Source: an optimization exercise on an open RTL-to-GDS flow (aim: small area). Production flows keep margins and buffers that such runs may drop. Where RTL was checked, it was by simulation tests only, not by an equivalence proof against the original. Some runs may be left out. An edit can pass the tests and still lose a function that they never use. For runs 5 to 7, only the layout was checked, not whether the RTL still works. With no activity given, the tool overestimates toggling in this design, so its power and IR-drop figures are unreliable.

Figure 1. IR drop map (run 1).
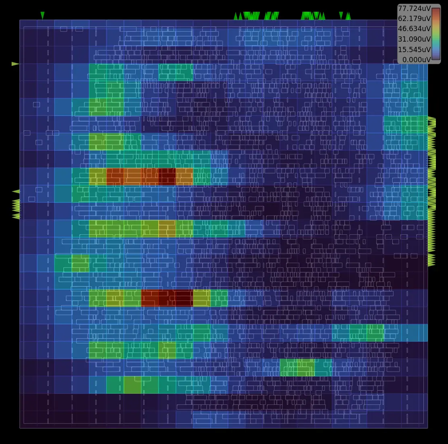
Figure 2. Clock nets (run 1).
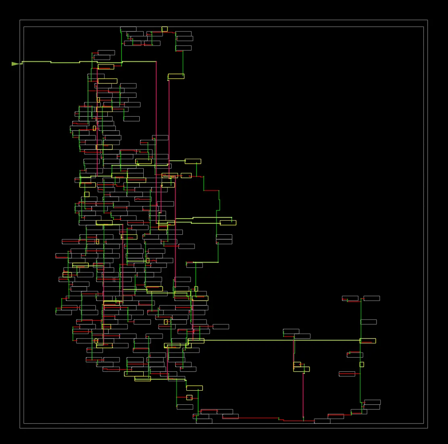
Figure 3. Pin placement (run 1).
Drawn at 1.5 px/um. Pins as bars across the die edge, other pins in gray.
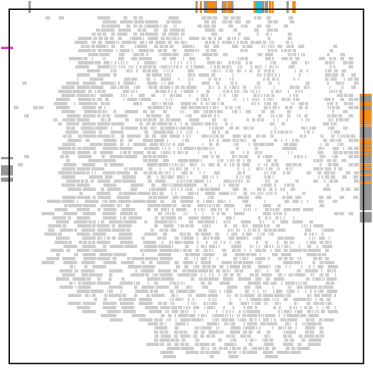
$ cat flow/config.mk
export PLATFORM = sky130hd
export DESIGN_NAME = gaussian_noise
export DESIGN_NICKNAME = gaussian_noise
export VERILOG_FILES = /design/flow/design.v
export SDC_FILE = /design/flow/constraint.sdc
export NUM_CORES = 4
export LEC_CHECK = 0
export CAP_MARGIN = 20
export CORE_MARGIN = 2
export CORE_UTILIZATION = 40
export SLEW_MARGIN = 20
$ cat flow/constraint.sdc
create_clock -name core_clock -period 15.0 [get_ports {clk}]
set_input_delay 3.0000 -clock core_clock [delete_from_list [all_inputs] [get_ports {clk}]]
set_output_delay 3.0000 -clock core_clock [all_outputs]
set_load 0.01 [all_outputs]
$ cat flow/design.v
module gaussian_noise (Y, select, clk, Y_hat, noise_debug, reset, state);
input [31:0] Y;
input [2:0] select;
input reset;
input clk;
output [31:0] Y_hat, noise_debug;
output [2:0] state;
reg [31:0] g0;
reg [31:0] g1;
reg [31:0] g2;
reg [31:0] g3;
reg [31:0] g4;
reg [31:0] g5;
reg [37:0] ch;
always @(posedge clk or posedge reset) begin
  if (reset) begin
    g0 <= 32'h0f0f0f0f;
    g1 <= 32'h0fefbf0f;
    g2 <= 32'h0aefba0f;
    g3 <= 32'h0aef6a04;
    g4 <= 32'h0a2f6204;
    g5 <= 32'h112c6204;
    ch <= 38'h6d;
  end else begin
    g0 <= {g0[30:0], g0[31]^g0[21]^g0[1]^g0[0]};
    g1 <= {g1[30:0], g1[31]^g1[21]^g1[1]^g1[0]};
    g2 <= {g2[30:0], g2[31]^g2[21]^g2[1]^g2[0]};
    g3 <= {g3[30:0], g3[31]^g3[21]^g3[1]^g3[0]};
    g4 <= {g4[30:0], g4[31]^g4[21]^g4[1]^g4[0]};
    g5 <= {g5[30:0], g5[31]^g5[21]^g5[1]^g5[0]};
    ch <= {ch[36:0], ch[31]^ch[21]^ch[1]^ch[0]};
  end
end
wire valid = (select[2:1] != 2'b11);
wire setb = (select >= 3'd3);
reg [31:0] gs;
always @(*) begin
  case (select)
    3'd0: gs = g0;
    3'd1: gs = g1;
    3'd2: gs = g2;
    3'd3: gs = g3;
    3'd4: gs = g4;
    3'd5: gs = g5;
    default: gs = 32'd0;
  endcase
end
wire [31:0] v0, v1, v2;
genvar m;
generate for (m = 0; m < 32; m = m + 1) begin : col
  wire d00 = ch[m+6] ^ ch[m+4] ^ ch[m+3] ^ ch[m+2];
  wire d01 = ch[m+5] ^ ch[m+2];
  wire d02 = ch[m+6] ^ ch[m+5] ^ ch[m+3] ^ ch[m+2];
  wire d03 = ch[m+5] ^ ch[m+3] ^ ch[m+2] ^ ch[m+1] ^ ch[m+0];
  wire d04 = ch[m+6] ^ ch[m+4] ^ ch[m+1];
  wire [2:0] c0 = {2'b0,d00} + {2'b0,d01} + {2'b0,d02} + {2'b0,d03} + {2'b0,d04};
  wire d10 = ch[m+6] ^ ch[m+3] ^ ch[m+2];
  wire d11 = ch[m+5] ^ ch[m+4] ^ ch[m+3];
  wire d12 = ch[m+6] ^ ch[m+5] ^ ch[m+3] ^ ch[m+2];
  wire d13 = ch[m+6] ^ ch[m+5] ^ ch[m+4] ^ ch[m+1];
  wire d14 = ch[m+6] ^ ch[m+1];
  wire [2:0] c1 = {2'b0,d10} + {2'b0,d11} + {2'b0,d12} + {2'b0,d13} + {2'b0,d14};
  wire [2:0] c = valid ? (setb ? c1 : c0) : 3'd0;
  wire [2:0] v = gs[m] ? 3'd6 - c : c;
  assign v0[m] = v[0];
  assign v1[m] = v[1];
  assign v2[m] = v[2];
end endgenerate
wire [31:0] n = v0 + {v1[30:0], 1'b0} + {v2[29:0], 2'b0};
reg [31:0] ns;
always @(*) begin
  case (select)
    3'd0: ns = n >> 10;
    3'd1: ns = n >> 8;
    3'd2: ns = n >> 6;
    3'd3: ns = n >> 4;
    3'd4: ns = n >> 2;
    3'd5: ns = n >> 0;
    default: ns = n;
  endcase
end
assign noise_debug = n;
assign Y_hat = Y + ns;
assign state = select;
endmodule
$ cat flow/run.sh
#!/bin/bash
# synth_recipe.tcl (not shown) runs the flow's synth.tcl, then flattens the netlist and writes it again
# the make line also repeats each setting of config.mk as NAME=value (left out here)
make -C /OpenROAD-flow-scripts/flow DESIGN_CONFIG=/design/flow/config.mk WORK_HOME=/design/flow/orfs CLKGATE_MAP_FILE= SYNTH_SCRIPT=/design/flow/synth_recipe.tcl finish
==> results.yml, run 1 <==
cts:
  postCtsResizedCells: 0
  clkTransAtPathRegs_ns: 0.06
  cts_tree: "yes"
  cts_max_level: 1
yosys:
  synth_cell_types: 83
  netlist_top_cells_area: "dfrtp_1, fa_1, xnor2_1, dfstp_2, ha_1"
  syn_area_per_cell_um2: 9.415
  synth_fa_ha_area_frac: 0.2337
  yosys_warnings: 1
  async_flop_share: 1.000
  synth_nets: 2612
  synthCells: 2269
  synth_seq_cells: 230
layout:
  layout_common_cells: "xnor2_1, nand2_1, inv_1"
  clock_area_frac: 0.03625
  biggestCellCategory: "multi-input gates"
  multi_input_gates: 1707
  layout_commonest_cell: "xnor2_1"
  layout.nonclk_buf_frac: 0.05879
  fill_cells: 4981
  final_cells: 3033
timing:
  hold_viol: 0
  clock_skew_ns: 0.02926
  period_needed_ns: 14.42
  max_freq_ghz: 0.06933
  fin_crit_sh: 0.9616
  whs_ns: 0.3366
job:
  max_cap_viol_count: 0
setup_path:
  cp_num_buf_inv: 7
  crit_start: "select[2]"
  cp_max_fo: 68
  slowest_stage: "clkdlybuf4s50_1"
  arrival_ns: 11.42
  crit_end: "Y_hat[31]"
floorplan:
  num_rows: 84
global_routing:
  antenna_found_initial: 1
  gr-usage-met2: 0.3685
place:
  place_congestion: 0.9278
  placed_cells: 2984
  place_area_um2: 23170
hold_path:
  worstHoldStart: "g1[12]"
  hold_path_class: "register to register"
  hold_path_depth: 0
  holdPathEnd: "g1[13]"
drt:
  wire_per_inst_um: 19.77
  firstDrtPassIters: 5
  avgViaCountPerCell: 5.436
  num_vias: 16490
  drtAntennaViolNets: 0
  routed_wl_um: 59970
  met3_length_um: 3467
status:
  status: "finished clean"
Notes on Figure 1 above:

Notes on Figure 2 above:
total CTS buffers: 25
sequential cell count: 230
Clock Latency Late Sink: 0.55 ns

Notes on Figure 3 above:
select -> cyan  # pins 3, direction input, edge top
Y_hat -> orange  # pins 32, direction output, edge 19 right, 13 top
clk -> magenta  # pins 1, direction input, edge left
I/O Buffers: 103
Die H: 235.1 um
die width: 235.1 um

==> run 1: cells in the mapped netlist, types with 11 or more instances <==
master    instances
buf_1            17
nand3_1          20
o211ai_1         11
dfrtp_1         135
ha_1            151
fa_1            155
inv_1           210
o22ai_1          12
a31oi_1          12
a221oi_1         29
and3_1           11
or2_2            21
a211oi_1         14
xnor2_1         294
clkbuf_1         93
a22oi_1          82
a21o_1           25
dfstp_2          95
a21oi_1         177
xor2_1          130
nor2_1          145
nand2_1         218
o21ai_0          53
nor3_1           13
==> run 1: sequential cells by signal (all words and copies together), names as in the netlist <==
name,flops
ch,38
g0,32
g1,32
g2,32
g3,32
g4,32
g5,32
Figure 4. Metal 3 (run 1).
Drawn at 1.5 px/um.
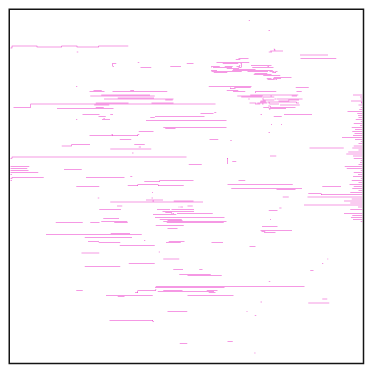

==> run 1 -> run 2 <==
==> flow/design.v (replaced) <==
module gaussian_noise (Y, select, clk, Y_hat, noise_debug, reset, state);
input [31:0] Y;
input [2:0] select;
input reset;
input clk;
output [31:0] Y_hat, noise_debug;
output [2:0] state;
reg [31:0] g0;
reg [31:0] g1;
reg [31:0] g2;
reg [31:0] g3;
reg [31:0] g4;
reg [31:0] g5;
reg [31:0] ch;   
reg [31:1] ca0, ca1, ca2, cb0, cb1, cb2;   
wire h00 = ch[6] ^ ch[4] ^ ch[3] ^ ch[2];
wire h01 = ch[5] ^ ch[2];
wire h02 = ch[6] ^ ch[5] ^ ch[3] ^ ch[2];
wire h03 = ch[5] ^ ch[3] ^ ch[2] ^ ch[1] ^ ch[0];
wire h04 = ch[6] ^ ch[4] ^ ch[1];
wire [2:0] n0 = {2'b0,h00} + {2'b0,h01} + {2'b0,h02} + {2'b0,h03} + {2'b0,h04};
wire h10 = ch[6] ^ ch[3] ^ ch[2];
wire h11 = ch[5] ^ ch[4] ^ ch[3];
wire h12 = ch[6] ^ ch[5] ^ ch[3] ^ ch[2];
wire h13 = ch[6] ^ ch[5] ^ ch[4] ^ ch[1];
wire h14 = ch[6] ^ ch[1];
wire [2:0] n1 = {2'b0,h10} + {2'b0,h11} + {2'b0,h12} + {2'b0,h13} + {2'b0,h14};
always @(posedge clk or posedge reset) begin
  if (reset) begin
    g0 <= 32'h0f0f0f0f;
    g1 <= 32'h0fefbf0f;
    g2 <= 32'h0aefba0f;
    g3 <= 32'h0aef6a04;
    g4 <= 32'h0a2f6204;
    g5 <= 32'h112c6204;
    ch <= 32'h0000006d;
    ca0 <= 31'h00000031;
    ca1 <= 31'h00000006;
    ca2 <= 31'h00000008;
    cb0 <= 31'h00000007;
    cb1 <= 31'h00000013;
    cb2 <= 31'h00000008;
  end else begin
    g0 <= {g0[30:0], g0[31]^g0[21]^g0[1]^g0[0]};
    g1 <= {g1[30:0], g1[31]^g1[21]^g1[1]^g1[0]};
    g2 <= {g2[30:0], g2[31]^g2[21]^g2[1]^g2[0]};
    g3 <= {g3[30:0], g3[31]^g3[21]^g3[1]^g3[0]};
    g4 <= {g4[30:0], g4[31]^g4[21]^g4[1]^g4[0]};
    g5 <= {g5[30:0], g5[31]^g5[21]^g5[1]^g5[0]};
    ch <= {ch[30:0], ch[31]^ch[21]^ch[1]^ch[0]};
    ca0 <= {ca0[30:1], n0[0]};
    ca1 <= {ca1[30:1], n0[1]};
    ca2 <= {ca2[30:1], n0[2]};
    cb0 <= {cb0[30:1], n1[0]};
    cb1 <= {cb1[30:1], n1[1]};
    cb2 <= {cb2[30:1], n1[2]};
  end
end
wire [31:0] a0 = {ca0, n0[0]}, a1 = {ca1, n0[1]}, a2 = {ca2, n0[2]};
wire [31:0] b0 = {cb0, n1[0]}, b1 = {cb1, n1[1]}, b2 = {cb2, n1[2]};
wire valid = (select[2:1] != 2'b11);
wire setb = (select >= 3'd3);
reg [31:0] gs;
always @(*) begin
  case (select)
    3'd0: gs = g0;
    3'd1: gs = g1;
    3'd2: gs = g2;
    3'd3: gs = g3;
    3'd4: gs = g4;
    3'd5: gs = g5;
    default: gs = 32'd0;
  endcase
end
wire [31:0] v0, v1, v2;
genvar m;
generate for (m = 0; m < 32; m = m + 1) begin : col
  wire [2:0] c = valid ? (setb ? {b2[m], b1[m], b0[m]} : {a2[m], a1[m], a0[m]}) : 3'd0;
  wire [2:0] v = gs[m] ? 3'd6 - c : c;
  assign v0[m] = v[0];
  assign v1[m] = v[1];
  assign v2[m] = v[2];
end endgenerate
wire [31:0] n = v0 + {v1[30:0], 1'b0} + {v2[29:0], 2'b0};
reg [31:0] ns;
always @(*) begin
  case (select)
    3'd0: ns = n >> 10;
    3'd1: ns = n >> 8;
    3'd2: ns = n >> 6;
    3'd3: ns = n >> 4;
    3'd4: ns = n >> 2;
    3'd5: ns = n >> 0;
    default: ns = n;
  endcase
end
assign noise_debug = n;
assign Y_hat = Y + ns;
assign state = select;
endmodule
--- a/flow/config.mk
+++ b/flow/config.mk
@@ -5,7 +5,8 @@
 export SDC_FILE = /design/flow/constraint.sdc
 export NUM_CORES = 4
 export LEC_CHECK = 0
-export CAP_MARGIN = 20
+export CAP_MARGIN = 5
 export CORE_MARGIN = 2
 export CORE_UTILIZATION = 40
-export SLEW_MARGIN = 20
+export CTS_BUF_LIST = sky130_fd_sc_hd__clkbuf_4
+export SLEW_MARGIN = 5
Figure 5. Metal 3 (run 2).
Drawn at 1.5 px/um.
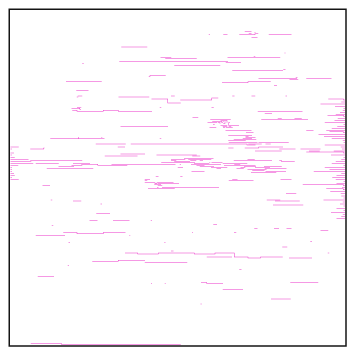
nets with wire on the layer = 188
main direction = horizontal
GR Util met3: 0.04368
final wirelength: 51520 um
DR vias: 14330

Figure 6. IR drop map (run 2).
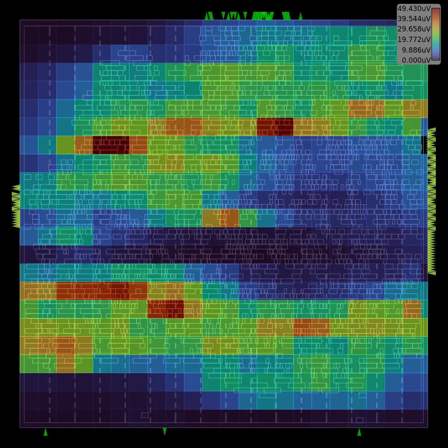

==> run 2 against run 1 <==
  * Global-route usage decreased by 0.79 points
  * Still clean on timing, DRC and antenna
  * First-iteration DRC count is 0.50% higher
  * Design area fell by 6.5%
  * Via count down 13%
  * Critical path type unchanged
==> results.yml, run 2 <==
status:
  status: "finished clean"
yosys:
  synth_seq_cells: 404
  synth_cell_types: 87
  async_flop_share: 1.000
  ys_top_cells_by_count: "dfrtp_1, nand2_1, a21oi_1, dfstp_2, nor2_1"
  yosys_warnings: 1
  netlist_top_cells_area: "dfrtp_1, dfstp_2, ha_1, nand2_1, a21oi_1"
  syn_area_per_cell_um2: 10.84
  synth_nets: 1943
  synth_most_common_cell: "dfrtp_1"
  synthCells: 1778
drt:
  avgViaCountPerCell: 5.413
  drtAntennaViolNets: 0
  wire_per_inst_um: 19.46
setup_path:
  arrival_ns: 11.57
  slowest_stage: "a222oi_1"
  cp_max_fo: 26
place:
  place_area_um2: 21180
  placed_cells: 2461
  io_buffers: 103
  place_congestion: 0.9139
cts:
  cts_tree: "yes"
  cts.sinks: 404
  cts_max_level: 3
  clkTransAtPathRegs_ns: 0.06
  postCtsResizedCells: 0
layout:
  num-nonclk-inverters: 27
  layout_commonest_cell: "dfrtp_1"
  register_area_um2: 10240
  seq-cell-share: 0.4546
  layout.nonclk_buf_frac: 0.06452
  multi_input_gates: 1259
  fill_cells: 4449
  biggestCellCategory: "registers"
  clock_area_frac: 0.05963
  layout_common_cells: "dfrtp_1, nand2_1, a21oi_1"
timing:
  clock_skew_ns: 0.03863
  slew_headroom: 0.2654
  max_freq_ghz: 0.06863
  period_needed_ns: 14.57
  hold_viol: 0
hold_path:
  hold_path_class: "register to register"
job:
  max_cap_viol_count: 0
global_routing:
  antenna_found_initial: 2
Figure 7. Pin placement (run 2).
Drawn at 1.5 px/um. Pins as bars across the die edge, other pins in gray.
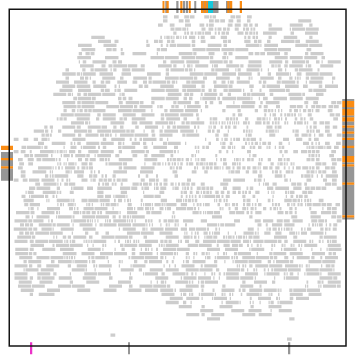
select -> cyan  # pins 3, direction input, edge top
Y_hat -> orange  # pins 32, direction output, edge 18 right, 10 top, 4 left
clk -> magenta  # pins 1, direction input, edge bottom

[run 2: per-layer routing]
metal / GRT usage / vias to the layer above / wire length (um)
met3: 0.04368 / 66 / 2829
met4: 0.06817 / 0 / 1235
met2: 0.3420 / 452 / 24630
li1: - / 6710 / -
met1: 0.2799 / 7101 / 22830
met5: 0 / - / 0
[run 2: kinds of logic after synthesis]
kind of cell    count (synthesis)  synth area share
simple gates                  481            0.1073
fa+ha+maj                     128           0.09668
buf+inv                       115           0.02381
xor+xnor                      115           0.05457
compound gates                508            0.1714
mux                            27           0.01492
flops                         404            0.5313
[run 2: path summary, 6_finish.rpt]
check,from,to,cells after the start
worst min-delay path,ch[29],ch[30],0
worst max register to register,ch[6],ca1[0],7
max in group asynchronous,reset,g0[29],3
worst min register to register,ch[29],ch[30],0
worst max-delay path,select[1],Y_hat[17],30
min in group asynchronous,reset,cb2[23],2
[run 2: critical path, delay by kind of cell]
kind	cells	cell delay (ns)
buf+inv	2	1.02
fa+ha+maj	5	1.75
xor+xnor	3	0.67
simple gates	7	1.12
compound gates	13	3.96
Figure 8. A small window of the routed layout (run 2).
Window x 99 to 124, y 99 to 124 um. Cells in gray, sequential cells in the stronger gray; small squares are vias.
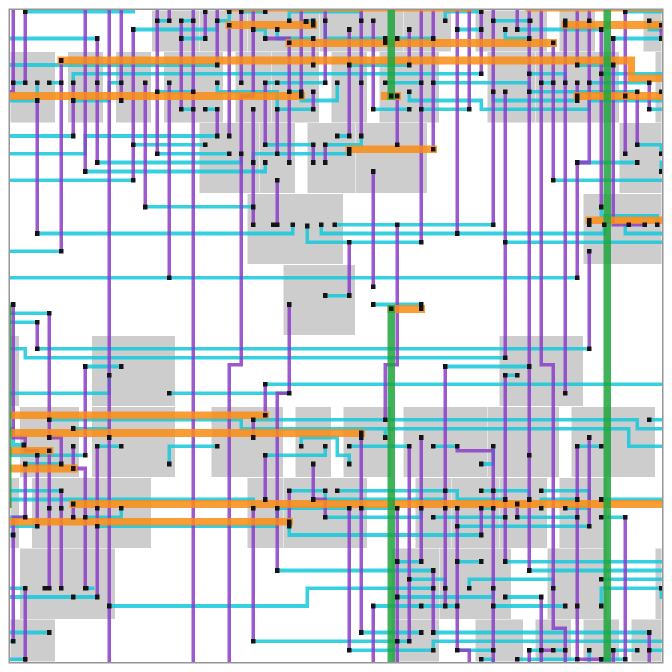

==> run 2 -> run 3 <==
==> flow/config.mk (replaced) <==
export PLATFORM = sky130hd
export DESIGN_NAME = gaussian_noise
export DESIGN_NICKNAME = gaussian_noise
export VERILOG_FILES = /design/flow/design.v
export SDC_FILE = /design/flow/constraint.sdc
export NUM_CORES = 4
export LEC_CHECK = 0
export CAP_MARGIN = 20
export CORE_MARGIN = 2
export CORE_UTILIZATION = 40
export CTS_BUF_LIST = sky130_fd_sc_hd__clkbuf_8
export SLEW_MARGIN = 20
Figure 9. A small window of the routed layout (run 3).
Window x 99 to 124, y 99 to 124 um. Cells in gray, sequential cells in the stronger gray; small squares are vias.
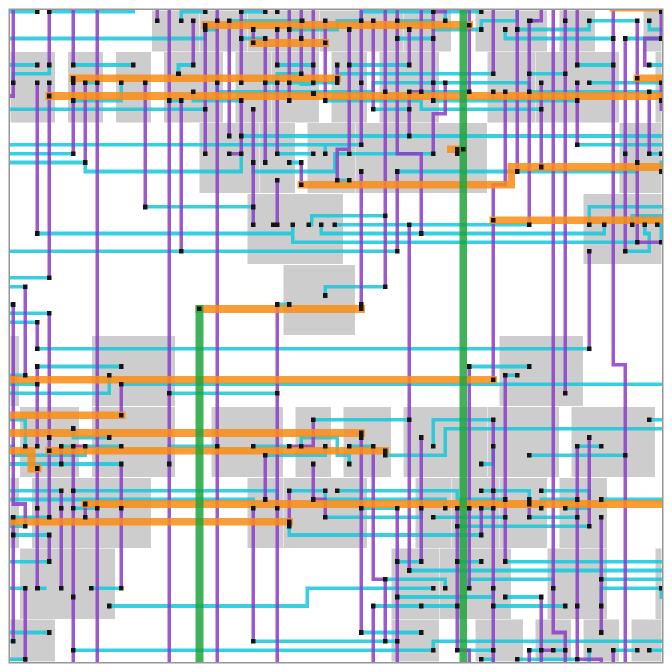
met1 -> cyan
met3 -> orange
met2 -> purple
met4 -> green
cells with their middle in the window = 52
most frequent = o21ai_0 (8), nor2_1 (7)
sequential cells in the window = 0

Figure 10. Pin placement (run 3).
Drawn at 1.5 px/um. Pins as bars across the die edge, other pins in gray.
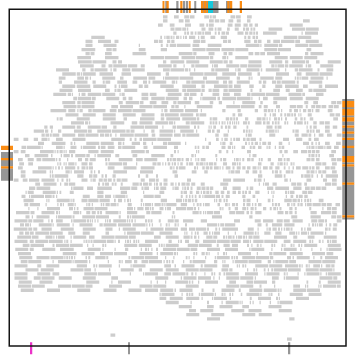
Die H: 223.6 um
die width: 223.6 um

Figure 11. Clock nets (run 3).
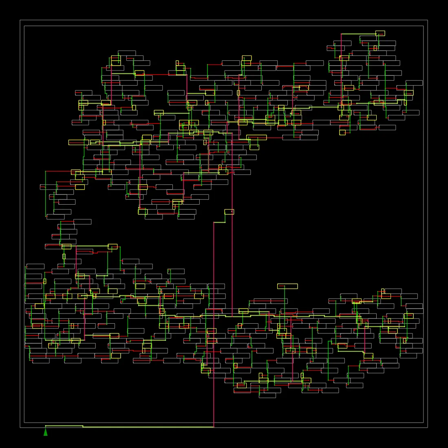
sequential cell count: 404
clk_skew: 0.02374 ns
final-layout clock buffer total: 84

==> run 3 against run 2 <==
  * Critical endpoint unchanged
  * Sequential share of layout area decreased by 0.18 points
  * Highest routed layer unchanged
  * Flip-flop and latch count did not move
  * Register-to-register slack barely moved
  * Via count decreased by 2.0%
==> results.yml, run 3 <==
status:
  status: "finished clean"
cts:
  cts_tree: "yes"
  postCtsResizedCells: 0
  cts.sinks: 404
  cts_max_level: 3
global_routing:
  antenna_found_initial: 2
  grt.met1_usage: 0.2804
yosys:
  ys_top_cells_by_count: "dfrtp_1, nand2_1, a21oi_1, dfstp_2, nor2_1"
  async_flop_share: 1.000
  synth_seq_cells: 404
  synth_top_family_by_area: "compound AO/OA/AOI/OAI gates"
  synthSimpleGateAreaFrac: 0.1073
  yosys_warnings: 1
  syn_area_per_cell_um2: 10.84
  synth_nets: 1943
  synth_xor_area_frac: 0.05457
  synth_fa_ha_area_frac: 0.09668
  synth_compound_area_frac: 0.1714
layout:
  fill_cells: 4397
hold_path:
  worstHoldStart: "ch[25]"
  hold_path_class: "register to register"
drt:
  met2_length_um: 24320
  drtAntennaViolNets: 0
  wire_per_inst_um: 19.86
  routed_wl_um: 51330
  num_vias: 14040
  topRoutingLayerUsed: "met4"
  avgViaCountPerCell: 5.432
  wl_met1_um: 22930
place:
  placed_cells: 2461
  io_buffers: 103
  place_congestion: 0.9139
  place_area_um2: 21180
timing:
  hold_viol: 0
  slew_headroom: 0.3053
setup_path:
  critPathTopFamily: "compound AO/OA/AOI/OAI gates"
  slowest_stage: "and2_2"
  r2r-start: "ch[6]"
  arrival_ns: 11.52
run 3: worst paths after layout:
kind | end | depth (start not counted)
min in group asynchronous | ca2[25] | 2
min | ch[26] | 0
max reg2reg | ca1[0] | 7
max in group asynchronous | g1[28] | 4
min reg2reg | ch[26] | 0
max | Y_hat[17] | 28
run 3: cells by family after synthesis:
group,count (synthesis)
AOI/OAI and AO/OA,508
DFF,404
xor gates and xnor gates,115
buffers and inverters,115
adders and majority gates,128
and+or+nand+nor,481
muxes,27
run 3: final cells by class:
cell class / count / area, um2 / share of cell area
Clock buffer: 84 / 1156 / 0.05110
Clock inverter: 36 / 251.5 / 0.01112
Antenna cell: 2 / 5.005 / 0.0002212
Tap cell: 615 / 769.5 / 0.03401
Multi-Input combinational cell: 1259 / 8605 / 0.3803
Sequential cell: 404 / 10240 / 0.4528
Inverter: 27 / 108.9 / 0.004811
Timing Repair Buffer: 157 / 1485 / 0.06564
Figure 12. Drive-strength map (run 3).
Drawn at 2 px/um.
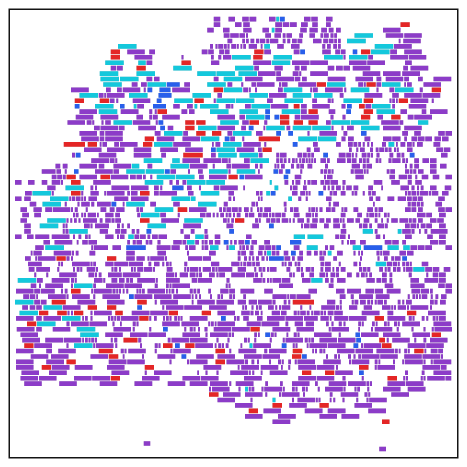

==> run 3 -> run 4 <==
--- a/flow/config.mk
+++ b/flow/config.mk
@@ -8,5 +8,4 @@
 export CAP_MARGIN = 20
 export CORE_MARGIN = 2
 export CORE_UTILIZATION = 40
-export CTS_BUF_LIST = sky130_fd_sc_hd__clkbuf_8
 export SLEW_MARGIN = 20
Figure 13. Drive-strength map (run 4).
Drawn at 2 px/um.
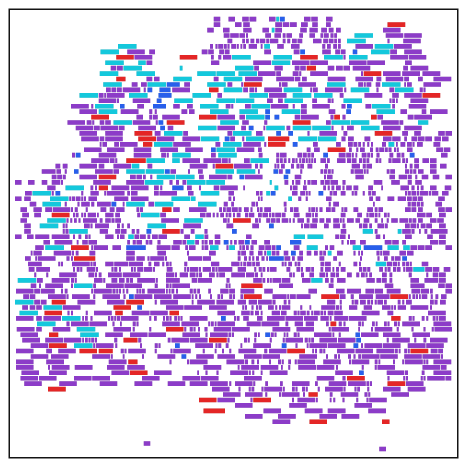
drive 2 -> cyan  # cells 140, share 7.3%
drive 1 or less -> purple  # cells 1657, share 86%
drive 3 to 4 -> blue  # cells 60, share 3.1%
drive 6 and up -> red  # cells 65, share 3.4%

Figure 14. IR drop map (run 4).
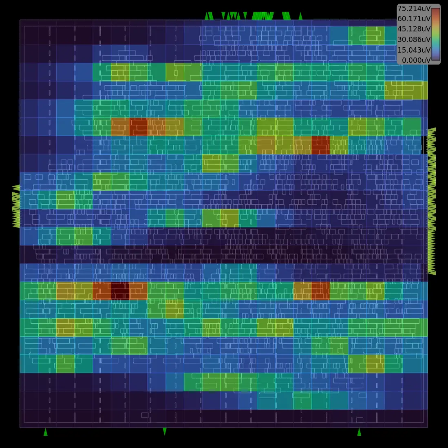

Figure 15. A small window of the routed layout (run 4).
Window x 99 to 124, y 99 to 124 um. Cells in gray, sequential cells in the stronger gray; small squares are vias.
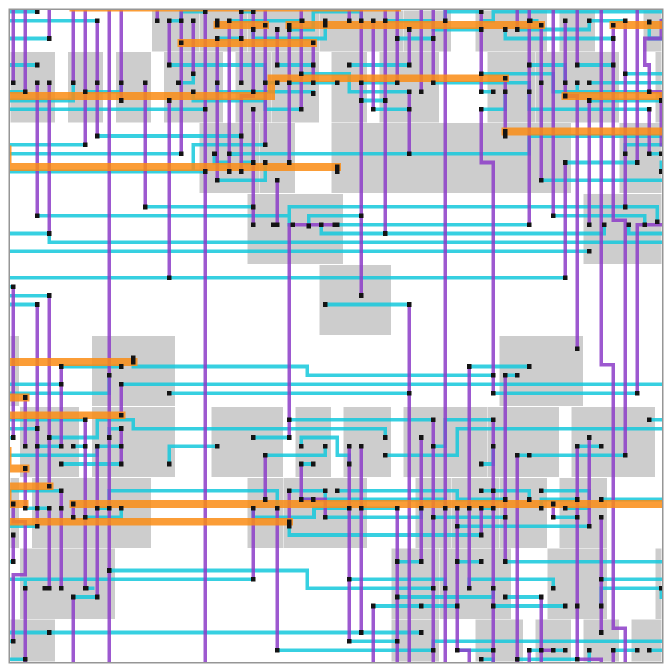
met1 -> cyan
met2 -> purple
met3 -> orange
cells with their middle in the window = 51
sequential cells in the window = 0
most frequent = o21ai_0 (7), nor2_1 (7)

==> run 4 against run 3 <==
  * First-iteration DRC count up 5.8%
  * Via count shrank 0.51%
  * Routed wire length decreased by 0.19%
==> results.yml, run 4 <==
drt:
  drtAntennaViolNets: 0
  wire_per_inst_um: 20.19
  avgViaCountPerCell: 5.503
  num_vias: 13970
  routed_wl_um: 51230
setup_path:
  critPathTopFamily: "compound AO/OA/AOI/OAI gates"
  crit_start: "select[1]"
  arrival_ns: 11.58
  cp_max_fo: 26
  slowest_stage: "o31ai_1"
  worstPathRequired_ns: 12.00
  r2r-start: "ch[6]"
place:
  place_ws_ns: 0.6554
  placed_cells: 2461
  place_congestion: 0.9139
  place_area_um2: 21180
  io_buffers: 103
hold_path:
  worstHoldStart: "ch[25]"
  hold_path_class: "register to register"
timing:
  fin_ws_ns: 0.4151
  clock_skew_ns: 0.01859
  hold_viol: 0
  setup_tns_ns: 0
  slew_headroom: 0.3016
cts:
  cts.sinks: 404
  clkTransAtPathRegs_ns: 0.06
  cts_tree: "yes"
  cts_max_level: 2
  postCtsResizedCells: 0
yosys:
  synth_cell_types: 87
  synth_seq_cells: 404
  synth_nets: 1943
  synth_xor_area_frac: 0.05457
  synth_compound_area_frac: 0.1714
  yosys_warnings: 1
  async_flop_share: 1.000
  synthSimpleGateAreaFrac: 0.1073
  synth_fa_ha_area_frac: 0.09668
  synth_top_family_by_area: "compound AO/OA/AOI/OAI gates"
  ys_top_cells_by_count: "dfrtp_1, nand2_1, a21oi_1, dfstp_2, nor2_1"
  syn_area_per_cell_um2: 10.84
floorplan:
  die_h_um: 223.6
  core_um2: 47650
  die_w_um: 223.6
  num_rows: 80
layout:
  final_cells: 2538
  fill_cells: 4373
global_routing:
  antenna_found_initial: 1
status:
  status: "finished clean"
==> run 4: cell counts after synthesis <==
No cell type changed its count.
==> run 4: layout make-up <==
cell class	count	area, um2	share of cell area
Sequential cell	404	10240	0.4532
Timing Repair Buffer	157	1485	0.06570
Antenna cell	1	2.502	0.0001107
Multi-Input combinational cell	1259	8605	0.3807
Inverter	27	108.9	0.004816
Clock inverter	9	158.9	0.007030
Clock buffer	66	1230	0.05441
Tap cell	615	769.5	0.03404
==> run 4: layer usage <==
| layer | GRT usage | share of wire | up-vias |
|---|---|---|---|
| met5 | 0 | 0 | - |
| met4 | 0.07204 | 0.031 | 0 |
| met3 | 0.03515 | 0.059 | 77 |
| met2 | 0.3359 | 0.47 | 435 |
| met1 | 0.2808 | 0.44 | 6950 |
| li1 | - | - | 6504 |
==> run 4: worst paths after layout <==
kind / end / slack [ns] / cells after the start
hold reg to reg: ch[26] / 0.35 / 0
setup reg to reg: ca1[0] / 12.36 / 7
min in group asynchronous: ca2[25] / 3.04 / 2
hold / removal: ch[26] / 0.35 / 0
max in group asynchronous: g5[27] / 10.35 / 4
setup / recovery: Y_hat[17] / 0.42 / 30
Figure 16. Metal 3 (run 4).
Drawn at 1.5 px/um.
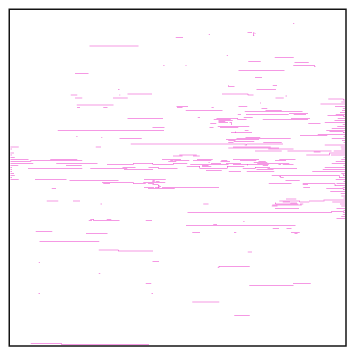

==> run 4 -> run 5 <==
--- a/flow/design.v
+++ b/flow/design.v
@@ -58,29 +58,13 @@
 end
 wire [31:0] a0 = {ca0, n0[0]}, a1 = {ca1, n0[1]}, a2 = {ca2, n0[2]};
 wire [31:0] b0 = {cb0, n1[0]}, b1 = {cb1, n1[1]}, b2 = {cb2, n1[2]};
-wire valid = (select[2:1] != 2'b11);
-wire setb = (select >= 3'd3);
-reg [31:0] gs;
-always @(*) begin
-  case (select)
-    3'd0: gs = g0;
-    3'd1: gs = g1;
-    3'd2: gs = g2;
-    3'd3: gs = g3;
-    3'd4: gs = g4;
-    3'd5: gs = g5;
-    default: gs = 32'd0;
-  endcase
-end
-wire [31:0] v0, v1, v2;
-genvar m;
-generate for (m = 0; m < 32; m = m + 1) begin : col
-  wire [2:0] c = valid ? (setb ? {b2[m], b1[m], b0[m]} : {a2[m], a1[m], a0[m]}) : 3'd0;
-  wire [2:0] v = gs[m] ? 3'd6 - c : c;
-  assign v0[m] = v[0];
-  assign v1[m] = v[1];
-  assign v2[m] = v[2];
-end endgenerate
+wire valid = ~(select[2] & select[1]);   
+wire setb = select[2] | (select[1] & select[0]);   
+wire [31:0] gs = select[2] ? (select[0] ? g5 : g4) : (select[1] ? (select[0] ? g3 : g2) : (select[0] ? g1 : g0));
+wire [31:0] c0 = setb ? b0 : a0, c1 = setb ? b1 : a1, c2 = setb ? b2 : a2;
+wire [31:0] v0 = c0;
+wire [31:0] v1 = c1 ^ (gs & ~c0);
+wire [31:0] v2 = c2 ^ (gs & ~(c1 & c0));
 wire [31:0] n = v0 + {v1[30:0], 1'b0} + {v2[29:0], 2'b0};
 reg [31:0] ns;
 always @(*) begin
@@ -91,10 +75,10 @@
     3'd3: ns = n >> 4;
     3'd4: ns = n >> 2;
     3'd5: ns = n >> 0;
-    default: ns = n;
+    default: ns = 32'd0;
   endcase
 end
-assign noise_debug = n;
 assign Y_hat = Y + ns;
+assign noise_debug = valid ? n : 32'd0;
 assign state = select;
 endmodule
--- a/flow/config.mk
+++ b/flow/config.mk
@@ -8,4 +8,7 @@
 export CAP_MARGIN = 20
 export CORE_MARGIN = 2
 export CORE_UTILIZATION = 40
+export CTS_BUF_LIST = sky130_fd_sc_hd__clkbuf_16
+export CTS_CLUSTER_DIAMETER = 100
+export CTS_CLUSTER_SIZE = 24
 export SLEW_MARGIN = 20
Figure 17. Metal 3 (run 5).
Drawn at 1.5 px/um.
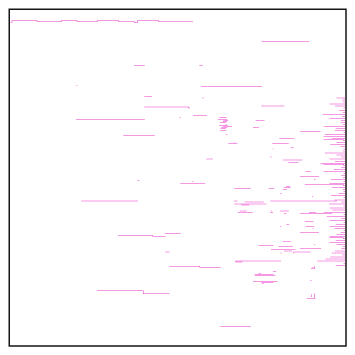
wire length on this layer = 1570 um
main direction = horizontal
longest straight run = 45.6 um
share of all routed wire = 3.8%

Figure 18. IR drop map (run 5).
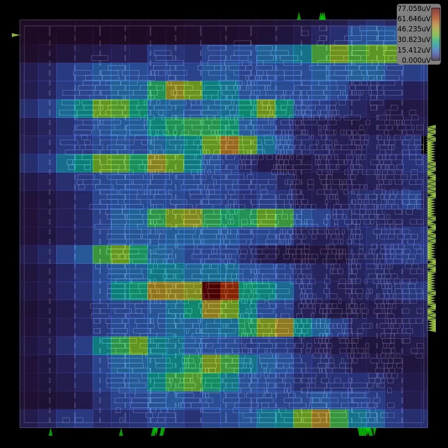

Figure 19. Pin placement (run 5).
Drawn at 1.5 px/um. Pins as bars across the die edge, other pins in gray.
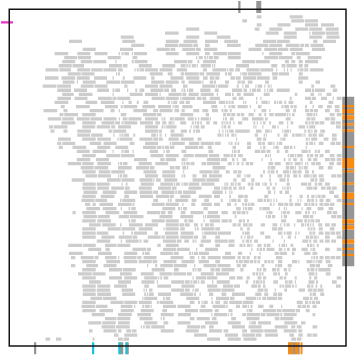
Die H: 223.5 um
die width: 223.5 um

==> run 5 against run 4 <==
  * Largest cell class unchanged
  * Clock skew increased by 0.0057 ns
  * Still clean
  * Die area about the same
  * Critical path depth increased by 3
  * Hold slack improved by 0.0087 ns
  * Synthesized area about the same
  * Critical path type unchanged
  * First-iteration DRC count decreased by 51%
  * Via count decreased by 15%
  * Flip-flop and latch count unchanged
  * Core utilization decreased by 2.1 points
  * Sequential share of layout area increased by 2.1 points
==> results.yml, run 5 <==
cts:
  clkTransAtPathRegs_ns: 0.09
  cts_max_level: 1
  cts.sinks: 404
timing:
  clock_skew_ns: 0.02427
  hold_viol: 0
  setup_tns_ns: 0
  slew_headroom: 0.3615
place:
  place_congestion: 0.8891
  place_ws_ns: 0.2484
  place_area_um2: 20940
hold_path:
  hold_path_depth: 0
  hold_path_class: "register to register"
  holdPathEnd: "ch[16]"
yosys:
  yosys_warnings: 1
  synth_seq_cells: 404
  synth_nets: 1688
  ys_top_cells_by_count: "dfrtp_1, mux2i_1, nand2_1, dfstp_2, xor2_1"
setup_path:
  ff2ff_path_depth: 8
  worstPathRequired_ns: 12.00
  cp.depth: 33
  reg2reg_to: "cb1[0]"
floorplan:
  core_um2: 47650
  num_rows: 80
layout:
  antenna_cells: 0
  final_cells: 2273
drt:
  avgViaCountPerCell: 5.211
  wire_per_inst_um: 18.08
status:
  status: "finished clean"
==> run 5: worst max-delay path by stage <==
stage | start | endpoint
2_1_floorplan | reset | ca0[10]
3_3_place_gp | select[2] | Y_hat[31]
3_5_place_dp | select[2] | Y_hat[31]
4_1_cts | select[2] | Y_hat[31]
5_1_grt | select[2] | Y_hat[20]
6_report | select[2] | Y_hat[20]
==> run 5: per-layer routing <==
metal  share of wire  global-route usage  vias to the layer above
met5               0                   0                        -
met3           0.038             0.01910                       50
li1                -                   -                     5654
met2            0.44              0.2555                      254
met1            0.50              0.2493                     5887
met4           0.020             0.04043                        0
==> run 5: cell families after synthesis <==
group,Yosys count,synth area share
flops,404,0.5316
compound gates,302,0.1041
simple gates,301,0.07545
mux,177,0.1140
xor+xnor,148,0.06804
buf+inv,123,0.02948
fa+ha+maj,98,0.07726
==> run 5: area by class of cell <==
cell class	instances	area (um2)
flip-flops and latches	404	10240
well taps	615	769.5
clock buffers	21	525.5
fillers	4231	26030
clock inverters	15	80.08
inverters	60	232.7
multi-input cells	1026	8479
repair buffers	132	1286
==> run 5: what timing repair did <==
action	4_1_cts	5_1_grt
setup buffers	0	6
setup endpoints to repair	0	4
gates resized for setup	0	2
Figure 20. Drive-strength map (run 5).
Drawn at 2 px/um.
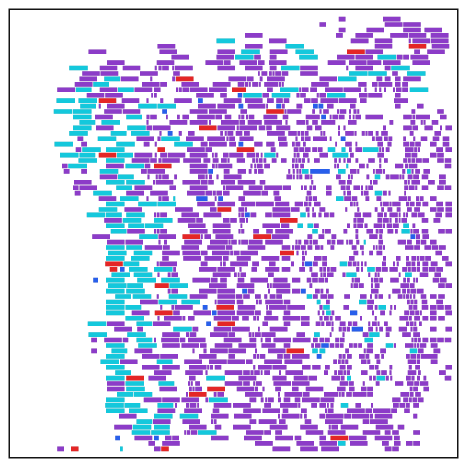

==> run 5 -> run 6 <==
==> flow/flow/run.sh (new file) <==
#!/bin/bash
# Standard ORFS layout, with the port buffers inserted as the smallest buffer cell.
# Each tool's full log is kept by ORFS under orfs/logs/; make's own output goes to flow_make.log.
set -euo pipefail
bash standard.sh BUFFER_PORTS_ARGS="-buffer_cell sky130_fd_sc_hd__buf_1" finish > flow_make.log 2>&1
==> flow/standard.sh (new file) <==
#!/bin/bash
# synth_recipe.tcl (not shown) runs the flow's synth.tcl, then flattens the netlist and writes it again
# the make line also repeats each setting of config.mk as NAME=value (left out here)
make -C /OpenROAD-flow-scripts/flow DESIGN_CONFIG=/design/flow/config.mk WORK_HOME=/design/flow/orfs CLKGATE_MAP_FILE= SYNTH_SCRIPT=/design/flow/synth_recipe.tcl "${@:-finish}"
removed: flow/run.sh
Figure 21. Drive-strength map (run 6).
Drawn at 2 px/um.
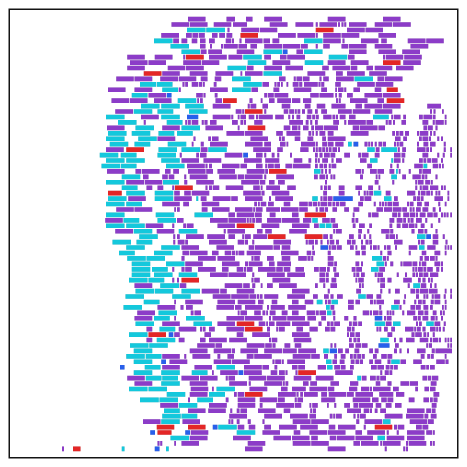
drive 6 and up -> red  # cells 29, share 1.8%
drive 3 to 4 -> blue  # cells 19, share 1.2%
drive 1 or less -> purple  # cells 1418, share 86%
drive 2 -> cyan  # cells 181, share 11%
post-route cell area: 20940 um2
Area Growth Syn to Fin: 8.642%
Setup WS post-layout: 1.008 ns
Plain + repair buffers: 117

Figure 22. A small window of the routed layout (run 6).
Window x 99 to 124, y 99 to 124 um. Cells in gray, sequential cells in the stronger gray; small squares are vias.
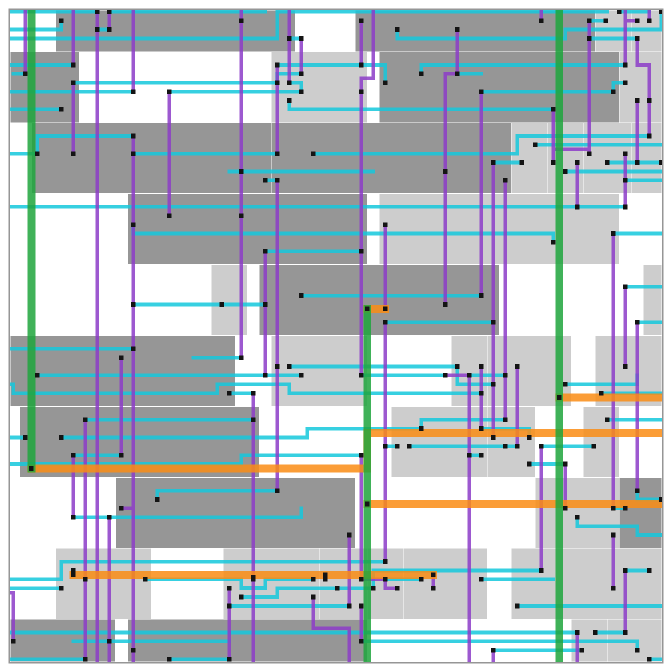
met3 -> orange
met1 -> cyan
met4 -> green
met2 -> purple
netlist names of flops here include = cb0 (4), ca1 (3), ca0 (2)
most frequent = dfrtp_1 (11), mux2i_1 (5), inv_1 (5)
sequential cells in the window = 11
cells with their middle in the window = 33

Figure 23. Metal 3 (run 6).
Drawn at 1.5 px/um.
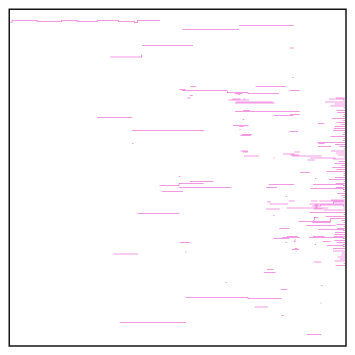
wire length on this layer = 1760 um
nets with wire on the layer = 146

==> run 6 against run 5 <==
  * Still clean
  * Register-to-register slack lost 0.06 ns
  * Non-clock buffer count fell by 15
  * Core utilization fell by 1.4 points
  * Design area shrank 3.2%
  * Clock-buffer cell count up 2
  * Critical path type unchanged
  * Largest cell class unchanged
==> results.yml, run 6 <==
cts:
  cts_max_level: 1
  postCtsResizedCells: 0
  cts.sinks: 404
timing:
  hold_viol: 0
  slew_headroom: 0.3583
  clock_skew_ns: 0.01823
setup_path:
  worstPathRequired_ns: 12.00
layout:
  design.seq.count: 404
  antenna_cells: 0
  multi_input_area_um2: 8472
  final_cells: 2262
  fill_cells: 4327
yosys:
  ys_top_cells_by_count: "dfrtp_1, mux2i_1, nand2_1, dfstp_2, xor2_1"
  yosys_warnings: 1
  synth_seq_cells: 404
floorplan:
  die_w_um: 223.5
  nWellTaps: 615
  die_h_um: 223.5
  core_um2: 47650
place:
  place_ws_ns: 1.057
drt:
  wire_per_inst_um: 17.93
  avgViaCountPerCell: 5.215
status:
  status: "finished clean"
hold_path:
  hold_path_class: "register to register"
-- run 6: cell counts after synthesis --
No cell type changed its count.
-- run 6: cell families (layout without fill, tap and decap cells) --
family	after synthesis	count (layout)	share of synthesized area
flip-flops	404	404	0.5316
AO/OA/AOI/OAI	302	302	0.1041
AND/OR/NAND/NOR	301	301	0.07545
multiplexers	177	177	0.1140
XOR/XNOR	148	148	0.06804
buffers and inverters	123	217	0.02948
adder cells (fa/ha/maj)	98	98	0.07726
-- run 6: worst paths after layout --
check / startpoint / to / slack [ns] / cells after the start
setup / recovery: select[0] / Y_hat[20] / 1.01 / 32
min in group asynchronous: reset / g0[30] / 2.62 / 2
setup reg to reg: ch[6] / cb1[0] / 12.25 / 7
max in group asynchronous: reset / ch[27] / 10.26 / 4
hold reg to reg: g0[16] / g0[17] / 0.35 / 0
hold / removal: g0[16] / g0[17] / 0.35 / 0
-- run 6: per-layer routing --
layer  vias to the layer above  global-route usage  share of wire
met2                       253              0.2593           0.46
met3                        46             0.01844          0.043
li1                       5624                   -              -
met4                         0             0.03828          0.018
met5                         -                   0              0
met1                      5873              0.2392           0.48
Figure 24. Clock nets (run 6).
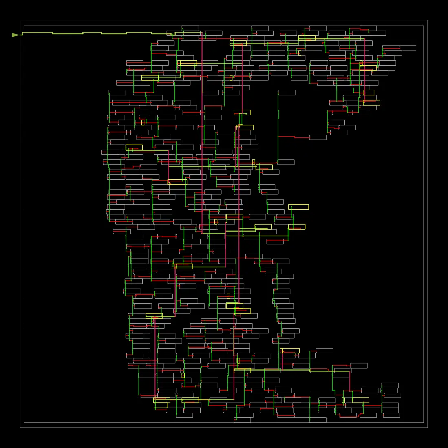

--- run 7 (changed files replaced; the others as in run 6) ---
removed: flow/flow/run.sh
removed: flow/standard.sh
==> flow/design.v <==
module uniformRV32 ( RST, CLK, Y );
  input   CLK;
  input   RST;
  parameter [31:0] SEED = 32'h0F0F0F0F;
  output reg [31:0]  Y;
  reg  [31:0] next;
  always@* begin
    next[31] = Y[30];
    next[30] = Y[29];
    next[29] = Y[28];
    next[28] = Y[27];
    next[27] = Y[26];
    next[26] = Y[25];
    next[25] = Y[24];
    next[24] = Y[23];
    next[23] = Y[22];
    next[22] = Y[21];
    next[21] = Y[20];
    next[20] = Y[19];
    next[19] = Y[18];
    next[18] = Y[17];
    next[17] = Y[16];
    next[16] = Y[15];
    next[15] = Y[14];
    next[14] = Y[13];
    next[13] = Y[12];
    next[12] = Y[11];
    next[11] = Y[10];
    next[10] = Y[9];
    next[9] = Y[8];
    next[8] = Y[7];
    next[7] = Y[6];
    next[6] = Y[5];
    next[5] = Y[4];
    next[4] = Y[3];
    next[3] = Y[2];
    next[2] = Y[1];
    next[1] = Y[0];
    next[0] = Y[31]^Y[21]^Y[1]^Y[0];
  end
  always@(posedge CLK or posedge RST) begin
    if (RST) begin
      Y <= SEED;
    end else begin
      Y <= next;
    end
  end
endmodule
module gaussian_noise_40db (Y, clk, Y_hat, noise, reset);
input	[31:0]	Y;	
input clk, reset;
output reg [31:0]  	Y_hat, noise;
wire [31:0] noise1,noise2, noise3,noise4,noise5, noise6;
localparam [31:0] seed = 32'h0F0F0F0F;
uniformRV32 #(.SEED(seed)) uniformRV32_1( .RST (reset), .CLK (clk), .Y (noise1));
uniformRV32 #(.SEED(seed+15)) uniformRV32_2( .RST (reset), .CLK (clk), .Y (noise2));
uniformRV32 #(.SEED(seed+8)) uniformRV32_3( .RST (reset), .CLK (clk), .Y (noise3));
uniformRV32 #(.SEED(seed+12)) uniformRV32_4( .RST (reset), .CLK (clk), .Y (noise4));
uniformRV32 #(.SEED(seed+50)) uniformRV32_5( .RST (reset), .CLK (clk), .Y (noise5));
uniformRV32 #(.SEED(seed+47)) uniformRV32_6( .RST (reset), .CLK (clk), .Y (noise6));
always@(*)	 begin
	 noise = (noise1+noise2+noise3+noise4+noise5+noise6);
	 Y_hat = {{10'h00000000}, {noise[31:10]}}+Y;  
end
endmodule
module gaussian_noise_30db (Y, clk, Y_hat, noise, reset);
input	[31:0]	Y;	
input clk, reset;
output reg [31:0]  	Y_hat, noise;
wire [31:0] noise1,noise2, noise3,noise4,noise5, noise6;
localparam [31:0] seed = 32'h0FEFBF0F;
uniformRV32 #(.SEED(seed)) uniformRV32_1( .RST (reset), .CLK (clk), .Y (noise1));
uniformRV32 #(.SEED(seed+15)) uniformRV32_2( .RST (reset), .CLK (clk), .Y (noise2));
uniformRV32 #(.SEED(seed+8)) uniformRV32_3( .RST (reset), .CLK (clk), .Y (noise3));
uniformRV32 #(.SEED(seed+12)) uniformRV32_4( .RST (reset), .CLK (clk), .Y (noise4));
uniformRV32 #(.SEED(seed+50)) uniformRV32_5( .RST (reset), .CLK (clk), .Y (noise5));
uniformRV32 #(.SEED(seed+47)) uniformRV32_6( .RST (reset), .CLK (clk), .Y (noise6));
always@(*)	 begin
	 noise = (noise1+noise2+noise3+noise4+noise5+noise6);
	 Y_hat = {{8'b00000000}, {noise[31:8]}}+Y;  
end
endmodule
module gaussian_noise_20db (Y, clk, Y_hat, noise, reset);
input	[31:0]	Y;	
input clk, reset;
output reg [31:0]  	Y_hat, noise;
wire [31:0] noise1,noise2, noise3,noise4,noise5, noise6;
localparam [31:0] seed = 32'h0AEFBA0F;
uniformRV32 #(.SEED(seed)) uniformRV32_1( .RST (reset), .CLK (clk), .Y (noise1));
uniformRV32 #(.SEED(seed+15)) uniformRV32_2( .RST (reset), .CLK (clk), .Y (noise2));
uniformRV32 #(.SEED(seed+8)) uniformRV32_3( .RST (reset), .CLK (clk), .Y (noise3));
uniformRV32 #(.SEED(seed+12)) uniformRV32_4( .RST (reset), .CLK (clk), .Y (noise4));
uniformRV32 #(.SEED(seed+50)) uniformRV32_5( .RST (reset), .CLK (clk), .Y (noise5));
uniformRV32 #(.SEED(seed+47)) uniformRV32_6( .RST (reset), .CLK (clk), .Y (noise6));
always@(*)	 begin
	 noise = (noise1+noise2+noise3+noise4+noise5+noise6);
	 Y_hat = {{6'h00000000}, {noise[31:6]}}+Y;  
end
endmodule
module gaussian_noise_10db (Y, clk, Y_hat, noise, reset);
input	[31:0]	Y;	
input clk, reset;
output reg [31:0]  	Y_hat, noise;
wire [31:0] noise1,noise2, noise3,noise4,noise5, noise6;
localparam [31:0] seed = 32'h0AEF6A04;
uniformRV32 #(.SEED(seed)) uniformRV32_1( .RST (reset), .CLK (clk), .Y (noise1));
uniformRV32 #(.SEED(seed+15)) uniformRV32_2( .RST (reset), .CLK (clk), .Y (noise2));
uniformRV32 #(.SEED(seed+8)) uniformRV32_3( .RST (reset), .CLK (clk), .Y (noise3));
uniformRV32 #(.SEED(seed+12)) uniformRV32_4( .RST (reset), .CLK (clk), .Y (noise4));
uniformRV32 #(.SEED(seed+50)) uniformRV32_5( .RST (reset), .CLK (clk), .Y (noise5));
uniformRV32 #(.SEED(seed+47)) uniformRV32_6( .RST (reset), .CLK (clk), .Y (noise6));
always@(*)	 begin
	 noise = (noise1+noise2+noise3+noise4+noise5+noise6);
	 Y_hat = {{4'h00000000}, {noise[31:4]}}+Y;  
end
endmodule
module gaussian_noise_0db (Y, clk, Y_hat, noise, reset);
input	[31:0]	Y;	
input clk, reset;
output reg [31:0]  	Y_hat, noise;
wire [31:0] noise1,noise2, noise3,noise4,noise5, noise6;
localparam [31:0] seed = 32'h0A2F6204;
uniformRV32 #(.SEED(seed)) uniformRV32_1( .RST (reset), .CLK (clk), .Y (noise1));
uniformRV32 #(.SEED(seed+15)) uniformRV32_2( .RST (reset), .CLK (clk), .Y (noise2));
uniformRV32 #(.SEED(seed+8)) uniformRV32_3( .RST (reset), .CLK (clk), .Y (noise3));
uniformRV32 #(.SEED(seed+12)) uniformRV32_4( .RST (reset), .CLK (clk), .Y (noise4));
uniformRV32 #(.SEED(seed+50)) uniformRV32_5( .RST (reset), .CLK (clk), .Y (noise5));
uniformRV32 #(.SEED(seed+47)) uniformRV32_6( .RST (reset), .CLK (clk), .Y (noise6));
always@(*)	 begin
	 noise = (noise1+noise2+noise3+noise4+noise5+noise6);
	 Y_hat = {{2'h00000000}, {noise[31:2]}}+Y;  
end
endmodule
module gaussian_noise_m10db (Y, clk, Y_hat, noise, reset);
input	[31:0]	Y;	
input clk, reset;
output reg [31:0]  	Y_hat, noise;
wire [31:0] noise1,noise2, noise3,noise4,noise5, noise6;
localparam [31:0] seed = 32'h112C6204;
uniformRV32 #(.SEED(seed)) uniformRV32_1( .RST (reset), .CLK (clk), .Y (noise1));
uniformRV32 #(.SEED(seed+15)) uniformRV32_2( .RST (reset), .CLK (clk), .Y (noise2));
uniformRV32 #(.SEED(seed+8)) uniformRV32_3( .RST (reset), .CLK (clk), .Y (noise3));
uniformRV32 #(.SEED(seed+12)) uniformRV32_4( .RST (reset), .CLK (clk), .Y (noise4));
uniformRV32 #(.SEED(seed+50)) uniformRV32_5( .RST (reset), .CLK (clk), .Y (noise5));
uniformRV32 #(.SEED(seed+47)) uniformRV32_6( .RST (reset), .CLK (clk), .Y (noise6));
always@(*)	 begin
	 noise = (noise1+noise2+noise3+noise4+noise5+noise6);
	 Y_hat = noise+Y;  
end
endmodule
module gaussian_noise (Y, select, clk, Y_hat, noise_debug, reset, state);
input [31:0] Y ;
input [2:0] select;
input reset;
input clk;
output reg [31:0] Y_hat, noise_debug;
output reg [2:0] state;
wire reset_0;
wire [31:0] Y_hat_40, Y_hat_30, Y_hat_20, Y_hat_10, Y_hat_0, Y_hat_m10;
wire [31:0] noise_debug_40, noise_debug_30, noise_debug_20, noise_debug_10, noise_debug_0, noise_debug_m10;
assign reset_0 = reset;
gaussian_noise_40db gaussian_noise_40db_1(.Y (Y), .clk (clk), .Y_hat (Y_hat_40), .noise (noise_debug_40), .reset(reset_0));
gaussian_noise_30db gaussian_noise_30db_1(.Y (Y), .clk (clk), .Y_hat (Y_hat_30), .noise (noise_debug_30), .reset(reset_0));
gaussian_noise_20db gaussian_noise_20db_1(.Y (Y), .clk (clk), .Y_hat (Y_hat_20), .noise (noise_debug_20), .reset(reset_0));
gaussian_noise_10db gaussian_noise_10db_1(.Y (Y), .clk (clk), .Y_hat (Y_hat_10), .noise (noise_debug_10), .reset(reset_0));
gaussian_noise_0db gaussian_noise_0db_1(.Y (Y), .clk (clk), .Y_hat (Y_hat_0), .noise (noise_debug_0), .reset(reset_0));
gaussian_noise_m10db gaussian_noise_m10db_1(.Y (Y), .clk (clk), .Y_hat (Y_hat_m10), .noise (noise_debug_m10), .reset(reset_0));
always@(*)	 begin
if(select == 3'b000) begin 
	Y_hat=Y_hat_40;
	noise_debug = noise_debug_40;
	state=select;	
end
else if(select == 3'b001) begin 
	Y_hat=Y_hat_30;
	noise_debug = noise_debug_30; 
	state=select;	
end
else if(select == 3'b010) begin 
	Y_hat=Y_hat_20;
	noise_debug = noise_debug_20; 
	state=select;	
end
else if(select == 3'b011) begin 
	Y_hat=Y_hat_10;
	noise_debug = noise_debug_10; 
	state=select;	
end
else if(select == 3'b100) begin 
	Y_hat=Y_hat_0;
	noise_debug = noise_debug_0; 
	state=select;	
end
else if(select == 3'b101) begin 
	Y_hat=Y_hat_m10;
	noise_debug = noise_debug_m10; 
	state=select;	
end
else begin 
	Y_hat=Y;
	noise_debug = 32'h00000000; 
	state=select;	
end
end
endmodule
==> flow/run.sh <==
#!/bin/bash
# synth_recipe.tcl (not shown) runs the flow's synth.tcl, then flattens the netlist and writes it again
# the make line also repeats each setting of config.mk as NAME=value (left out here)
make -C /OpenROAD-flow-scripts/flow DESIGN_CONFIG=/design/flow/config.mk WORK_HOME=/design/flow/orfs CLKGATE_MAP_FILE= SYNTH_SCRIPT=/design/flow/synth_recipe.tcl finish
==> flow/config.mk <==
export PLATFORM = sky130hd
export DESIGN_NAME = gaussian_noise
export DESIGN_NICKNAME = gaussian_noise
export VERILOG_FILES = /design/flow/design.v
export SDC_FILE = /design/flow/constraint.sdc
export NUM_CORES = 4
export LEC_CHECK = 0
export CAP_MARGIN = 20
export CORE_MARGIN = 2
export CORE_UTILIZATION = 40
export SLEW_MARGIN = 20
Figure 25. Clock nets (run 7).
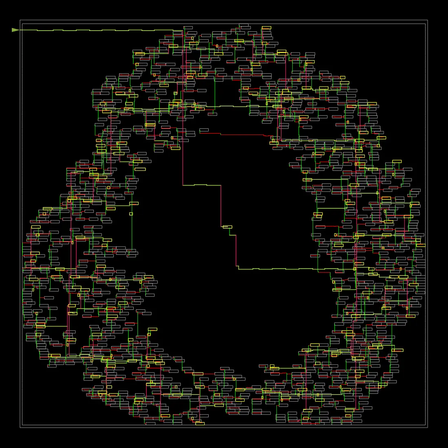
sequential cell count: 1152
Clock Latency Late Sink: 0.79 ns

Figure 26. Pin placement (run 7).
Drawn at 1 px/um. Pins as bars across the die edge, other pins in gray.
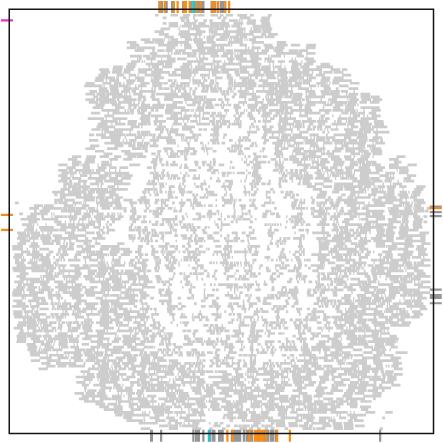
clk -> magenta  # pins 1, direction input, edge left
Y_hat -> orange  # pins 32, direction output, edge 15 top, 14 bottom, 2 left, 1 right
select -> cyan  # pins 3, direction input, edge 2 top, 1 bottom
all pins by edge = 56 bottom, 36 top, 9 right, 3 left
Die H: 422.8 um
die width: 422.8 um

==> run 7 against run 6 <==
  * Still clean
  * First-iteration DRC count grew to 5.2 times the previous value
  * Non-clock buffer count rose by 15
  * Hold slack got worse by 0.0013 ns
  * Clock skew up 0.018 ns
  * Routed wire length grew to 4.7 times the previous value
  * Critical endpoint is now Y_hat[30]
==> results.yml, run 7 <==
global_routing:
  gr-usage-met2: 0.3384
  grt.met1_usage: 0.2958
  top_usage_layer: "met2"
yosys:
  synth_seq_area_share: 0.4210
  yosysTopAreaCell: "fa_1"
  synth_seq_cells: 1152
  ys_top_cells_by_count: "inv_1, fa_1, dfrtp_1, dfstp_2, ha_1"
  yosys_warnings: 43
drt:
  wl_met1_um: 81290
  avgViaCountPerCell: 5.054
  wire_per_inst_um: 21.61
  topRoutingLayerUsed: "met5"
  met2_length_um: 86680
  met3_length_um: 9705
layout:
  area_delta_synth_final_pct: 11.90
  fill_cells: 15960
  final_cells: 8743
  layout_common_cells: "inv_1, fa_1, dfrtp_1"
  final_core_util: 0.4511
cts:
  cts_max_level: 4
  postCtsResizedCells: 0
  cts.sinks: 1152
setup_path:
  crit_end: "Y_hat[30]"
  worstPathRequired_ns: 12.00
  r2r-start: "gaussian_noise_0db_1.uniformRV32_2.Y[21]"
  crit_start: "gaussian_noise_40db_1.uniformRV32_3.Y[1]"
  ff2ff_path_depth: 2
  reg2reg_slack_ns: 13.95
  reg2reg_to: "gaussian_noise_0db_1.uniformRV32_2.Y[0]"
timing:
  whs_ns: 0.3495
  slew_headroom: 0.1818
  clock_skew_ns: 0.03665
  fin_crit_sh: 0.8459
  tightest_slew_ns: 1.218
  hold_viol: 0
place:
  place_ws_ns: 3.335
hold_path:
  hold_path_depth: 0
  holdPathEnd: "gaussian_noise_20db_1.uniformRV32_6.Y[8]"
status:
  status: "finished clean"
floorplan:
  core_um2: 174000
Figure 27. Metal 3 (run 7).
Drawn at 1 px/um.
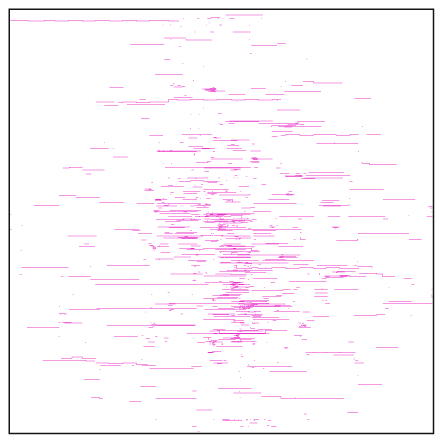
DR vias: 44190
GR Util met3: 0.03279
final wirelength: 189000 um

==> run 7: cell count changes after synthesis, sizes merged, moves of 243 or more <==
cell   delta
xnor2   +247
a21oi   +243
ha      +283
fa      +709
dfrtp   +292
dfstp   +456
inv    +1303
==> run 7: logic make-up after synthesis <==
logic type	count (synthesis)	share of synthesized area
muxes	48	0.01002
DFF	1152	0.4210
adders and majority gates	1091	0.2742
xor gates and xnor gates	460	0.05743
AOI/OAI and AO/OA	1142	0.1081
and+or+nand+nor	778	0.05174
buffers and inverters	1444	0.07746
==> run 7: cell type report <==
cell class | count | area [um2] | share of cell area
inverters | 1363 | 5120 | 0.06522
clock inverters | 48 | 589.3 | 0.007508
multi-input cells | 3519 | 35190 | 0.4483
clock buffers | 196 | 3826 | 0.04874
repair buffers | 132 | 1306 | 0.01664
flip-flops and latches | 1152 | 29530 | 0.3762
diodes | 8 | 20.02 | 0.0002550
well taps | 2325 | 2909 | 0.03706
==> run 7: through the flow <==
stage / instance area, um2
floorplan: 70150
global placement: 74040
detailed placement: 74050
CTS: 78460
global route: 78490
finish: 78500
Figure 28. Drive-strength map (run 7).
Drawn at 1.5 px/um.
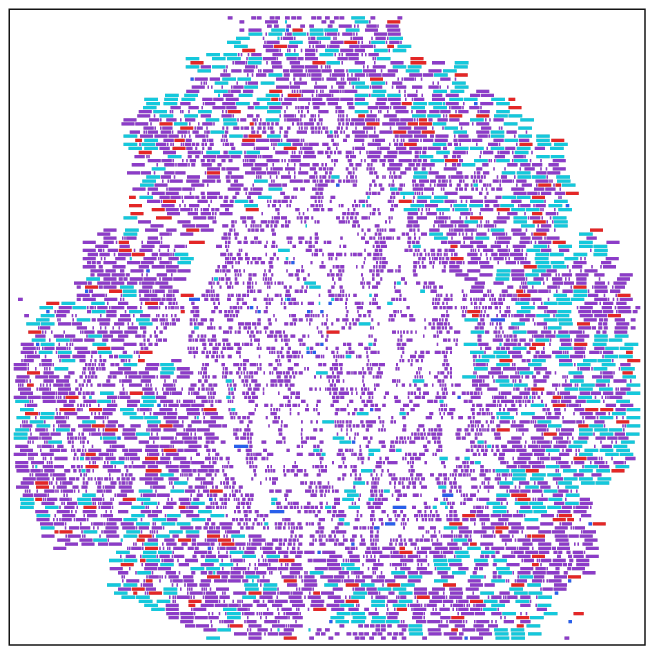

## Run 8: files that changed since run 7, shown whole
==> flow/design.v <==
module gaussian_noise (Y, select, clk, Y_hat, noise_debug, reset, state);
input [31:0] Y;
input [2:0] select;
input reset;
input clk;
output [31:0] Y_hat, noise_debug;
output [2:0] state;
reg [31:0] g0;
reg [31:0] g1;
reg [31:0] g2;
reg [31:0] g3;
reg [31:0] g4;
reg [31:0] g5;
reg [31:0] ch;   
reg [31:1] ca0, ca1, ca2, cb0, cb1, cb2;   
wire h00 = ch[6] ^ ch[4] ^ ch[3] ^ ch[2];
wire h01 = ch[5] ^ ch[2];
wire h02 = ch[6] ^ ch[5] ^ ch[3] ^ ch[2];
wire h03 = ch[5] ^ ch[3] ^ ch[2] ^ ch[1] ^ ch[0];
wire h04 = ch[6] ^ ch[4] ^ ch[1];
wire [2:0] n0 = {2'b0,h00} + {2'b0,h01} + {2'b0,h02} + {2'b0,h03} + {2'b0,h04};
wire h10 = ch[6] ^ ch[3] ^ ch[2];
wire h11 = ch[5] ^ ch[4] ^ ch[3];
wire h12 = ch[6] ^ ch[5] ^ ch[3] ^ ch[2];
wire h13 = ch[6] ^ ch[5] ^ ch[4] ^ ch[1];
wire h14 = ch[6] ^ ch[1];
wire [2:0] n1 = {2'b0,h10} + {2'b0,h11} + {2'b0,h12} + {2'b0,h13} + {2'b0,h14};
always @(posedge clk or posedge reset) begin
  if (reset) begin
    g0 <= 32'h0f0f0f0f;
    g1 <= 32'h0fefbf0f;
    g2 <= 32'h0aefba0f;
    g3 <= 32'h0aef6a04;
    g4 <= 32'h0a2f6204;
    g5 <= 32'h112c6204;
    ch <= 32'h0000006d;
    ca0 <= 31'h00000031;
    ca1 <= 31'h00000006;
    ca2 <= 31'h00000008;
    cb0 <= 31'h00000007;
    cb1 <= 31'h00000013;
    cb2 <= 31'h00000008;
  end else begin
    g0 <= {g0[30:0], g0[31]^g0[21]^g0[1]^g0[0]};
    g1 <= {g1[30:0], g1[31]^g1[21]^g1[1]^g1[0]};
    g2 <= {g2[30:0], g2[31]^g2[21]^g2[1]^g2[0]};
    g3 <= {g3[30:0], g3[31]^g3[21]^g3[1]^g3[0]};
    g4 <= {g4[30:0], g4[31]^g4[21]^g4[1]^g4[0]};
    g5 <= {g5[30:0], g5[31]^g5[21]^g5[1]^g5[0]};
    ch <= {ch[30:0], ch[31]^ch[21]^ch[1]^ch[0]};
    ca0 <= {ca0[30:1], n0[0]};
    ca1 <= {ca1[30:1], n0[1]};
    ca2 <= {ca2[30:1], n0[2]};
    cb0 <= {cb0[30:1], n1[0]};
    cb1 <= {cb1[30:1], n1[1]};
    cb2 <= {cb2[30:1], n1[2]};
  end
end
wire [31:0] a0 = {ca0, n0[0]}, a1 = {ca1, n0[1]}, a2 = {ca2, n0[2]};
wire [31:0] b0 = {cb0, n1[0]}, b1 = {cb1, n1[1]}, b2 = {cb2, n1[2]};
wire valid = ~(select[2] & select[1]);   
wire setb = select[2] | (select[1] & select[0]);   
wire [31:0] gs = select[2] ? (select[0] ? g5 : g4) : (select[1] ? (select[0] ? g3 : g2) : (select[0] ? g1 : g0));
wire [31:0] c0 = setb ? b0 : a0, c1 = setb ? b1 : a1, c2 = setb ? b2 : a2;
wire [31:0] v0 = c0;
wire [31:0] v1 = c1 ^ (gs & ~c0);
wire [31:0] v2 = c2 ^ (gs & ~(c1 & c0));
wire [31:0] ra = v0, rb = {v1[30:0], 1'b0}, rc = {v2[29:0], 2'b0};
wire [31:0] cs = ra ^ rb ^ rc;
wire [31:0] cc = (ra & rb) | (ra & rc) | (rb & rc);
wire [31:0] n_p = cs ^ {cc[30:0], 1'b0};
wire [31:0] n_g = cs & {cc[30:0], 1'b0};
wire n_G1 = n_g[0] | (n_p[0] & 1'b0);
wire n_P1 = n_p[0] & 1'b0;
wire n_G2 = n_g[2] | (n_p[2] & n_g[1]);
wire n_P2 = n_p[2] & n_p[1];
wire n_G3 = n_g[4] | (n_p[4] & n_g[3]);
wire n_P3 = n_p[4] & n_p[3];
wire n_G4 = n_g[6] | (n_p[6] & n_g[5]);
wire n_P4 = n_p[6] & n_p[5];
wire n_G5 = n_g[8] | (n_p[8] & n_g[7]);
wire n_P5 = n_p[8] & n_p[7];
wire n_G6 = n_g[10] | (n_p[10] & n_g[9]);
wire n_P6 = n_p[10] & n_p[9];
wire n_G7 = n_g[12] | (n_p[12] & n_g[11]);
wire n_P7 = n_p[12] & n_p[11];
wire n_G8 = n_g[14] | (n_p[14] & n_g[13]);
wire n_P8 = n_p[14] & n_p[13];
wire n_G9 = n_g[16] | (n_p[16] & n_g[15]);
wire n_P9 = n_p[16] & n_p[15];
wire n_G10 = n_g[18] | (n_p[18] & n_g[17]);
wire n_P10 = n_p[18] & n_p[17];
wire n_G11 = n_g[20] | (n_p[20] & n_g[19]);
wire n_P11 = n_p[20] & n_p[19];
wire n_G12 = n_g[22] | (n_p[22] & n_g[21]);
wire n_P12 = n_p[22] & n_p[21];
wire n_G13 = n_g[24] | (n_p[24] & n_g[23]);
wire n_P13 = n_p[24] & n_p[23];
wire n_G14 = n_g[26] | (n_p[26] & n_g[25]);
wire n_P14 = n_p[26] & n_p[25];
wire n_G15 = n_g[28] | (n_p[28] & n_g[27]);
wire n_P15 = n_p[28] & n_p[27];
wire n_G16 = n_g[30] | (n_p[30] & n_g[29]);
wire n_P16 = n_p[30] & n_p[29];
wire n_G17 = n_g[1] | (n_p[1] & n_G1);
wire n_P17 = n_p[1] & n_P1;
wire n_G18 = n_G2 | (n_P2 & n_G1);
wire n_P18 = n_P2 & n_P1;
wire n_G19 = n_g[5] | (n_p[5] & n_G3);
wire n_P19 = n_p[5] & n_P3;
wire n_G20 = n_G4 | (n_P4 & n_G3);
wire n_P20 = n_P4 & n_P3;
wire n_G21 = n_g[9] | (n_p[9] & n_G5);
wire n_P21 = n_p[9] & n_P5;
wire n_G22 = n_G6 | (n_P6 & n_G5);
wire n_P22 = n_P6 & n_P5;
wire n_G23 = n_g[13] | (n_p[13] & n_G7);
wire n_P23 = n_p[13] & n_P7;
wire n_G24 = n_G8 | (n_P8 & n_G7);
wire n_P24 = n_P8 & n_P7;
wire n_G25 = n_g[17] | (n_p[17] & n_G9);
wire n_P25 = n_p[17] & n_P9;
wire n_G26 = n_G10 | (n_P10 & n_G9);
wire n_P26 = n_P10 & n_P9;
wire n_G27 = n_g[21] | (n_p[21] & n_G11);
wire n_P27 = n_p[21] & n_P11;
wire n_G28 = n_G12 | (n_P12 & n_G11);
wire n_P28 = n_P12 & n_P11;
wire n_G29 = n_g[25] | (n_p[25] & n_G13);
wire n_P29 = n_p[25] & n_P13;
wire n_G30 = n_G14 | (n_P14 & n_G13);
wire n_P30 = n_P14 & n_P13;
wire n_G31 = n_g[29] | (n_p[29] & n_G15);
wire n_P31 = n_p[29] & n_P15;
wire n_G32 = n_G16 | (n_P16 & n_G15);
wire n_P32 = n_P16 & n_P15;
wire n_G33 = n_g[3] | (n_p[3] & n_G18);
wire n_P33 = n_p[3] & n_P18;
wire n_G34 = n_G3 | (n_P3 & n_G18);
wire n_P34 = n_P3 & n_P18;
wire n_G35 = n_G19 | (n_P19 & n_G18);
wire n_P35 = n_P19 & n_P18;
wire n_G36 = n_G20 | (n_P20 & n_G18);
wire n_P36 = n_P20 & n_P18;
wire n_G37 = n_g[11] | (n_p[11] & n_G22);
wire n_P37 = n_p[11] & n_P22;
wire n_G38 = n_G7 | (n_P7 & n_G22);
wire n_P38 = n_P7 & n_P22;
wire n_G39 = n_G23 | (n_P23 & n_G22);
wire n_P39 = n_P23 & n_P22;
wire n_G40 = n_G24 | (n_P24 & n_G22);
wire n_P40 = n_P24 & n_P22;
wire n_G41 = n_g[19] | (n_p[19] & n_G26);
wire n_P41 = n_p[19] & n_P26;
wire n_G42 = n_G11 | (n_P11 & n_G26);
wire n_P42 = n_P11 & n_P26;
wire n_G43 = n_G27 | (n_P27 & n_G26);
wire n_P43 = n_P27 & n_P26;
wire n_G44 = n_G28 | (n_P28 & n_G26);
wire n_P44 = n_P28 & n_P26;
wire n_G45 = n_g[27] | (n_p[27] & n_G30);
wire n_P45 = n_p[27] & n_P30;
wire n_G46 = n_G15 | (n_P15 & n_G30);
wire n_P46 = n_P15 & n_P30;
wire n_G47 = n_G31 | (n_P31 & n_G30);
wire n_P47 = n_P31 & n_P30;
wire n_G48 = n_G32 | (n_P32 & n_G30);
wire n_P48 = n_P32 & n_P30;
wire n_G49 = n_g[7] | (n_p[7] & n_G36);
wire n_P49 = n_p[7] & n_P36;
wire n_G50 = n_G5 | (n_P5 & n_G36);
wire n_P50 = n_P5 & n_P36;
wire n_G51 = n_G21 | (n_P21 & n_G36);
wire n_P51 = n_P21 & n_P36;
wire n_G52 = n_G22 | (n_P22 & n_G36);
wire n_P52 = n_P22 & n_P36;
wire n_G53 = n_G37 | (n_P37 & n_G36);
wire n_P53 = n_P37 & n_P36;
wire n_G54 = n_G38 | (n_P38 & n_G36);
wire n_P54 = n_P38 & n_P36;
wire n_G55 = n_G39 | (n_P39 & n_G36);
wire n_P55 = n_P39 & n_P36;
wire n_G56 = n_G40 | (n_P40 & n_G36);
wire n_P56 = n_P40 & n_P36;
wire n_G57 = n_g[23] | (n_p[23] & n_G44);
wire n_P57 = n_p[23] & n_P44;
wire n_G58 = n_G13 | (n_P13 & n_G44);
wire n_P58 = n_P13 & n_P44;
wire n_G59 = n_G29 | (n_P29 & n_G44);
wire n_P59 = n_P29 & n_P44;
wire n_G60 = n_G30 | (n_P30 & n_G44);
wire n_P60 = n_P30 & n_P44;
wire n_G61 = n_G45 | (n_P45 & n_G44);
wire n_P61 = n_P45 & n_P44;
wire n_G62 = n_G46 | (n_P46 & n_G44);
wire n_P62 = n_P46 & n_P44;
wire n_G63 = n_G47 | (n_P47 & n_G44);
wire n_P63 = n_P47 & n_P44;
wire n_G64 = n_G48 | (n_P48 & n_G44);
wire n_P64 = n_P48 & n_P44;
wire n_G65 = n_g[15] | (n_p[15] & n_G56);
wire n_P65 = n_p[15] & n_P56;
wire n_G66 = n_G9 | (n_P9 & n_G56);
wire n_P66 = n_P9 & n_P56;
wire n_G67 = n_G25 | (n_P25 & n_G56);
wire n_P67 = n_P25 & n_P56;
wire n_G68 = n_G26 | (n_P26 & n_G56);
wire n_P68 = n_P26 & n_P56;
wire n_G69 = n_G41 | (n_P41 & n_G56);
wire n_P69 = n_P41 & n_P56;
wire n_G70 = n_G42 | (n_P42 & n_G56);
wire n_P70 = n_P42 & n_P56;
wire n_G71 = n_G43 | (n_P43 & n_G56);
wire n_P71 = n_P43 & n_P56;
wire n_G72 = n_G44 | (n_P44 & n_G56);
wire n_P72 = n_P44 & n_P56;
wire n_G73 = n_G57 | (n_P57 & n_G56);
wire n_P73 = n_P57 & n_P56;
wire n_G74 = n_G58 | (n_P58 & n_G56);
wire n_P74 = n_P58 & n_P56;
wire n_G75 = n_G59 | (n_P59 & n_G56);
wire n_P75 = n_P59 & n_P56;
wire n_G76 = n_G60 | (n_P60 & n_G56);
wire n_P76 = n_P60 & n_P56;
wire n_G77 = n_G61 | (n_P61 & n_G56);
wire n_P77 = n_P61 & n_P56;
wire n_G78 = n_G62 | (n_P62 & n_G56);
wire n_P78 = n_P62 & n_P56;
wire n_G79 = n_G63 | (n_P63 & n_G56);
wire n_P79 = n_P63 & n_P56;
wire n_G80 = n_G64 | (n_P64 & n_G56);
wire n_P80 = n_P64 & n_P56;
wire n_G81 = n_g[31] | (n_p[31] & n_G80);
wire n_P81 = n_p[31] & n_P80;
wire [31:0] n = n_p ^ {n_G80, n_G79, n_G78, n_G77, n_G76, n_G75, n_G74, n_G73, n_G72, n_G71, n_G70, n_G69, n_G68, n_G67, n_G66, n_G65, n_G56, n_G55, n_G54, n_G53, n_G52, n_G51, n_G50, n_G49, n_G36, n_G35, n_G34, n_G33, n_G18, n_G17, n_G1, 1'b0};
reg [31:0] ns;
always @(*) begin
  case (select)
    3'd0: ns = n >> 10;
    3'd1: ns = n >> 8;
    3'd2: ns = n >> 6;
    3'd3: ns = n >> 4;
    3'd4: ns = n >> 2;
    3'd5: ns = n >> 0;
    default: ns = 32'd0;
  endcase
end
wire [31:0] yh_p = Y ^ ns;
wire [31:0] yh_g = Y & ns;
wire yh_G1 = yh_g[0] | (yh_p[0] & 1'b0);
wire yh_P1 = yh_p[0] & 1'b0;
wire yh_G2 = yh_g[2] | (yh_p[2] & yh_g[1]);
wire yh_P2 = yh_p[2] & yh_p[1];
wire yh_G3 = yh_g[4] | (yh_p[4] & yh_g[3]);
wire yh_P3 = yh_p[4] & yh_p[3];
wire yh_G4 = yh_g[6] | (yh_p[6] & yh_g[5]);
wire yh_P4 = yh_p[6] & yh_p[5];
wire yh_G5 = yh_g[8] | (yh_p[8] & yh_g[7]);
wire yh_P5 = yh_p[8] & yh_p[7];
wire yh_G6 = yh_g[10] | (yh_p[10] & yh_g[9]);
wire yh_P6 = yh_p[10] & yh_p[9];
wire yh_G7 = yh_g[12] | (yh_p[12] & yh_g[11]);
wire yh_P7 = yh_p[12] & yh_p[11];
wire yh_G8 = yh_g[14] | (yh_p[14] & yh_g[13]);
wire yh_P8 = yh_p[14] & yh_p[13];
wire yh_G9 = yh_g[16] | (yh_p[16] & yh_g[15]);
wire yh_P9 = yh_p[16] & yh_p[15];
wire yh_G10 = yh_g[18] | (yh_p[18] & yh_g[17]);
wire yh_P10 = yh_p[18] & yh_p[17];
wire yh_G11 = yh_g[20] | (yh_p[20] & yh_g[19]);
wire yh_P11 = yh_p[20] & yh_p[19];
wire yh_G12 = yh_g[22] | (yh_p[22] & yh_g[21]);
wire yh_P12 = yh_p[22] & yh_p[21];
wire yh_G13 = yh_g[24] | (yh_p[24] & yh_g[23]);
wire yh_P13 = yh_p[24] & yh_p[23];
wire yh_G14 = yh_g[26] | (yh_p[26] & yh_g[25]);
wire yh_P14 = yh_p[26] & yh_p[25];
wire yh_G15 = yh_g[28] | (yh_p[28] & yh_g[27]);
wire yh_P15 = yh_p[28] & yh_p[27];
wire yh_G16 = yh_g[30] | (yh_p[30] & yh_g[29]);
wire yh_P16 = yh_p[30] & yh_p[29];
wire yh_G17 = yh_g[1] | (yh_p[1] & yh_G1);
wire yh_P17 = yh_p[1] & yh_P1;
wire yh_G18 = yh_G2 | (yh_P2 & yh_G1);
wire yh_P18 = yh_P2 & yh_P1;
wire yh_G19 = yh_g[5] | (yh_p[5] & yh_G3);
wire yh_P19 = yh_p[5] & yh_P3;
wire yh_G20 = yh_G4 | (yh_P4 & yh_G3);
wire yh_P20 = yh_P4 & yh_P3;
wire yh_G21 = yh_g[9] | (yh_p[9] & yh_G5);
wire yh_P21 = yh_p[9] & yh_P5;
wire yh_G22 = yh_G6 | (yh_P6 & yh_G5);
wire yh_P22 = yh_P6 & yh_P5;
wire yh_G23 = yh_g[13] | (yh_p[13] & yh_G7);
wire yh_P23 = yh_p[13] & yh_P7;
wire yh_G24 = yh_G8 | (yh_P8 & yh_G7);
wire yh_P24 = yh_P8 & yh_P7;
wire yh_G25 = yh_g[17] | (yh_p[17] & yh_G9);
wire yh_P25 = yh_p[17] & yh_P9;
wire yh_G26 = yh_G10 | (yh_P10 & yh_G9);
wire yh_P26 = yh_P10 & yh_P9;
wire yh_G27 = yh_g[21] | (yh_p[21] & yh_G11);
wire yh_P27 = yh_p[21] & yh_P11;
wire yh_G28 = yh_G12 | (yh_P12 & yh_G11);
wire yh_P28 = yh_P12 & yh_P11;
wire yh_G29 = yh_g[25] | (yh_p[25] & yh_G13);
wire yh_P29 = yh_p[25] & yh_P13;
wire yh_G30 = yh_G14 | (yh_P14 & yh_G13);
wire yh_P30 = yh_P14 & yh_P13;
wire yh_G31 = yh_g[29] | (yh_p[29] & yh_G15);
wire yh_P31 = yh_p[29] & yh_P15;
wire yh_G32 = yh_G16 | (yh_P16 & yh_G15);
wire yh_P32 = yh_P16 & yh_P15;
wire yh_G33 = yh_g[3] | (yh_p[3] & yh_G18);
wire yh_P33 = yh_p[3] & yh_P18;
wire yh_G34 = yh_G3 | (yh_P3 & yh_G18);
wire yh_P34 = yh_P3 & yh_P18;
wire yh_G35 = yh_G19 | (yh_P19 & yh_G18);
wire yh_P35 = yh_P19 & yh_P18;
wire yh_G36 = yh_G20 | (yh_P20 & yh_G18);
wire yh_P36 = yh_P20 & yh_P18;
wire yh_G37 = yh_g[11] | (yh_p[11] & yh_G22);
wire yh_P37 = yh_p[11] & yh_P22;
wire yh_G38 = yh_G7 | (yh_P7 & yh_G22);
wire yh_P38 = yh_P7 & yh_P22;
wire yh_G39 = yh_G23 | (yh_P23 & yh_G22);
wire yh_P39 = yh_P23 & yh_P22;
wire yh_G40 = yh_G24 | (yh_P24 & yh_G22);
wire yh_P40 = yh_P24 & yh_P22;
wire yh_G41 = yh_g[19] | (yh_p[19] & yh_G26);
wire yh_P41 = yh_p[19] & yh_P26;
wire yh_G42 = yh_G11 | (yh_P11 & yh_G26);
wire yh_P42 = yh_P11 & yh_P26;
wire yh_G43 = yh_G27 | (yh_P27 & yh_G26);
wire yh_P43 = yh_P27 & yh_P26;
wire yh_G44 = yh_G28 | (yh_P28 & yh_G26);
wire yh_P44 = yh_P28 & yh_P26;
wire yh_G45 = yh_g[27] | (yh_p[27] & yh_G30);
wire yh_P45 = yh_p[27] & yh_P30;
wire yh_G46 = yh_G15 | (yh_P15 & yh_G30);
wire yh_P46 = yh_P15 & yh_P30;
wire yh_G47 = yh_G31 | (yh_P31 & yh_G30);
wire yh_P47 = yh_P31 & yh_P30;
wire yh_G48 = yh_G32 | (yh_P32 & yh_G30);
wire yh_P48 = yh_P32 & yh_P30;
wire yh_G49 = yh_g[7] | (yh_p[7] & yh_G36);
wire yh_P49 = yh_p[7] & yh_P36;
wire yh_G50 = yh_G5 | (yh_P5 & yh_G36);
wire yh_P50 = yh_P5 & yh_P36;
wire yh_G51 = yh_G21 | (yh_P21 & yh_G36);
wire yh_P51 = yh_P21 & yh_P36;
wire yh_G52 = yh_G22 | (yh_P22 & yh_G36);
wire yh_P52 = yh_P22 & yh_P36;
wire yh_G53 = yh_G37 | (yh_P37 & yh_G36);
wire yh_P53 = yh_P37 & yh_P36;
wire yh_G54 = yh_G38 | (yh_P38 & yh_G36);
wire yh_P54 = yh_P38 & yh_P36;
wire yh_G55 = yh_G39 | (yh_P39 & yh_G36);
wire yh_P55 = yh_P39 & yh_P36;
wire yh_G56 = yh_G40 | (yh_P40 & yh_G36);
wire yh_P56 = yh_P40 & yh_P36;
wire yh_G57 = yh_g[23] | (yh_p[23] & yh_G44);
wire yh_P57 = yh_p[23] & yh_P44;
wire yh_G58 = yh_G13 | (yh_P13 & yh_G44);
wire yh_P58 = yh_P13 & yh_P44;
wire yh_G59 = yh_G29 | (yh_P29 & yh_G44);
wire yh_P59 = yh_P29 & yh_P44;
wire yh_G60 = yh_G30 | (yh_P30 & yh_G44);
wire yh_P60 = yh_P30 & yh_P44;
wire yh_G61 = yh_G45 | (yh_P45 & yh_G44);
wire yh_P61 = yh_P45 & yh_P44;
wire yh_G62 = yh_G46 | (yh_P46 & yh_G44);
wire yh_P62 = yh_P46 & yh_P44;
wire yh_G63 = yh_G47 | (yh_P47 & yh_G44);
wire yh_P63 = yh_P47 & yh_P44;
wire yh_G64 = yh_G48 | (yh_P48 & yh_G44);
wire yh_P64 = yh_P48 & yh_P44;
wire yh_G65 = yh_g[15] | (yh_p[15] & yh_G56);
wire yh_P65 = yh_p[15] & yh_P56;
wire yh_G66 = yh_G9 | (yh_P9 & yh_G56);
wire yh_P66 = yh_P9 & yh_P56;
wire yh_G67 = yh_G25 | (yh_P25 & yh_G56);
wire yh_P67 = yh_P25 & yh_P56;
wire yh_G68 = yh_G26 | (yh_P26 & yh_G56);
wire yh_P68 = yh_P26 & yh_P56;
wire yh_G69 = yh_G41 | (yh_P41 & yh_G56);
wire yh_P69 = yh_P41 & yh_P56;
wire yh_G70 = yh_G42 | (yh_P42 & yh_G56);
wire yh_P70 = yh_P42 & yh_P56;
wire yh_G71 = yh_G43 | (yh_P43 & yh_G56);
wire yh_P71 = yh_P43 & yh_P56;
wire yh_G72 = yh_G44 | (yh_P44 & yh_G56);
wire yh_P72 = yh_P44 & yh_P56;
wire yh_G73 = yh_G57 | (yh_P57 & yh_G56);
wire yh_P73 = yh_P57 & yh_P56;
wire yh_G74 = yh_G58 | (yh_P58 & yh_G56);
wire yh_P74 = yh_P58 & yh_P56;
wire yh_G75 = yh_G59 | (yh_P59 & yh_G56);
wire yh_P75 = yh_P59 & yh_P56;
wire yh_G76 = yh_G60 | (yh_P60 & yh_G56);
wire yh_P76 = yh_P60 & yh_P56;
wire yh_G77 = yh_G61 | (yh_P61 & yh_G56);
wire yh_P77 = yh_P61 & yh_P56;
wire yh_G78 = yh_G62 | (yh_P62 & yh_G56);
wire yh_P78 = yh_P62 & yh_P56;
wire yh_G79 = yh_G63 | (yh_P63 & yh_G56);
wire yh_P79 = yh_P63 & yh_P56;
wire yh_G80 = yh_G64 | (yh_P64 & yh_G56);
wire yh_P80 = yh_P64 & yh_P56;
wire yh_G81 = yh_g[31] | (yh_p[31] & yh_G80);
wire yh_P81 = yh_p[31] & yh_P80;
wire [31:0] yh = yh_p ^ {yh_G80, yh_G79, yh_G78, yh_G77, yh_G76, yh_G75, yh_G74, yh_G73, yh_G72, yh_G71, yh_G70, yh_G69, yh_G68, yh_G67, yh_G66, yh_G65, yh_G56, yh_G55, yh_G54, yh_G53, yh_G52, yh_G51, yh_G50, yh_G49, yh_G36, yh_G35, yh_G34, yh_G33, yh_G18, yh_G17, yh_G1, 1'b0};
assign Y_hat = yh;
assign noise_debug = valid ? n : 32'd0;
assign state = select;
endmodule
==> flow/config.mk <==
export PLATFORM = sky130hd
export DESIGN_NAME = gaussian_noise
export DESIGN_NICKNAME = gaussian_noise
export VERILOG_FILES = /design/flow/design.v
export SDC_FILE = /design/flow/constraint.sdc
export NUM_CORES = 4
export LEC_CHECK = 0
export CAP_MARGIN = 20
export CORE_MARGIN = 2
export CORE_UTILIZATION = 40
export CTS_BUF_LIST = sky130_fd_sc_hd__clkbuf_16
export CTS_CLUSTER_DIAMETER = 100
export CTS_CLUSTER_SIZE = 24
export SLEW_MARGIN = 20
Figure 29. Drive-strength map (run 8).
Drawn at 2 px/um.
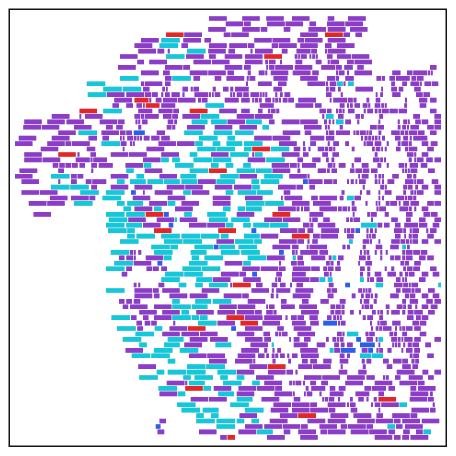
drive 3 to 4 -> blue  # cells 19, share 1.3%
drive 1 or less -> purple  # cells 1223, share 82%
drive 2 -> cyan  # cells 219, share 15%
drive 6 and up -> red  # cells 24, share 1.6%

Figure 30. Pin placement (run 8).
Drawn at 1.5 px/um. Pins as bars across the die edge, other pins in gray.
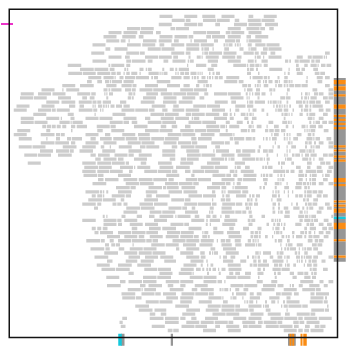
clk -> magenta  # pins 1, direction input, edge left
select -> cyan  # pins 3, direction input, edge 2 bottom, 1 right
Y_hat -> orange  # pins 32, direction output, edge 27 right, 5 bottom
Die H: 217.8 um
die width: 217.8 um

==> run 8 against run 7 <==
  * Global-route usage is 5.2 points lower
  * Flip-flop and latch count fell by 748
  * Critical path type is now input pin to output pin
  * Maximum frequency is 12% lower
==> results.yml, run 8 <==
drt:
  wire_per_inst_um: 18.51
  topRoutingLayerUsed: "met4"
  wl_met1_um: 17630
  met2_length_um: 18190
  drt_iter0_markers: 446
  met3_length_um: 1747
layout:
  final_cells: 2085
  area_delta_synth_final_pct: 12.62
  final_cell_area_um2: 20580
  layout_common_cells: "dfrtp_1, mux2i_1, dfstp_2"
  layout_commonest_cell: "dfrtp_1"
  antenna_cells: 0
yosys:
  synth_compound_area_frac: 0.07483
  synth_seq_cells: 404
  syn_area_um2: 18280
  yosysTopAreaCell: "dfrtp_1"
  synthSimpleGateAreaFrac: 0.05237
  synth_top_family_by_area: "multiplexers"
  yosys_warnings: 1
  synth_fa_ha_area_frac: 0.08694
  synth_ff_type: "dfrtp_1"
  ys_top_cells_by_count: "dfrtp_1, mux2i_1, dfstp_2, nor2_1, xor2_1"
  synth_seq_area_share: 0.5606
  synth_xor_area_frac: 0.06880
  synth.mux.area_fraction: 0.1341
timing:
  clock_skew_ns: 0.01732
  tightest_slew_ns: 0.9544
  fin_crit_sh: 0.9566
  hold_viol: 0
setup_path:
  crit_end: "Y_hat[31]"
  startpoint_type: "input pin"
  r2r-start: "ch[3]"
  ff2ff_path_depth: 5
  worstPathRequired_ns: 12.00
  cp_max_fo: 40
  reg2reg_slack_ns: 12.28
place:
  place_ws_ns: 0.6589
  place_area_um2: 20000
  io_buffers: 103
cts:
  insertion_delay_ns: 0.54
  postCtsResizedCells: 0
  cts.sinks: 404
floorplan:
  io_pins: 104
  core_um2: 45280
status:
  status: "finished clean"
global_routing:
  antenna_found_initial: 0
Figure 31. Metal 3 (run 8).
Drawn at 1.5 px/um.
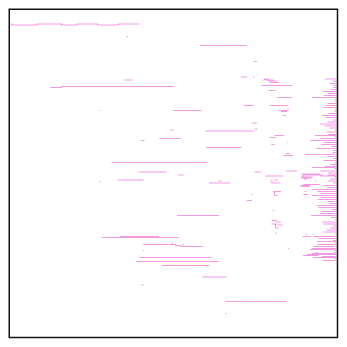
longest straight run = 74.5 um
share of all routed wire = 4.5%
DR vias: 10520
final wirelength: 38600 um
GR Util met3: 0.02413

[run 8: cell type report]
cell class	count	area (um2)	share of cell area
repair buffers	118	1159	0.05629
clock inverters	15	57.56	0.002796
flip-flops and latches	404	10240	0.4977
inverters	55	214.0	0.01039
multi-input cells	872	7632	0.3708
clock buffers	21	525.5	0.02553
well taps	600	750.7	0.03647
[run 8: how the worst min path moves through the flow]
stage          slack [ns]  cells past startpoint     end
2_1_floorplan        0.33                      0  ch[10]
3_3_place_gp         0.33                      0  ch[29]
3_5_place_dp         0.33                      0   ch[8]
4_1_cts              0.36                      0  ch[29]
5_1_grt              0.36                      0  ch[26]
6_report             0.35                      0  ch[18]
[run 8: metrics by stage]
| stage | util | hold slack [ns] |
|---|---|---|
| finish | 0.4545 | 0.3543 |
| global route | 0.4545 | 0.3645 |
| CTS | 0.4545 | 0.3563 |
| detailed placement | 0.4417 | 0.3347 |
| global placement | 0.4417 | 0.3348 |
| floorplan | - | 0.3312 |
[run 8: layer usage]
metal / GRT usage / vias up
met3: 0.02413 / 56
met2: 0.2791 / 231
met1: 0.2227 / 5288
met5: 0 / -
li1: - / 4940
met4: 0.05079 / 0
Figure 32. A small window of the routed layout (run 8).
Window x 96 to 121, y 96 to 121 um. Cells in gray, sequential cells in the stronger gray; small squares are vias.
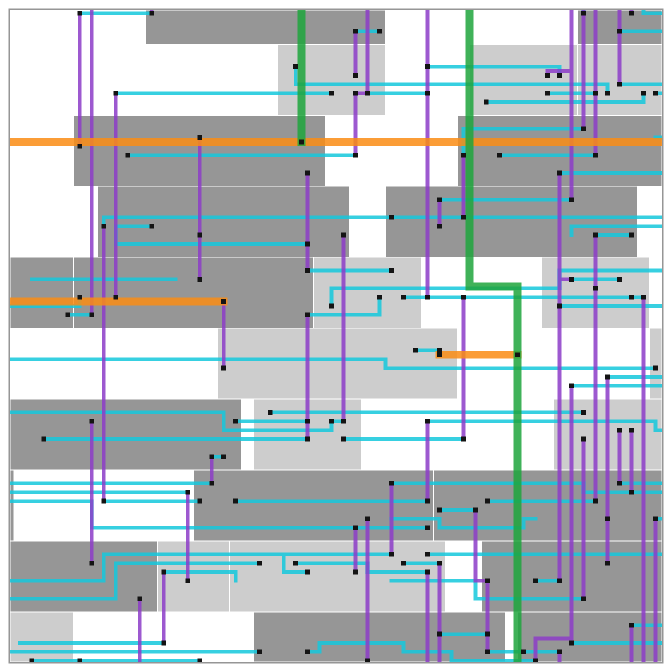

==> run 8 -> run 9 <==
==> flow/flow/run.sh (new file) <==
#!/bin/bash
# Standard ORFS layout, with the port buffers inserted as the smallest buffer cell.
# Each tool's full log is kept by ORFS under orfs/logs/; make's own output goes to flow_make.log.
set -euo pipefail
bash standard.sh BUFFER_PORTS_ARGS="-buffer_cell sky130_fd_sc_hd__buf_1" finish > flow_make.log 2>&1
==> flow/standard.sh (new file) <==
#!/bin/bash
# synth_recipe.tcl (not shown) runs the flow's synth.tcl, then flattens the netlist and writes it again
# the make line also repeats each setting of config.mk as NAME=value (left out here)
make -C /OpenROAD-flow-scripts/flow DESIGN_CONFIG=/design/flow/config.mk WORK_HOME=/design/flow/orfs CLKGATE_MAP_FILE= SYNTH_SCRIPT=/design/flow/synth_recipe.tcl "${@:-finish}"
removed: flow/run.sh
Figure 33. A small window of the routed layout (run 9).
Window x 96 to 121, y 96 to 121 um. Cells in gray, sequential cells in the stronger gray; small squares are vias.
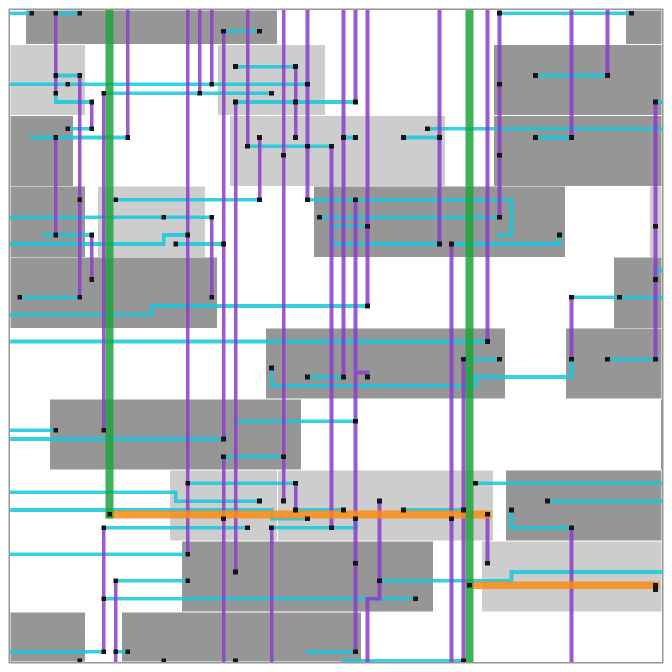
met2 -> purple
met3 -> orange
met4 -> green
met1 -> cyan
netlist names of flops here include = cb0 (2), g5 (2)
sequential cells in the window = 9
most frequent = dfrtp_1 (6), mux2_2 (4), dfstp_2 (3)
cells with their middle in the window = 16

Figure 34. Drive-strength map (run 9).
Drawn at 2 px/um.
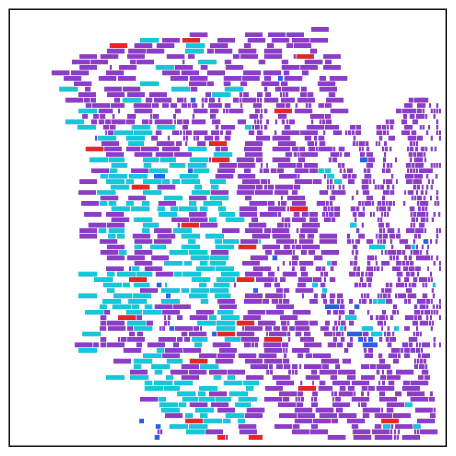
drive 1 or less -> purple  # cells 1224, share 82%
drive 6 and up -> red  # cells 23, share 1.5%
drive 3 to 4 -> blue  # cells 21, share 1.4%
drive 2 -> cyan  # cells 217, share 15%
Area Growth Syn to Fin: 9.167%
Setup WS post-layout: 0.7705 ns
Plain + repair buffers: 118

==> run 9 against run 8 <==
  * Still clean
  * Critical path depth did not move
  * Register-to-register slack improved by 0.07 ns
  * Maximum frequency rose by 0.84%
  * Synthesized cell count did not move
  * Core utilization fell by 1.4 points
  * Routed wire length fell by 2.5%
  * Global-route usage fell by 0.40 points
  * Hold slack got worse by 0.0046 ns
  * Via count rose by 0.83%
  * Flip-flop and latch count did not move
  * Design area fell by 3.1%
  * Critical endpoint unchanged
  * Highest routed layer unchanged
==> results.yml, run 9 <==
cts:
  cts_root_buffer: "clkbuf_16"
  cts.sinks: 404
  postCtsResizedCells: 0
  insertion_delay_ns: 0.54
timing:
  clock_skew_ns: 0.01830
  hold_viol: 0
  tightest_slew_ns: 0.9548
  max_freq_ghz: 0.07028
yosys:
  synth_cell_types: 68
  synth_seq_area_share: 0.5606
  yosysTopAreaCell: "dfrtp_1"
  syn_area_um2: 18280
  yosys_warnings: 1
  synth_ff_type: "dfrtp_1"
  synth_nets: 1521
  ys_top_cells_by_count: "dfrtp_1, mux2i_1, dfstp_2, nor2_1, xor2_1"
  synth_seq_cells: 404
floorplan:
  die_h_um: 217.8
  die_area_um2: 47420
  die_w_um: 217.8
  io_pins: 104
  core_um2: 45280
layout:
  final_cell_area_um2: 19950
  layout_common_cells: "dfrtp_1, mux2i_1, dfstp_2"
  layout-drive-gt1-share: 0.1758
  final_cells: 2086
  final_core_util: 0.4406
  layout_commonest_cell: "dfrtp_1"
setup_path:
  ff2ff_path_depth: 7
  r2r-start: "ch[3]"
  worstPathRequired_ns: 12.00
  slowest_stage: "buf_4"
  cp_num_buf_inv: 3
  cp_max_fo: 27
  reg2reg_slack_ns: 12.35
  startpoint_type: "input pin"
drt:
  drtAntennaViolNets: 0
  wire_per_inst_um: 18.05
  drt_iter0_markers: 632
status:
  status: "finished clean"
place:
  place_congestion: 0.9299
  place_area_um2: 19370
  place_ws_ns: 0.8072
  io_buffers: 103
hold_path:
  hold_path_depth: 0
  holdPathEnd: "ch[30]"
global_routing:
  antenna_found_initial: 0
Figure 35. Metal 3 (run 9).
Drawn at 1.5 px/um.
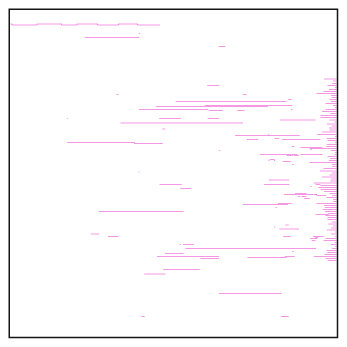
main direction = horizontal
share of all routed wire = 4.8%
wire length on this layer = 1820 um
final wirelength: 37650 um
DR vias: 10600
GR Util met3: 0.02427

-- run 9: area by class of cell --
class / count / area [um2]
Timing Repair Buffer: 118 / 520.5
Antenna cell: 1 / 2.502
Clock buffer: 21 / 525.5
Sequential cell: 404 / 10240
Clock inverter: 15 / 56.30
Tap cell: 600 / 750.7
Multi-Input combinational cell: 872 / 7637
Inverter: 55 / 214.0
Fill cell: 4138 / 25330
-- run 9: layer usage --
metal,global-route usage,routed length (um),vias to the layer above,part of all wire
met2,0.2581,17380,215,0.46
met4,0.04444,802,0,0.021
met1,0.2316,17650,5394,0.47
met5,0,0,-,0
li1,-,-,4942,-
met3,0.02427,1819,51,0.048
-- run 9: logic make-up after synthesis --
group           synth area share
fa+ha+maj                0.08694
mux                       0.1341
simple gates             0.05237
flops                     0.5606
buf+inv                  0.02239
xor+xnor                 0.06880
compound gates           0.07483
-- run 9: worst max-delay path by stage --
stage / cells after the start / endpoint / startpoint
final: 30 / Y_hat[31] / select[1]
after global routing: 31 / Y_hat[31] / select[1]
after CTS: 31 / Y_hat[31] / select[1]
after detailed placement: 31 / Y_hat[31] / select[1]
after global placement: 31 / Y_hat[31] / select[1]
after floorplan: 1 / ca0[10] / reset
Figure 36. Pin placement (run 9).
Drawn at 1.5 px/um. Pins as bars across the die edge, other pins in gray.
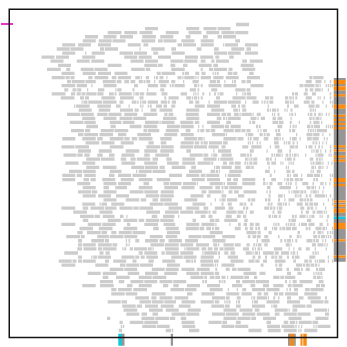

==> run 9 -> run 10 <==
--- a/flow/config.mk
+++ b/flow/config.mk
@@ -7,8 +7,8 @@
 export LEC_CHECK = 0
 export CAP_MARGIN = 20
 export CORE_MARGIN = 2
-export CORE_UTILIZATION = 40
+export CORE_UTILIZATION = 55
 export CTS_BUF_LIST = sky130_fd_sc_hd__clkbuf_16
-export CTS_CLUSTER_DIAMETER = 100
-export CTS_CLUSTER_SIZE = 24
+export CTS_CLUSTER_DIAMETER = 80
+export CTS_CLUSTER_SIZE = 30
 export SLEW_MARGIN = 20
Figure 37. Pin placement (run 10).
Drawn at 2 px/um. Pins as bars across the die edge, other pins in gray.
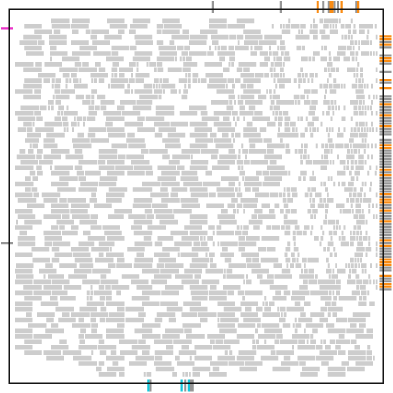
Y_hat -> orange  # pins 32, direction output, edge 27 right, 5 top
select -> cyan  # pins 3, direction input, edge bottom
clk -> magenta  # pins 1, direction input, edge left

Figure 38. IR drop map (run 10).
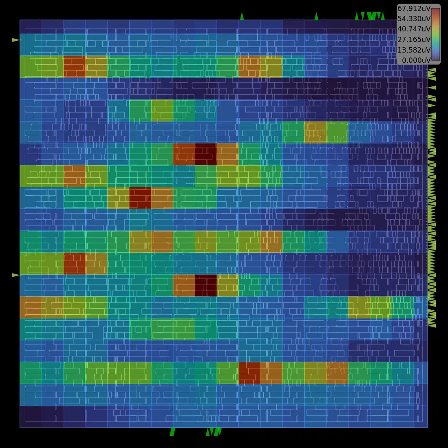

==> run 10 against run 9 <==
  * Clock-buffer cell count did not move
  * Clock skew up 0.010 ns
  * Cell count down 7.5%
  * Core utilization grew 17 points
  * Maximum frequency up 0.62%
  * Critical path type unchanged
  * Largest cell class unchanged
  * Highest routed layer unchanged
==> results.yml, run 10 <==
status:
  status: "finished clean"
layout:
  layout_commonest_cell: "dfrtp_1"
  final_cells: 1929
  fill_cells: 2566
  layout-drive-gt1-share: 0.1829
  final_cell_area_um2: 19910
  area_delta_synth_final_pct: 8.941
  layout_common_cells: "dfrtp_1, mux2i_1, dfstp_2"
  antenna_cells: 0
  final_core_util: 0.6104
global_routing:
  grt_max_degree: 211
  antenna_found_initial: 0
floorplan:
  die_w_um: 186.3
  core_um2: 32620
  io_pins: 104
  die_area_um2: 34700
  die_h_um: 186.3
setup_path:
  slowest_stage: "a21oi_4"
  worstPathRequired_ns: 12.00
  cp_max_fo: 35
  crit_end: "Y_hat[31]"
  reg2reg_slack_ns: 12.34
  ff2ff_path_depth: 7
  crit_start: "select[1]"
timing:
  hold_viol: 0
  fin_crit_sh: 0.9428
  clock_skew_ns: 0.02849
  tightest_slew_ns: 0.9882
  fin_ws_ns: 0.8581
  period_needed_ns: 14.14
yosys:
  synth_cell_types: 68
  syn_area_um2: 18280
  synth_nets: 1521
  yosysTopAreaCell: "dfrtp_1"
  synth_seq_cells: 404
  synth_ff_type: "dfrtp_1"
  synth_seq_area_share: 0.5606
  ys_top_cells_by_count: "dfrtp_1, mux2i_1, dfstp_2, nor2_1, xor2_1"
  yosys_warnings: 1
drt:
  drtAntennaViolNets: 0
  wire_per_inst_um: 18.94
  drt_iter0_markers: 531
  num_vias: 10400
cts:
  cts_root_buffer: "clkbuf_16"
  hold_buffers: 0
  clkTransAtPathRegs_ns: 0.11
  postCtsResizedCells: 0
place:
  io_buffers: 103
  place_area_um2: 19180
  place_congestion: 0.8502
  place_ws_ns: 0.8482
hold_path:
  holdPathEnd: "cb2[15]"
Figure 39. Clock nets (run 10).
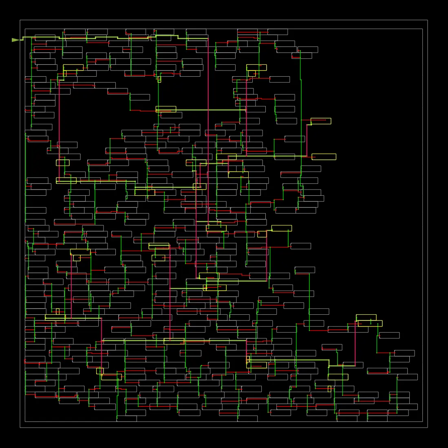
total CTS buffers: 20
Clock Latency Late Sink: 0.55 ns
clock net sink count: 404
sequential cell count: 404

==> run 10: cell counts after synthesis <==
No cell type changed its count.
==> run 10: cells by family after synthesis <==
family / count (synthesis) / synth area share
DFF: 404 / 0.5606
xor gates and xnor gates: 141 / 0.06880
AOI/OAI and AO/OA: 212 / 0.07483
adders and majority gates: 103 / 0.08694
muxes: 200 / 0.1341
buffers and inverters: 105 / 0.02239
and+or+nand+nor: 216 / 0.05237
==> run 10: worst max-delay path: cells and delay by family <==
family	cells	cell delay [ns]
compound gates	17	3.95
xor+xnor	4	0.91
fa+ha+maj	3	1.27
buf+inv	4	1.08
mux	1	0.32
simple gates	2	0.54
==> run 10: routing by layer <==
layer,GRT usage,share of wire
met1,0.3189,0.48
met3,0.03271,0.043
met5,0,0
met2,0.3453,0.46
met4,0.05260,0.021
==> run 10: layout make-up <==
type	count	area, um2	area share
multi-input combinational	872	7632	0.3833
timing repair buffer	120	571.8	0.02872
tap	442	553.0	0.02778
clock inverter	15	168.9	0.008484
clock buffer	21	525.5	0.02639
inverter	55	214.0	0.01075
sequential	404	10240	0.5145
Figure 40. Drive-strength map (run 10).
Drawn at 3 px/um.
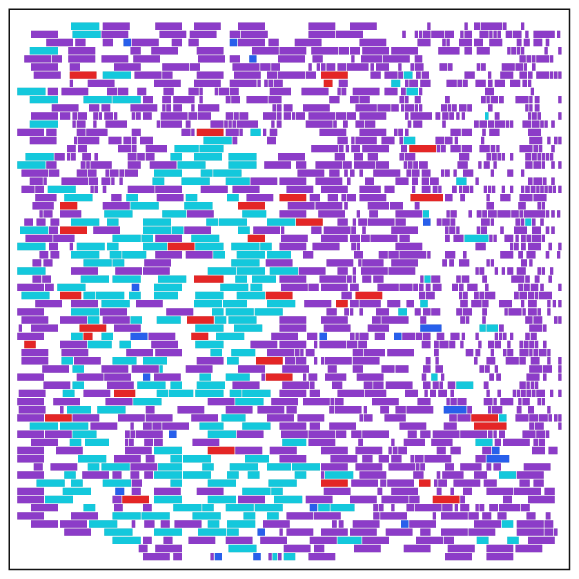

==> run 10 -> run 11 <==
--- a/flow/design.v
+++ b/flow/design.v
@@ -5,14 +5,14 @@
 input clk;
 output [31:0] Y_hat, noise_debug;
 output [2:0] state;
-reg [31:0] g0;
-reg [31:0] g1;
-reg [31:0] g2;
-reg [31:0] g3;
-reg [31:0] g4;
-reg [31:0] g5;
-reg [31:0] ch;   
-reg [31:1] ca0, ca1, ca2, cb0, cb1, cb2;   
+reg [31:0] g0;   
+reg [31:0] g1;   
+reg [31:0] g2;   
+reg [31:0] g3;   
+reg [31:0] g4;   
+reg [31:0] g5;   
+reg [37:0] ch;   
+reg [31:1] ca1, ca2, cb1, cb2;   
 wire h00 = ch[6] ^ ch[4] ^ ch[3] ^ ch[2];
 wire h01 = ch[5] ^ ch[2];
 wire h02 = ch[6] ^ ch[5] ^ ch[3] ^ ch[2];
@@ -33,11 +33,9 @@
     g3 <= 32'h0aef6a04;
     g4 <= 32'h0a2f6204;
     g5 <= 32'h112c6204;
-    ch <= 32'h0000006d;
-    ca0 <= 31'h00000031;
+    ch <= 38'h6d;
     ca1 <= 31'h00000006;
     ca2 <= 31'h00000008;
-    cb0 <= 31'h00000007;
     cb1 <= 31'h00000013;
     cb2 <= 31'h00000008;
   end else begin
@@ -47,17 +45,25 @@
     g3 <= {g3[30:0], g3[31]^g3[21]^g3[1]^g3[0]};
     g4 <= {g4[30:0], g4[31]^g4[21]^g4[1]^g4[0]};
     g5 <= {g5[30:0], g5[31]^g5[21]^g5[1]^g5[0]};
-    ch <= {ch[30:0], ch[31]^ch[21]^ch[1]^ch[0]};
-    ca0 <= {ca0[30:1], n0[0]};
+    ch <= {ch[36:0], ch[31]^ch[21]^ch[1]^ch[0]};
     ca1 <= {ca1[30:1], n0[1]};
     ca2 <= {ca2[30:1], n0[2]};
-    cb0 <= {cb0[30:1], n1[0]};
     cb1 <= {cb1[30:1], n1[1]};
     cb2 <= {cb2[30:1], n1[2]};
   end
 end
-wire [31:0] a0 = {ca0, n0[0]}, a1 = {ca1, n0[1]}, a2 = {ca2, n0[2]};
-wire [31:0] b0 = {cb0, n1[0]}, b1 = {cb1, n1[1]}, b2 = {cb2, n1[2]};
+wire [31:0] a1 = {ca1, n0[1]}, a2 = {ca2, n0[2]};
+wire [31:0] b1 = {cb1, n1[1]}, b2 = {cb2, n1[2]};
+wire [31:0] a0;
+genvar ia;
+generate for (ia = 0; ia < 32; ia = ia + 1) begin : para
+  assign a0[ia] = ch[ia+6] ^ ch[ia+5] ^ ch[ia+3] ^ ch[ia+0];
+end endgenerate
+wire [31:0] b0;
+genvar ib;
+generate for (ib = 0; ib < 32; ib = ib + 1) begin : parb
+  assign b0[ib] = ch[ib+5] ^ ch[ib+3];
+end endgenerate
 wire valid = ~(select[2] & select[1]);   
 wire setb = select[2] | (select[1] & select[0]);   
 wire [31:0] gs = select[2] ? (select[0] ? g5 : g4) : (select[1] ? (select[0] ? g3 : g2) : (select[0] ? g1 : g0));
--- a/flow/config.mk
+++ b/flow/config.mk
@@ -7,8 +7,8 @@
 export LEC_CHECK = 0
 export CAP_MARGIN = 20
 export CORE_MARGIN = 2
-export CORE_UTILIZATION = 55
+export CORE_UTILIZATION = 40
 export CTS_BUF_LIST = sky130_fd_sc_hd__clkbuf_16
-export CTS_CLUSTER_DIAMETER = 80
-export CTS_CLUSTER_SIZE = 30
+export CTS_CLUSTER_DIAMETER = 100
+export CTS_CLUSTER_SIZE = 24
 export SLEW_MARGIN = 20
Figure 41. Drive-strength map (run 11).
Drawn at 3 px/um.
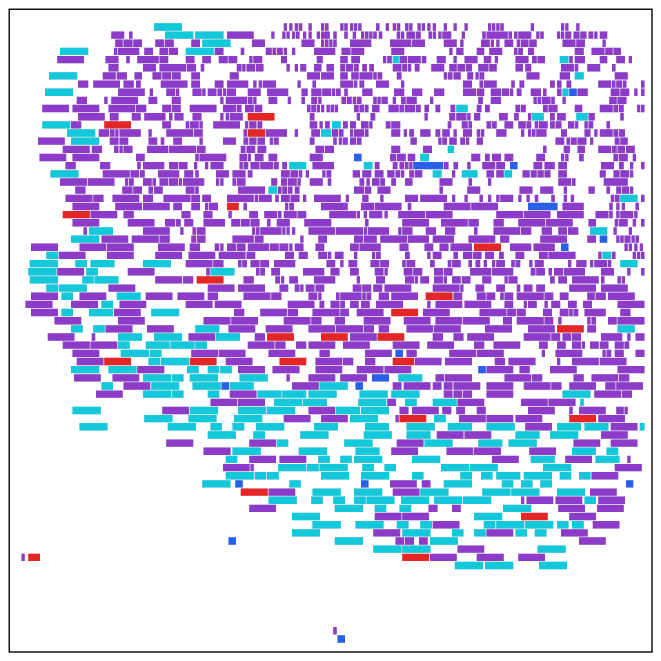
drive 3 to 4 -> blue  # cells 17, share 1.1%
drive 2 -> cyan  # cells 217, share 14%
drive 6 and up -> red  # cells 23, share 1.5%
drive 1 or less -> purple  # cells 1265, share 83%

Figure 42. A small window of the routed layout (run 11).
Window x 94 to 119, y 94 to 119 um. Cells in gray, sequential cells in the stronger gray; small squares are vias.
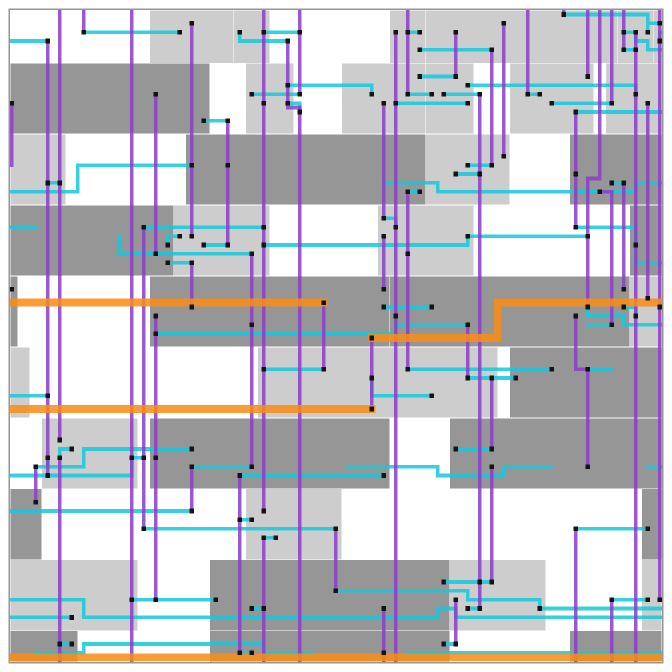

Figure 43. Pin placement (run 11).
Drawn at 2 px/um. Pins as bars across the die edge, other pins in gray.
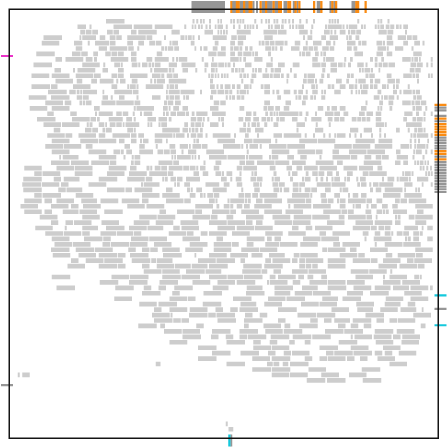
Y_hat -> orange  # pins 32, direction output, edge 22 top, 10 right
clk -> magenta  # pins 1, direction input, edge left
select -> cyan  # pins 3, direction input, edge 2 right, 1 bottom

==> run 11 against run 10 <==
  * Clock-buffer cell count down 2
  * Hold slack gained 0.016 ns
  * Sequential share of layout area is 5.4 points lower
  * Synthesized cell count grew 3.1%
  * Die area is 32% higher
  * Critical path type unchanged
  * Critical endpoint unchanged
==> results.yml, run 11 <==
global_routing:
  antenna_found_initial: 1
setup_path:
  cp_max_fo: 62
  critPathTopFamily: "compound AO/OA/AOI/OAI gates"
  crit_start: "select[2]"
  cp_num_buf_inv: 4
layout:
  layout-drive-gt1-share: 0.1689
  antenna_cells: 0
  num-nonclk-inverters: 74
  register_area_um2: 8836
  layout_common_cells: "dfrtp_1, xnor2_1, dfstp_2"
  clock_area_frac: 0.02797
place:
  place_congestion: 0.8246
  io_buffers: 103
yosys:
  synth_seq_area_share: 0.5022
  synth_ff_type: "dfrtp_1"
  synth_nets: 1564
  ys_top_cells_by_count: "dfrtp_1, xnor2_1, dfstp_2, nand2_1"
  synthSimpleGateAreaFrac: 0.05831
  synth_top_family_by_area: "multiplexers"
  yosysTopAreaCell: "dfrtp_1"
status:
  status: "finished clean"
floorplan:
  io_pins: 104
  die_h_um: 213.7
  die_area_um2: 45680
  core_um2: 43270
cts:
  clkTransAtPathRegs_ns: 0.09
  cts_root_buffer: "clkbuf_16"
  cts_inserted_buffers: 18
timing:
  fin_crit_sh: 0.9174
  tightest_slew_ns: 0.9643
[run 11: path summary, 6_finish.rpt]
path	slack, ns	cells past startpoint	to
worst min-delay path	0.36	0	g0[25]
worst min register to register	0.36	0	g0[25]
max in group asynchronous	10.02	4	ca1[27]
worst max-delay path	1.24	29	Y_hat[31]
min in group asynchronous	2.65	2	g2[7]
worst max register to register	12.39	8	ca1[0]
[run 11: layer usage]
layer | wire length, um | vias up | share of wire | GRT usage
met2 | 18680 | 168 | 0.51 | 0.2940
met4 | 452 | 0 | 0.012 | 0.02419
met1 | 16190 | 5280 | 0.44 | 0.2181
li1 | - | 5025 | - | -
met5 | 0 | - | 0 | 0
met3 | 1300 | 26 | 0.035 | 0.02182
[run 11: stage by stage]
stage,util,setup slack [ns],std cells
3_5_place_dp,0.4310,1.294,2075
2_1_floorplan,-,2.471,1424
4_1_cts,0.4434,1.269,2107
6_report,0.4435,1.239,2107
5_1_grt,0.4435,0.6344,2107
3_3_place_gp,0.4310,1.422,2075

==> notes/layouts.md <==
Pictures saved along the way, in no particular order.

IR drop map.
Plate I
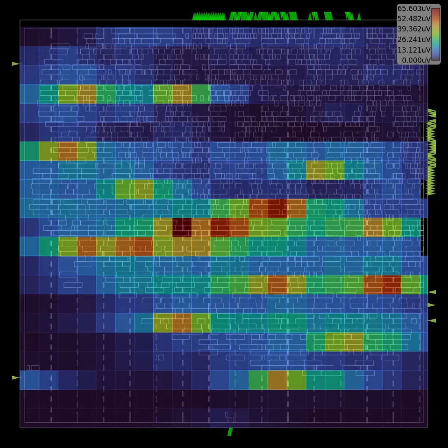
Plate II
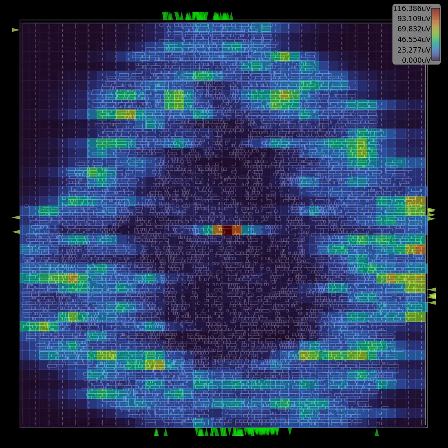
Plate III
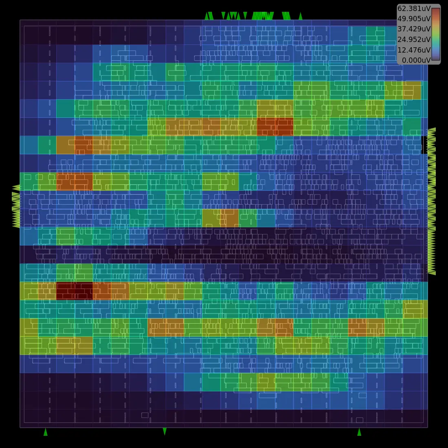
Plate IV
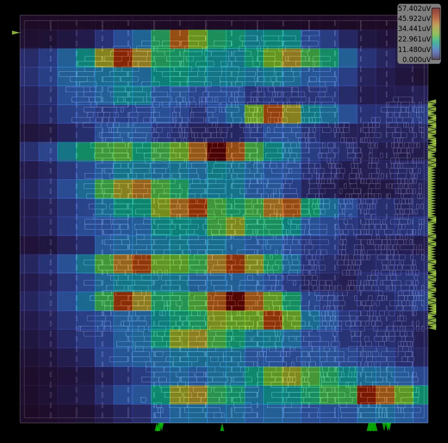
Plate V
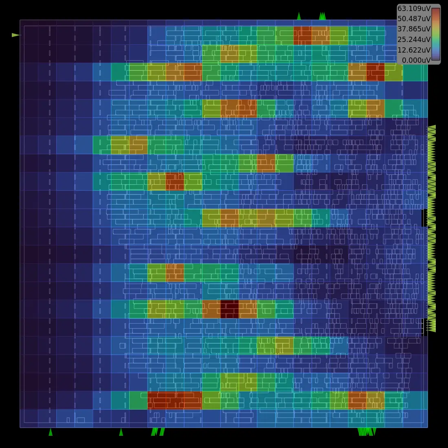
- Plate IV = run 9
- Plate V = run 6
- Plate II = run 7
- Plate III = run 3
- Plate I = run 11


==> layout pictures side by side <==
A small window of the routed layout.
panel A
Window x 99 to 124, y 99 to 124 um. Cells in gray, sequential cells in the stronger gray; small squares are vias.
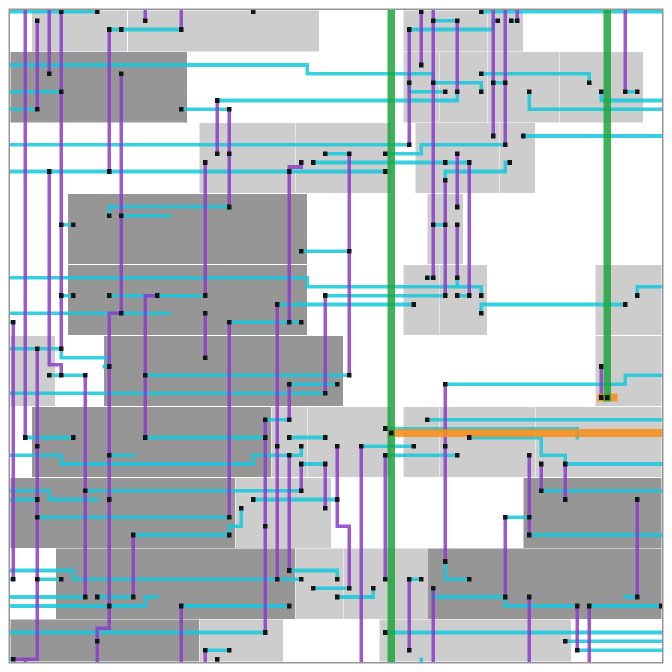
panel B
Window x 105 to 130, y 105 to 130 um. Cells in gray, sequential cells in the stronger gray; small squares are vias.
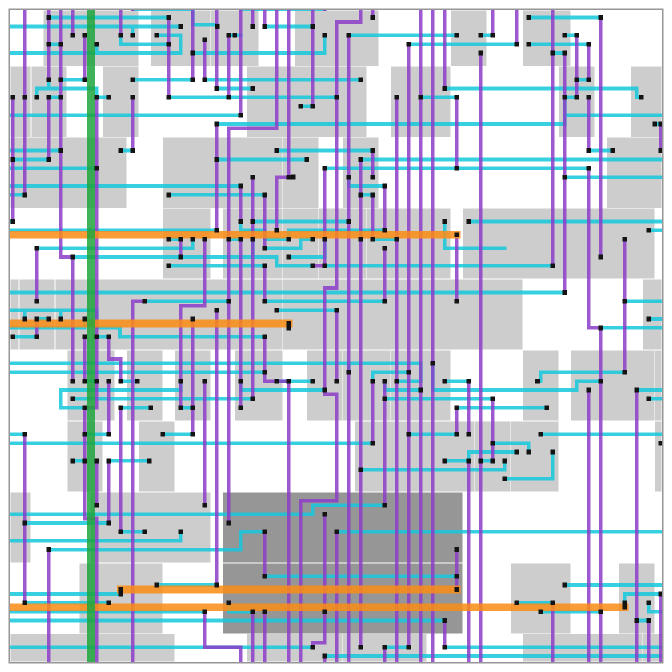
panel C
Window x 199 to 224, y 199 to 224 um. Cells in gray, sequential cells in the stronger gray; small squares are vias.
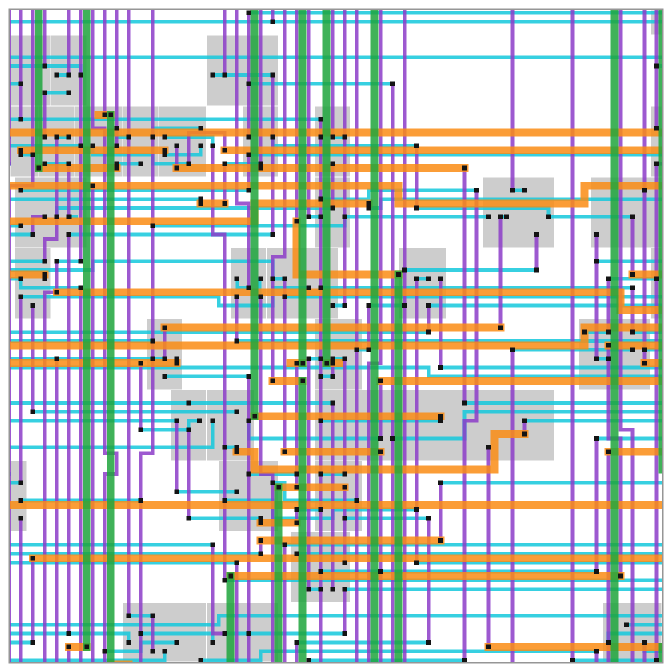
panel D
Window x 81 to 106, y 81 to 106 um. Cells in gray, sequential cells in the stronger gray; small squares are vias.
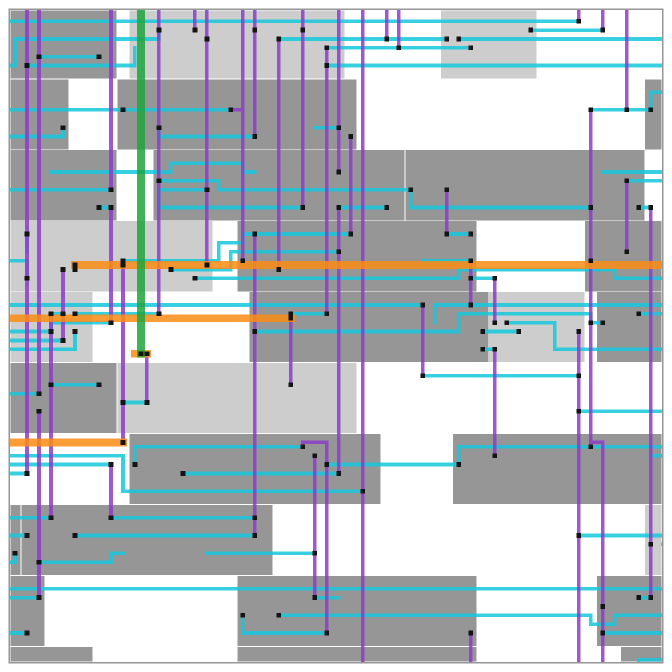
run 7: panel C
run 1: panel B
run 5: panel A
run 10: panel D

Key to panel D:
met4 -> green
met2 -> purple
met3 -> orange
met1 -> cyan
most frequent = dfrtp_1 (6), dfstp_2 (3)
cells with their middle in the window = 15
sequential cells in the window = 9
netlist names of flops here include = ca1 (2), cb1 (2), g4 (2)

## separate check: timing with driven ports
How much do the figures lean on ideal ports? The routed layouts below were timed once more, with nothing changed but the port constraints. Step 1: set_driving_cell puts a clkbuf_16 on clk and a buf_2 on each other input, an assumption about the parent block. Step 2, shift: input delay + t, output delay - t, t = (earliest + latest rising clock arrival at the registers) / 2. This alone moves slack from input paths to output paths. Slacks: ideal ports / drivers / drivers and shift; pairs: ideal ports / drivers.
run	t (ns)	setup slack, ns	worst hold slack (ns)	clock arrival spread, ns	pins driven straight from the clock port
run 1	0.599	0.576 / 0.533 / 0.533	0.337 / 0.337 / 0.337	0.035 / 0.034	1
run 2	0.875	0.430 / 0.408 / 0.408	0.336 / 0.336 / 0.336	0.050 / 0.050	1
run 3	0.669	0.476 / 0.454 / 0.454	0.345 / 0.345 / 0.345	0.036 / 0.035	1
run 4	0.611	0.415 / 0.393 / 0.393	0.346 / 0.346 / 0.346	0.020 / 0.019	1
run 5	0.579	0.537 / 0.510 / 0.510	0.355 / 0.355 / 0.355	0.024 / 0.024	1
run 6	0.605	1.008 / 0.989 / 0.989	0.351 / 0.351 / 0.351	0.025 / 0.024	1
run 7	0.869	2.312 / 2.221 / 3.090	0.350 / 0.350 / 0.350	0.059 / 0.060	1
run 8	0.582	0.652 / 0.626 / 0.626	0.354 / 0.354 / 0.354	0.018 / 0.018	1
run 9	0.587	0.770 / 0.751 / 0.751	0.350 / 0.350 / 0.350	0.019 / 0.019	1
run 10	0.593	0.858 / 0.838 / 0.838	0.347 / 0.347 / 0.347	0.038 / 0.039	1
run 11	0.561	1.239 / 1.218 / 1.218	0.363 / 0.363 / 0.363	0.017 / 0.017	1
After both steps every run listed still meets setup and hold. For run 1, which loses most, drivers alone change the setup slack by -0.043 ns; drivers and shift together by -0.043 ns.
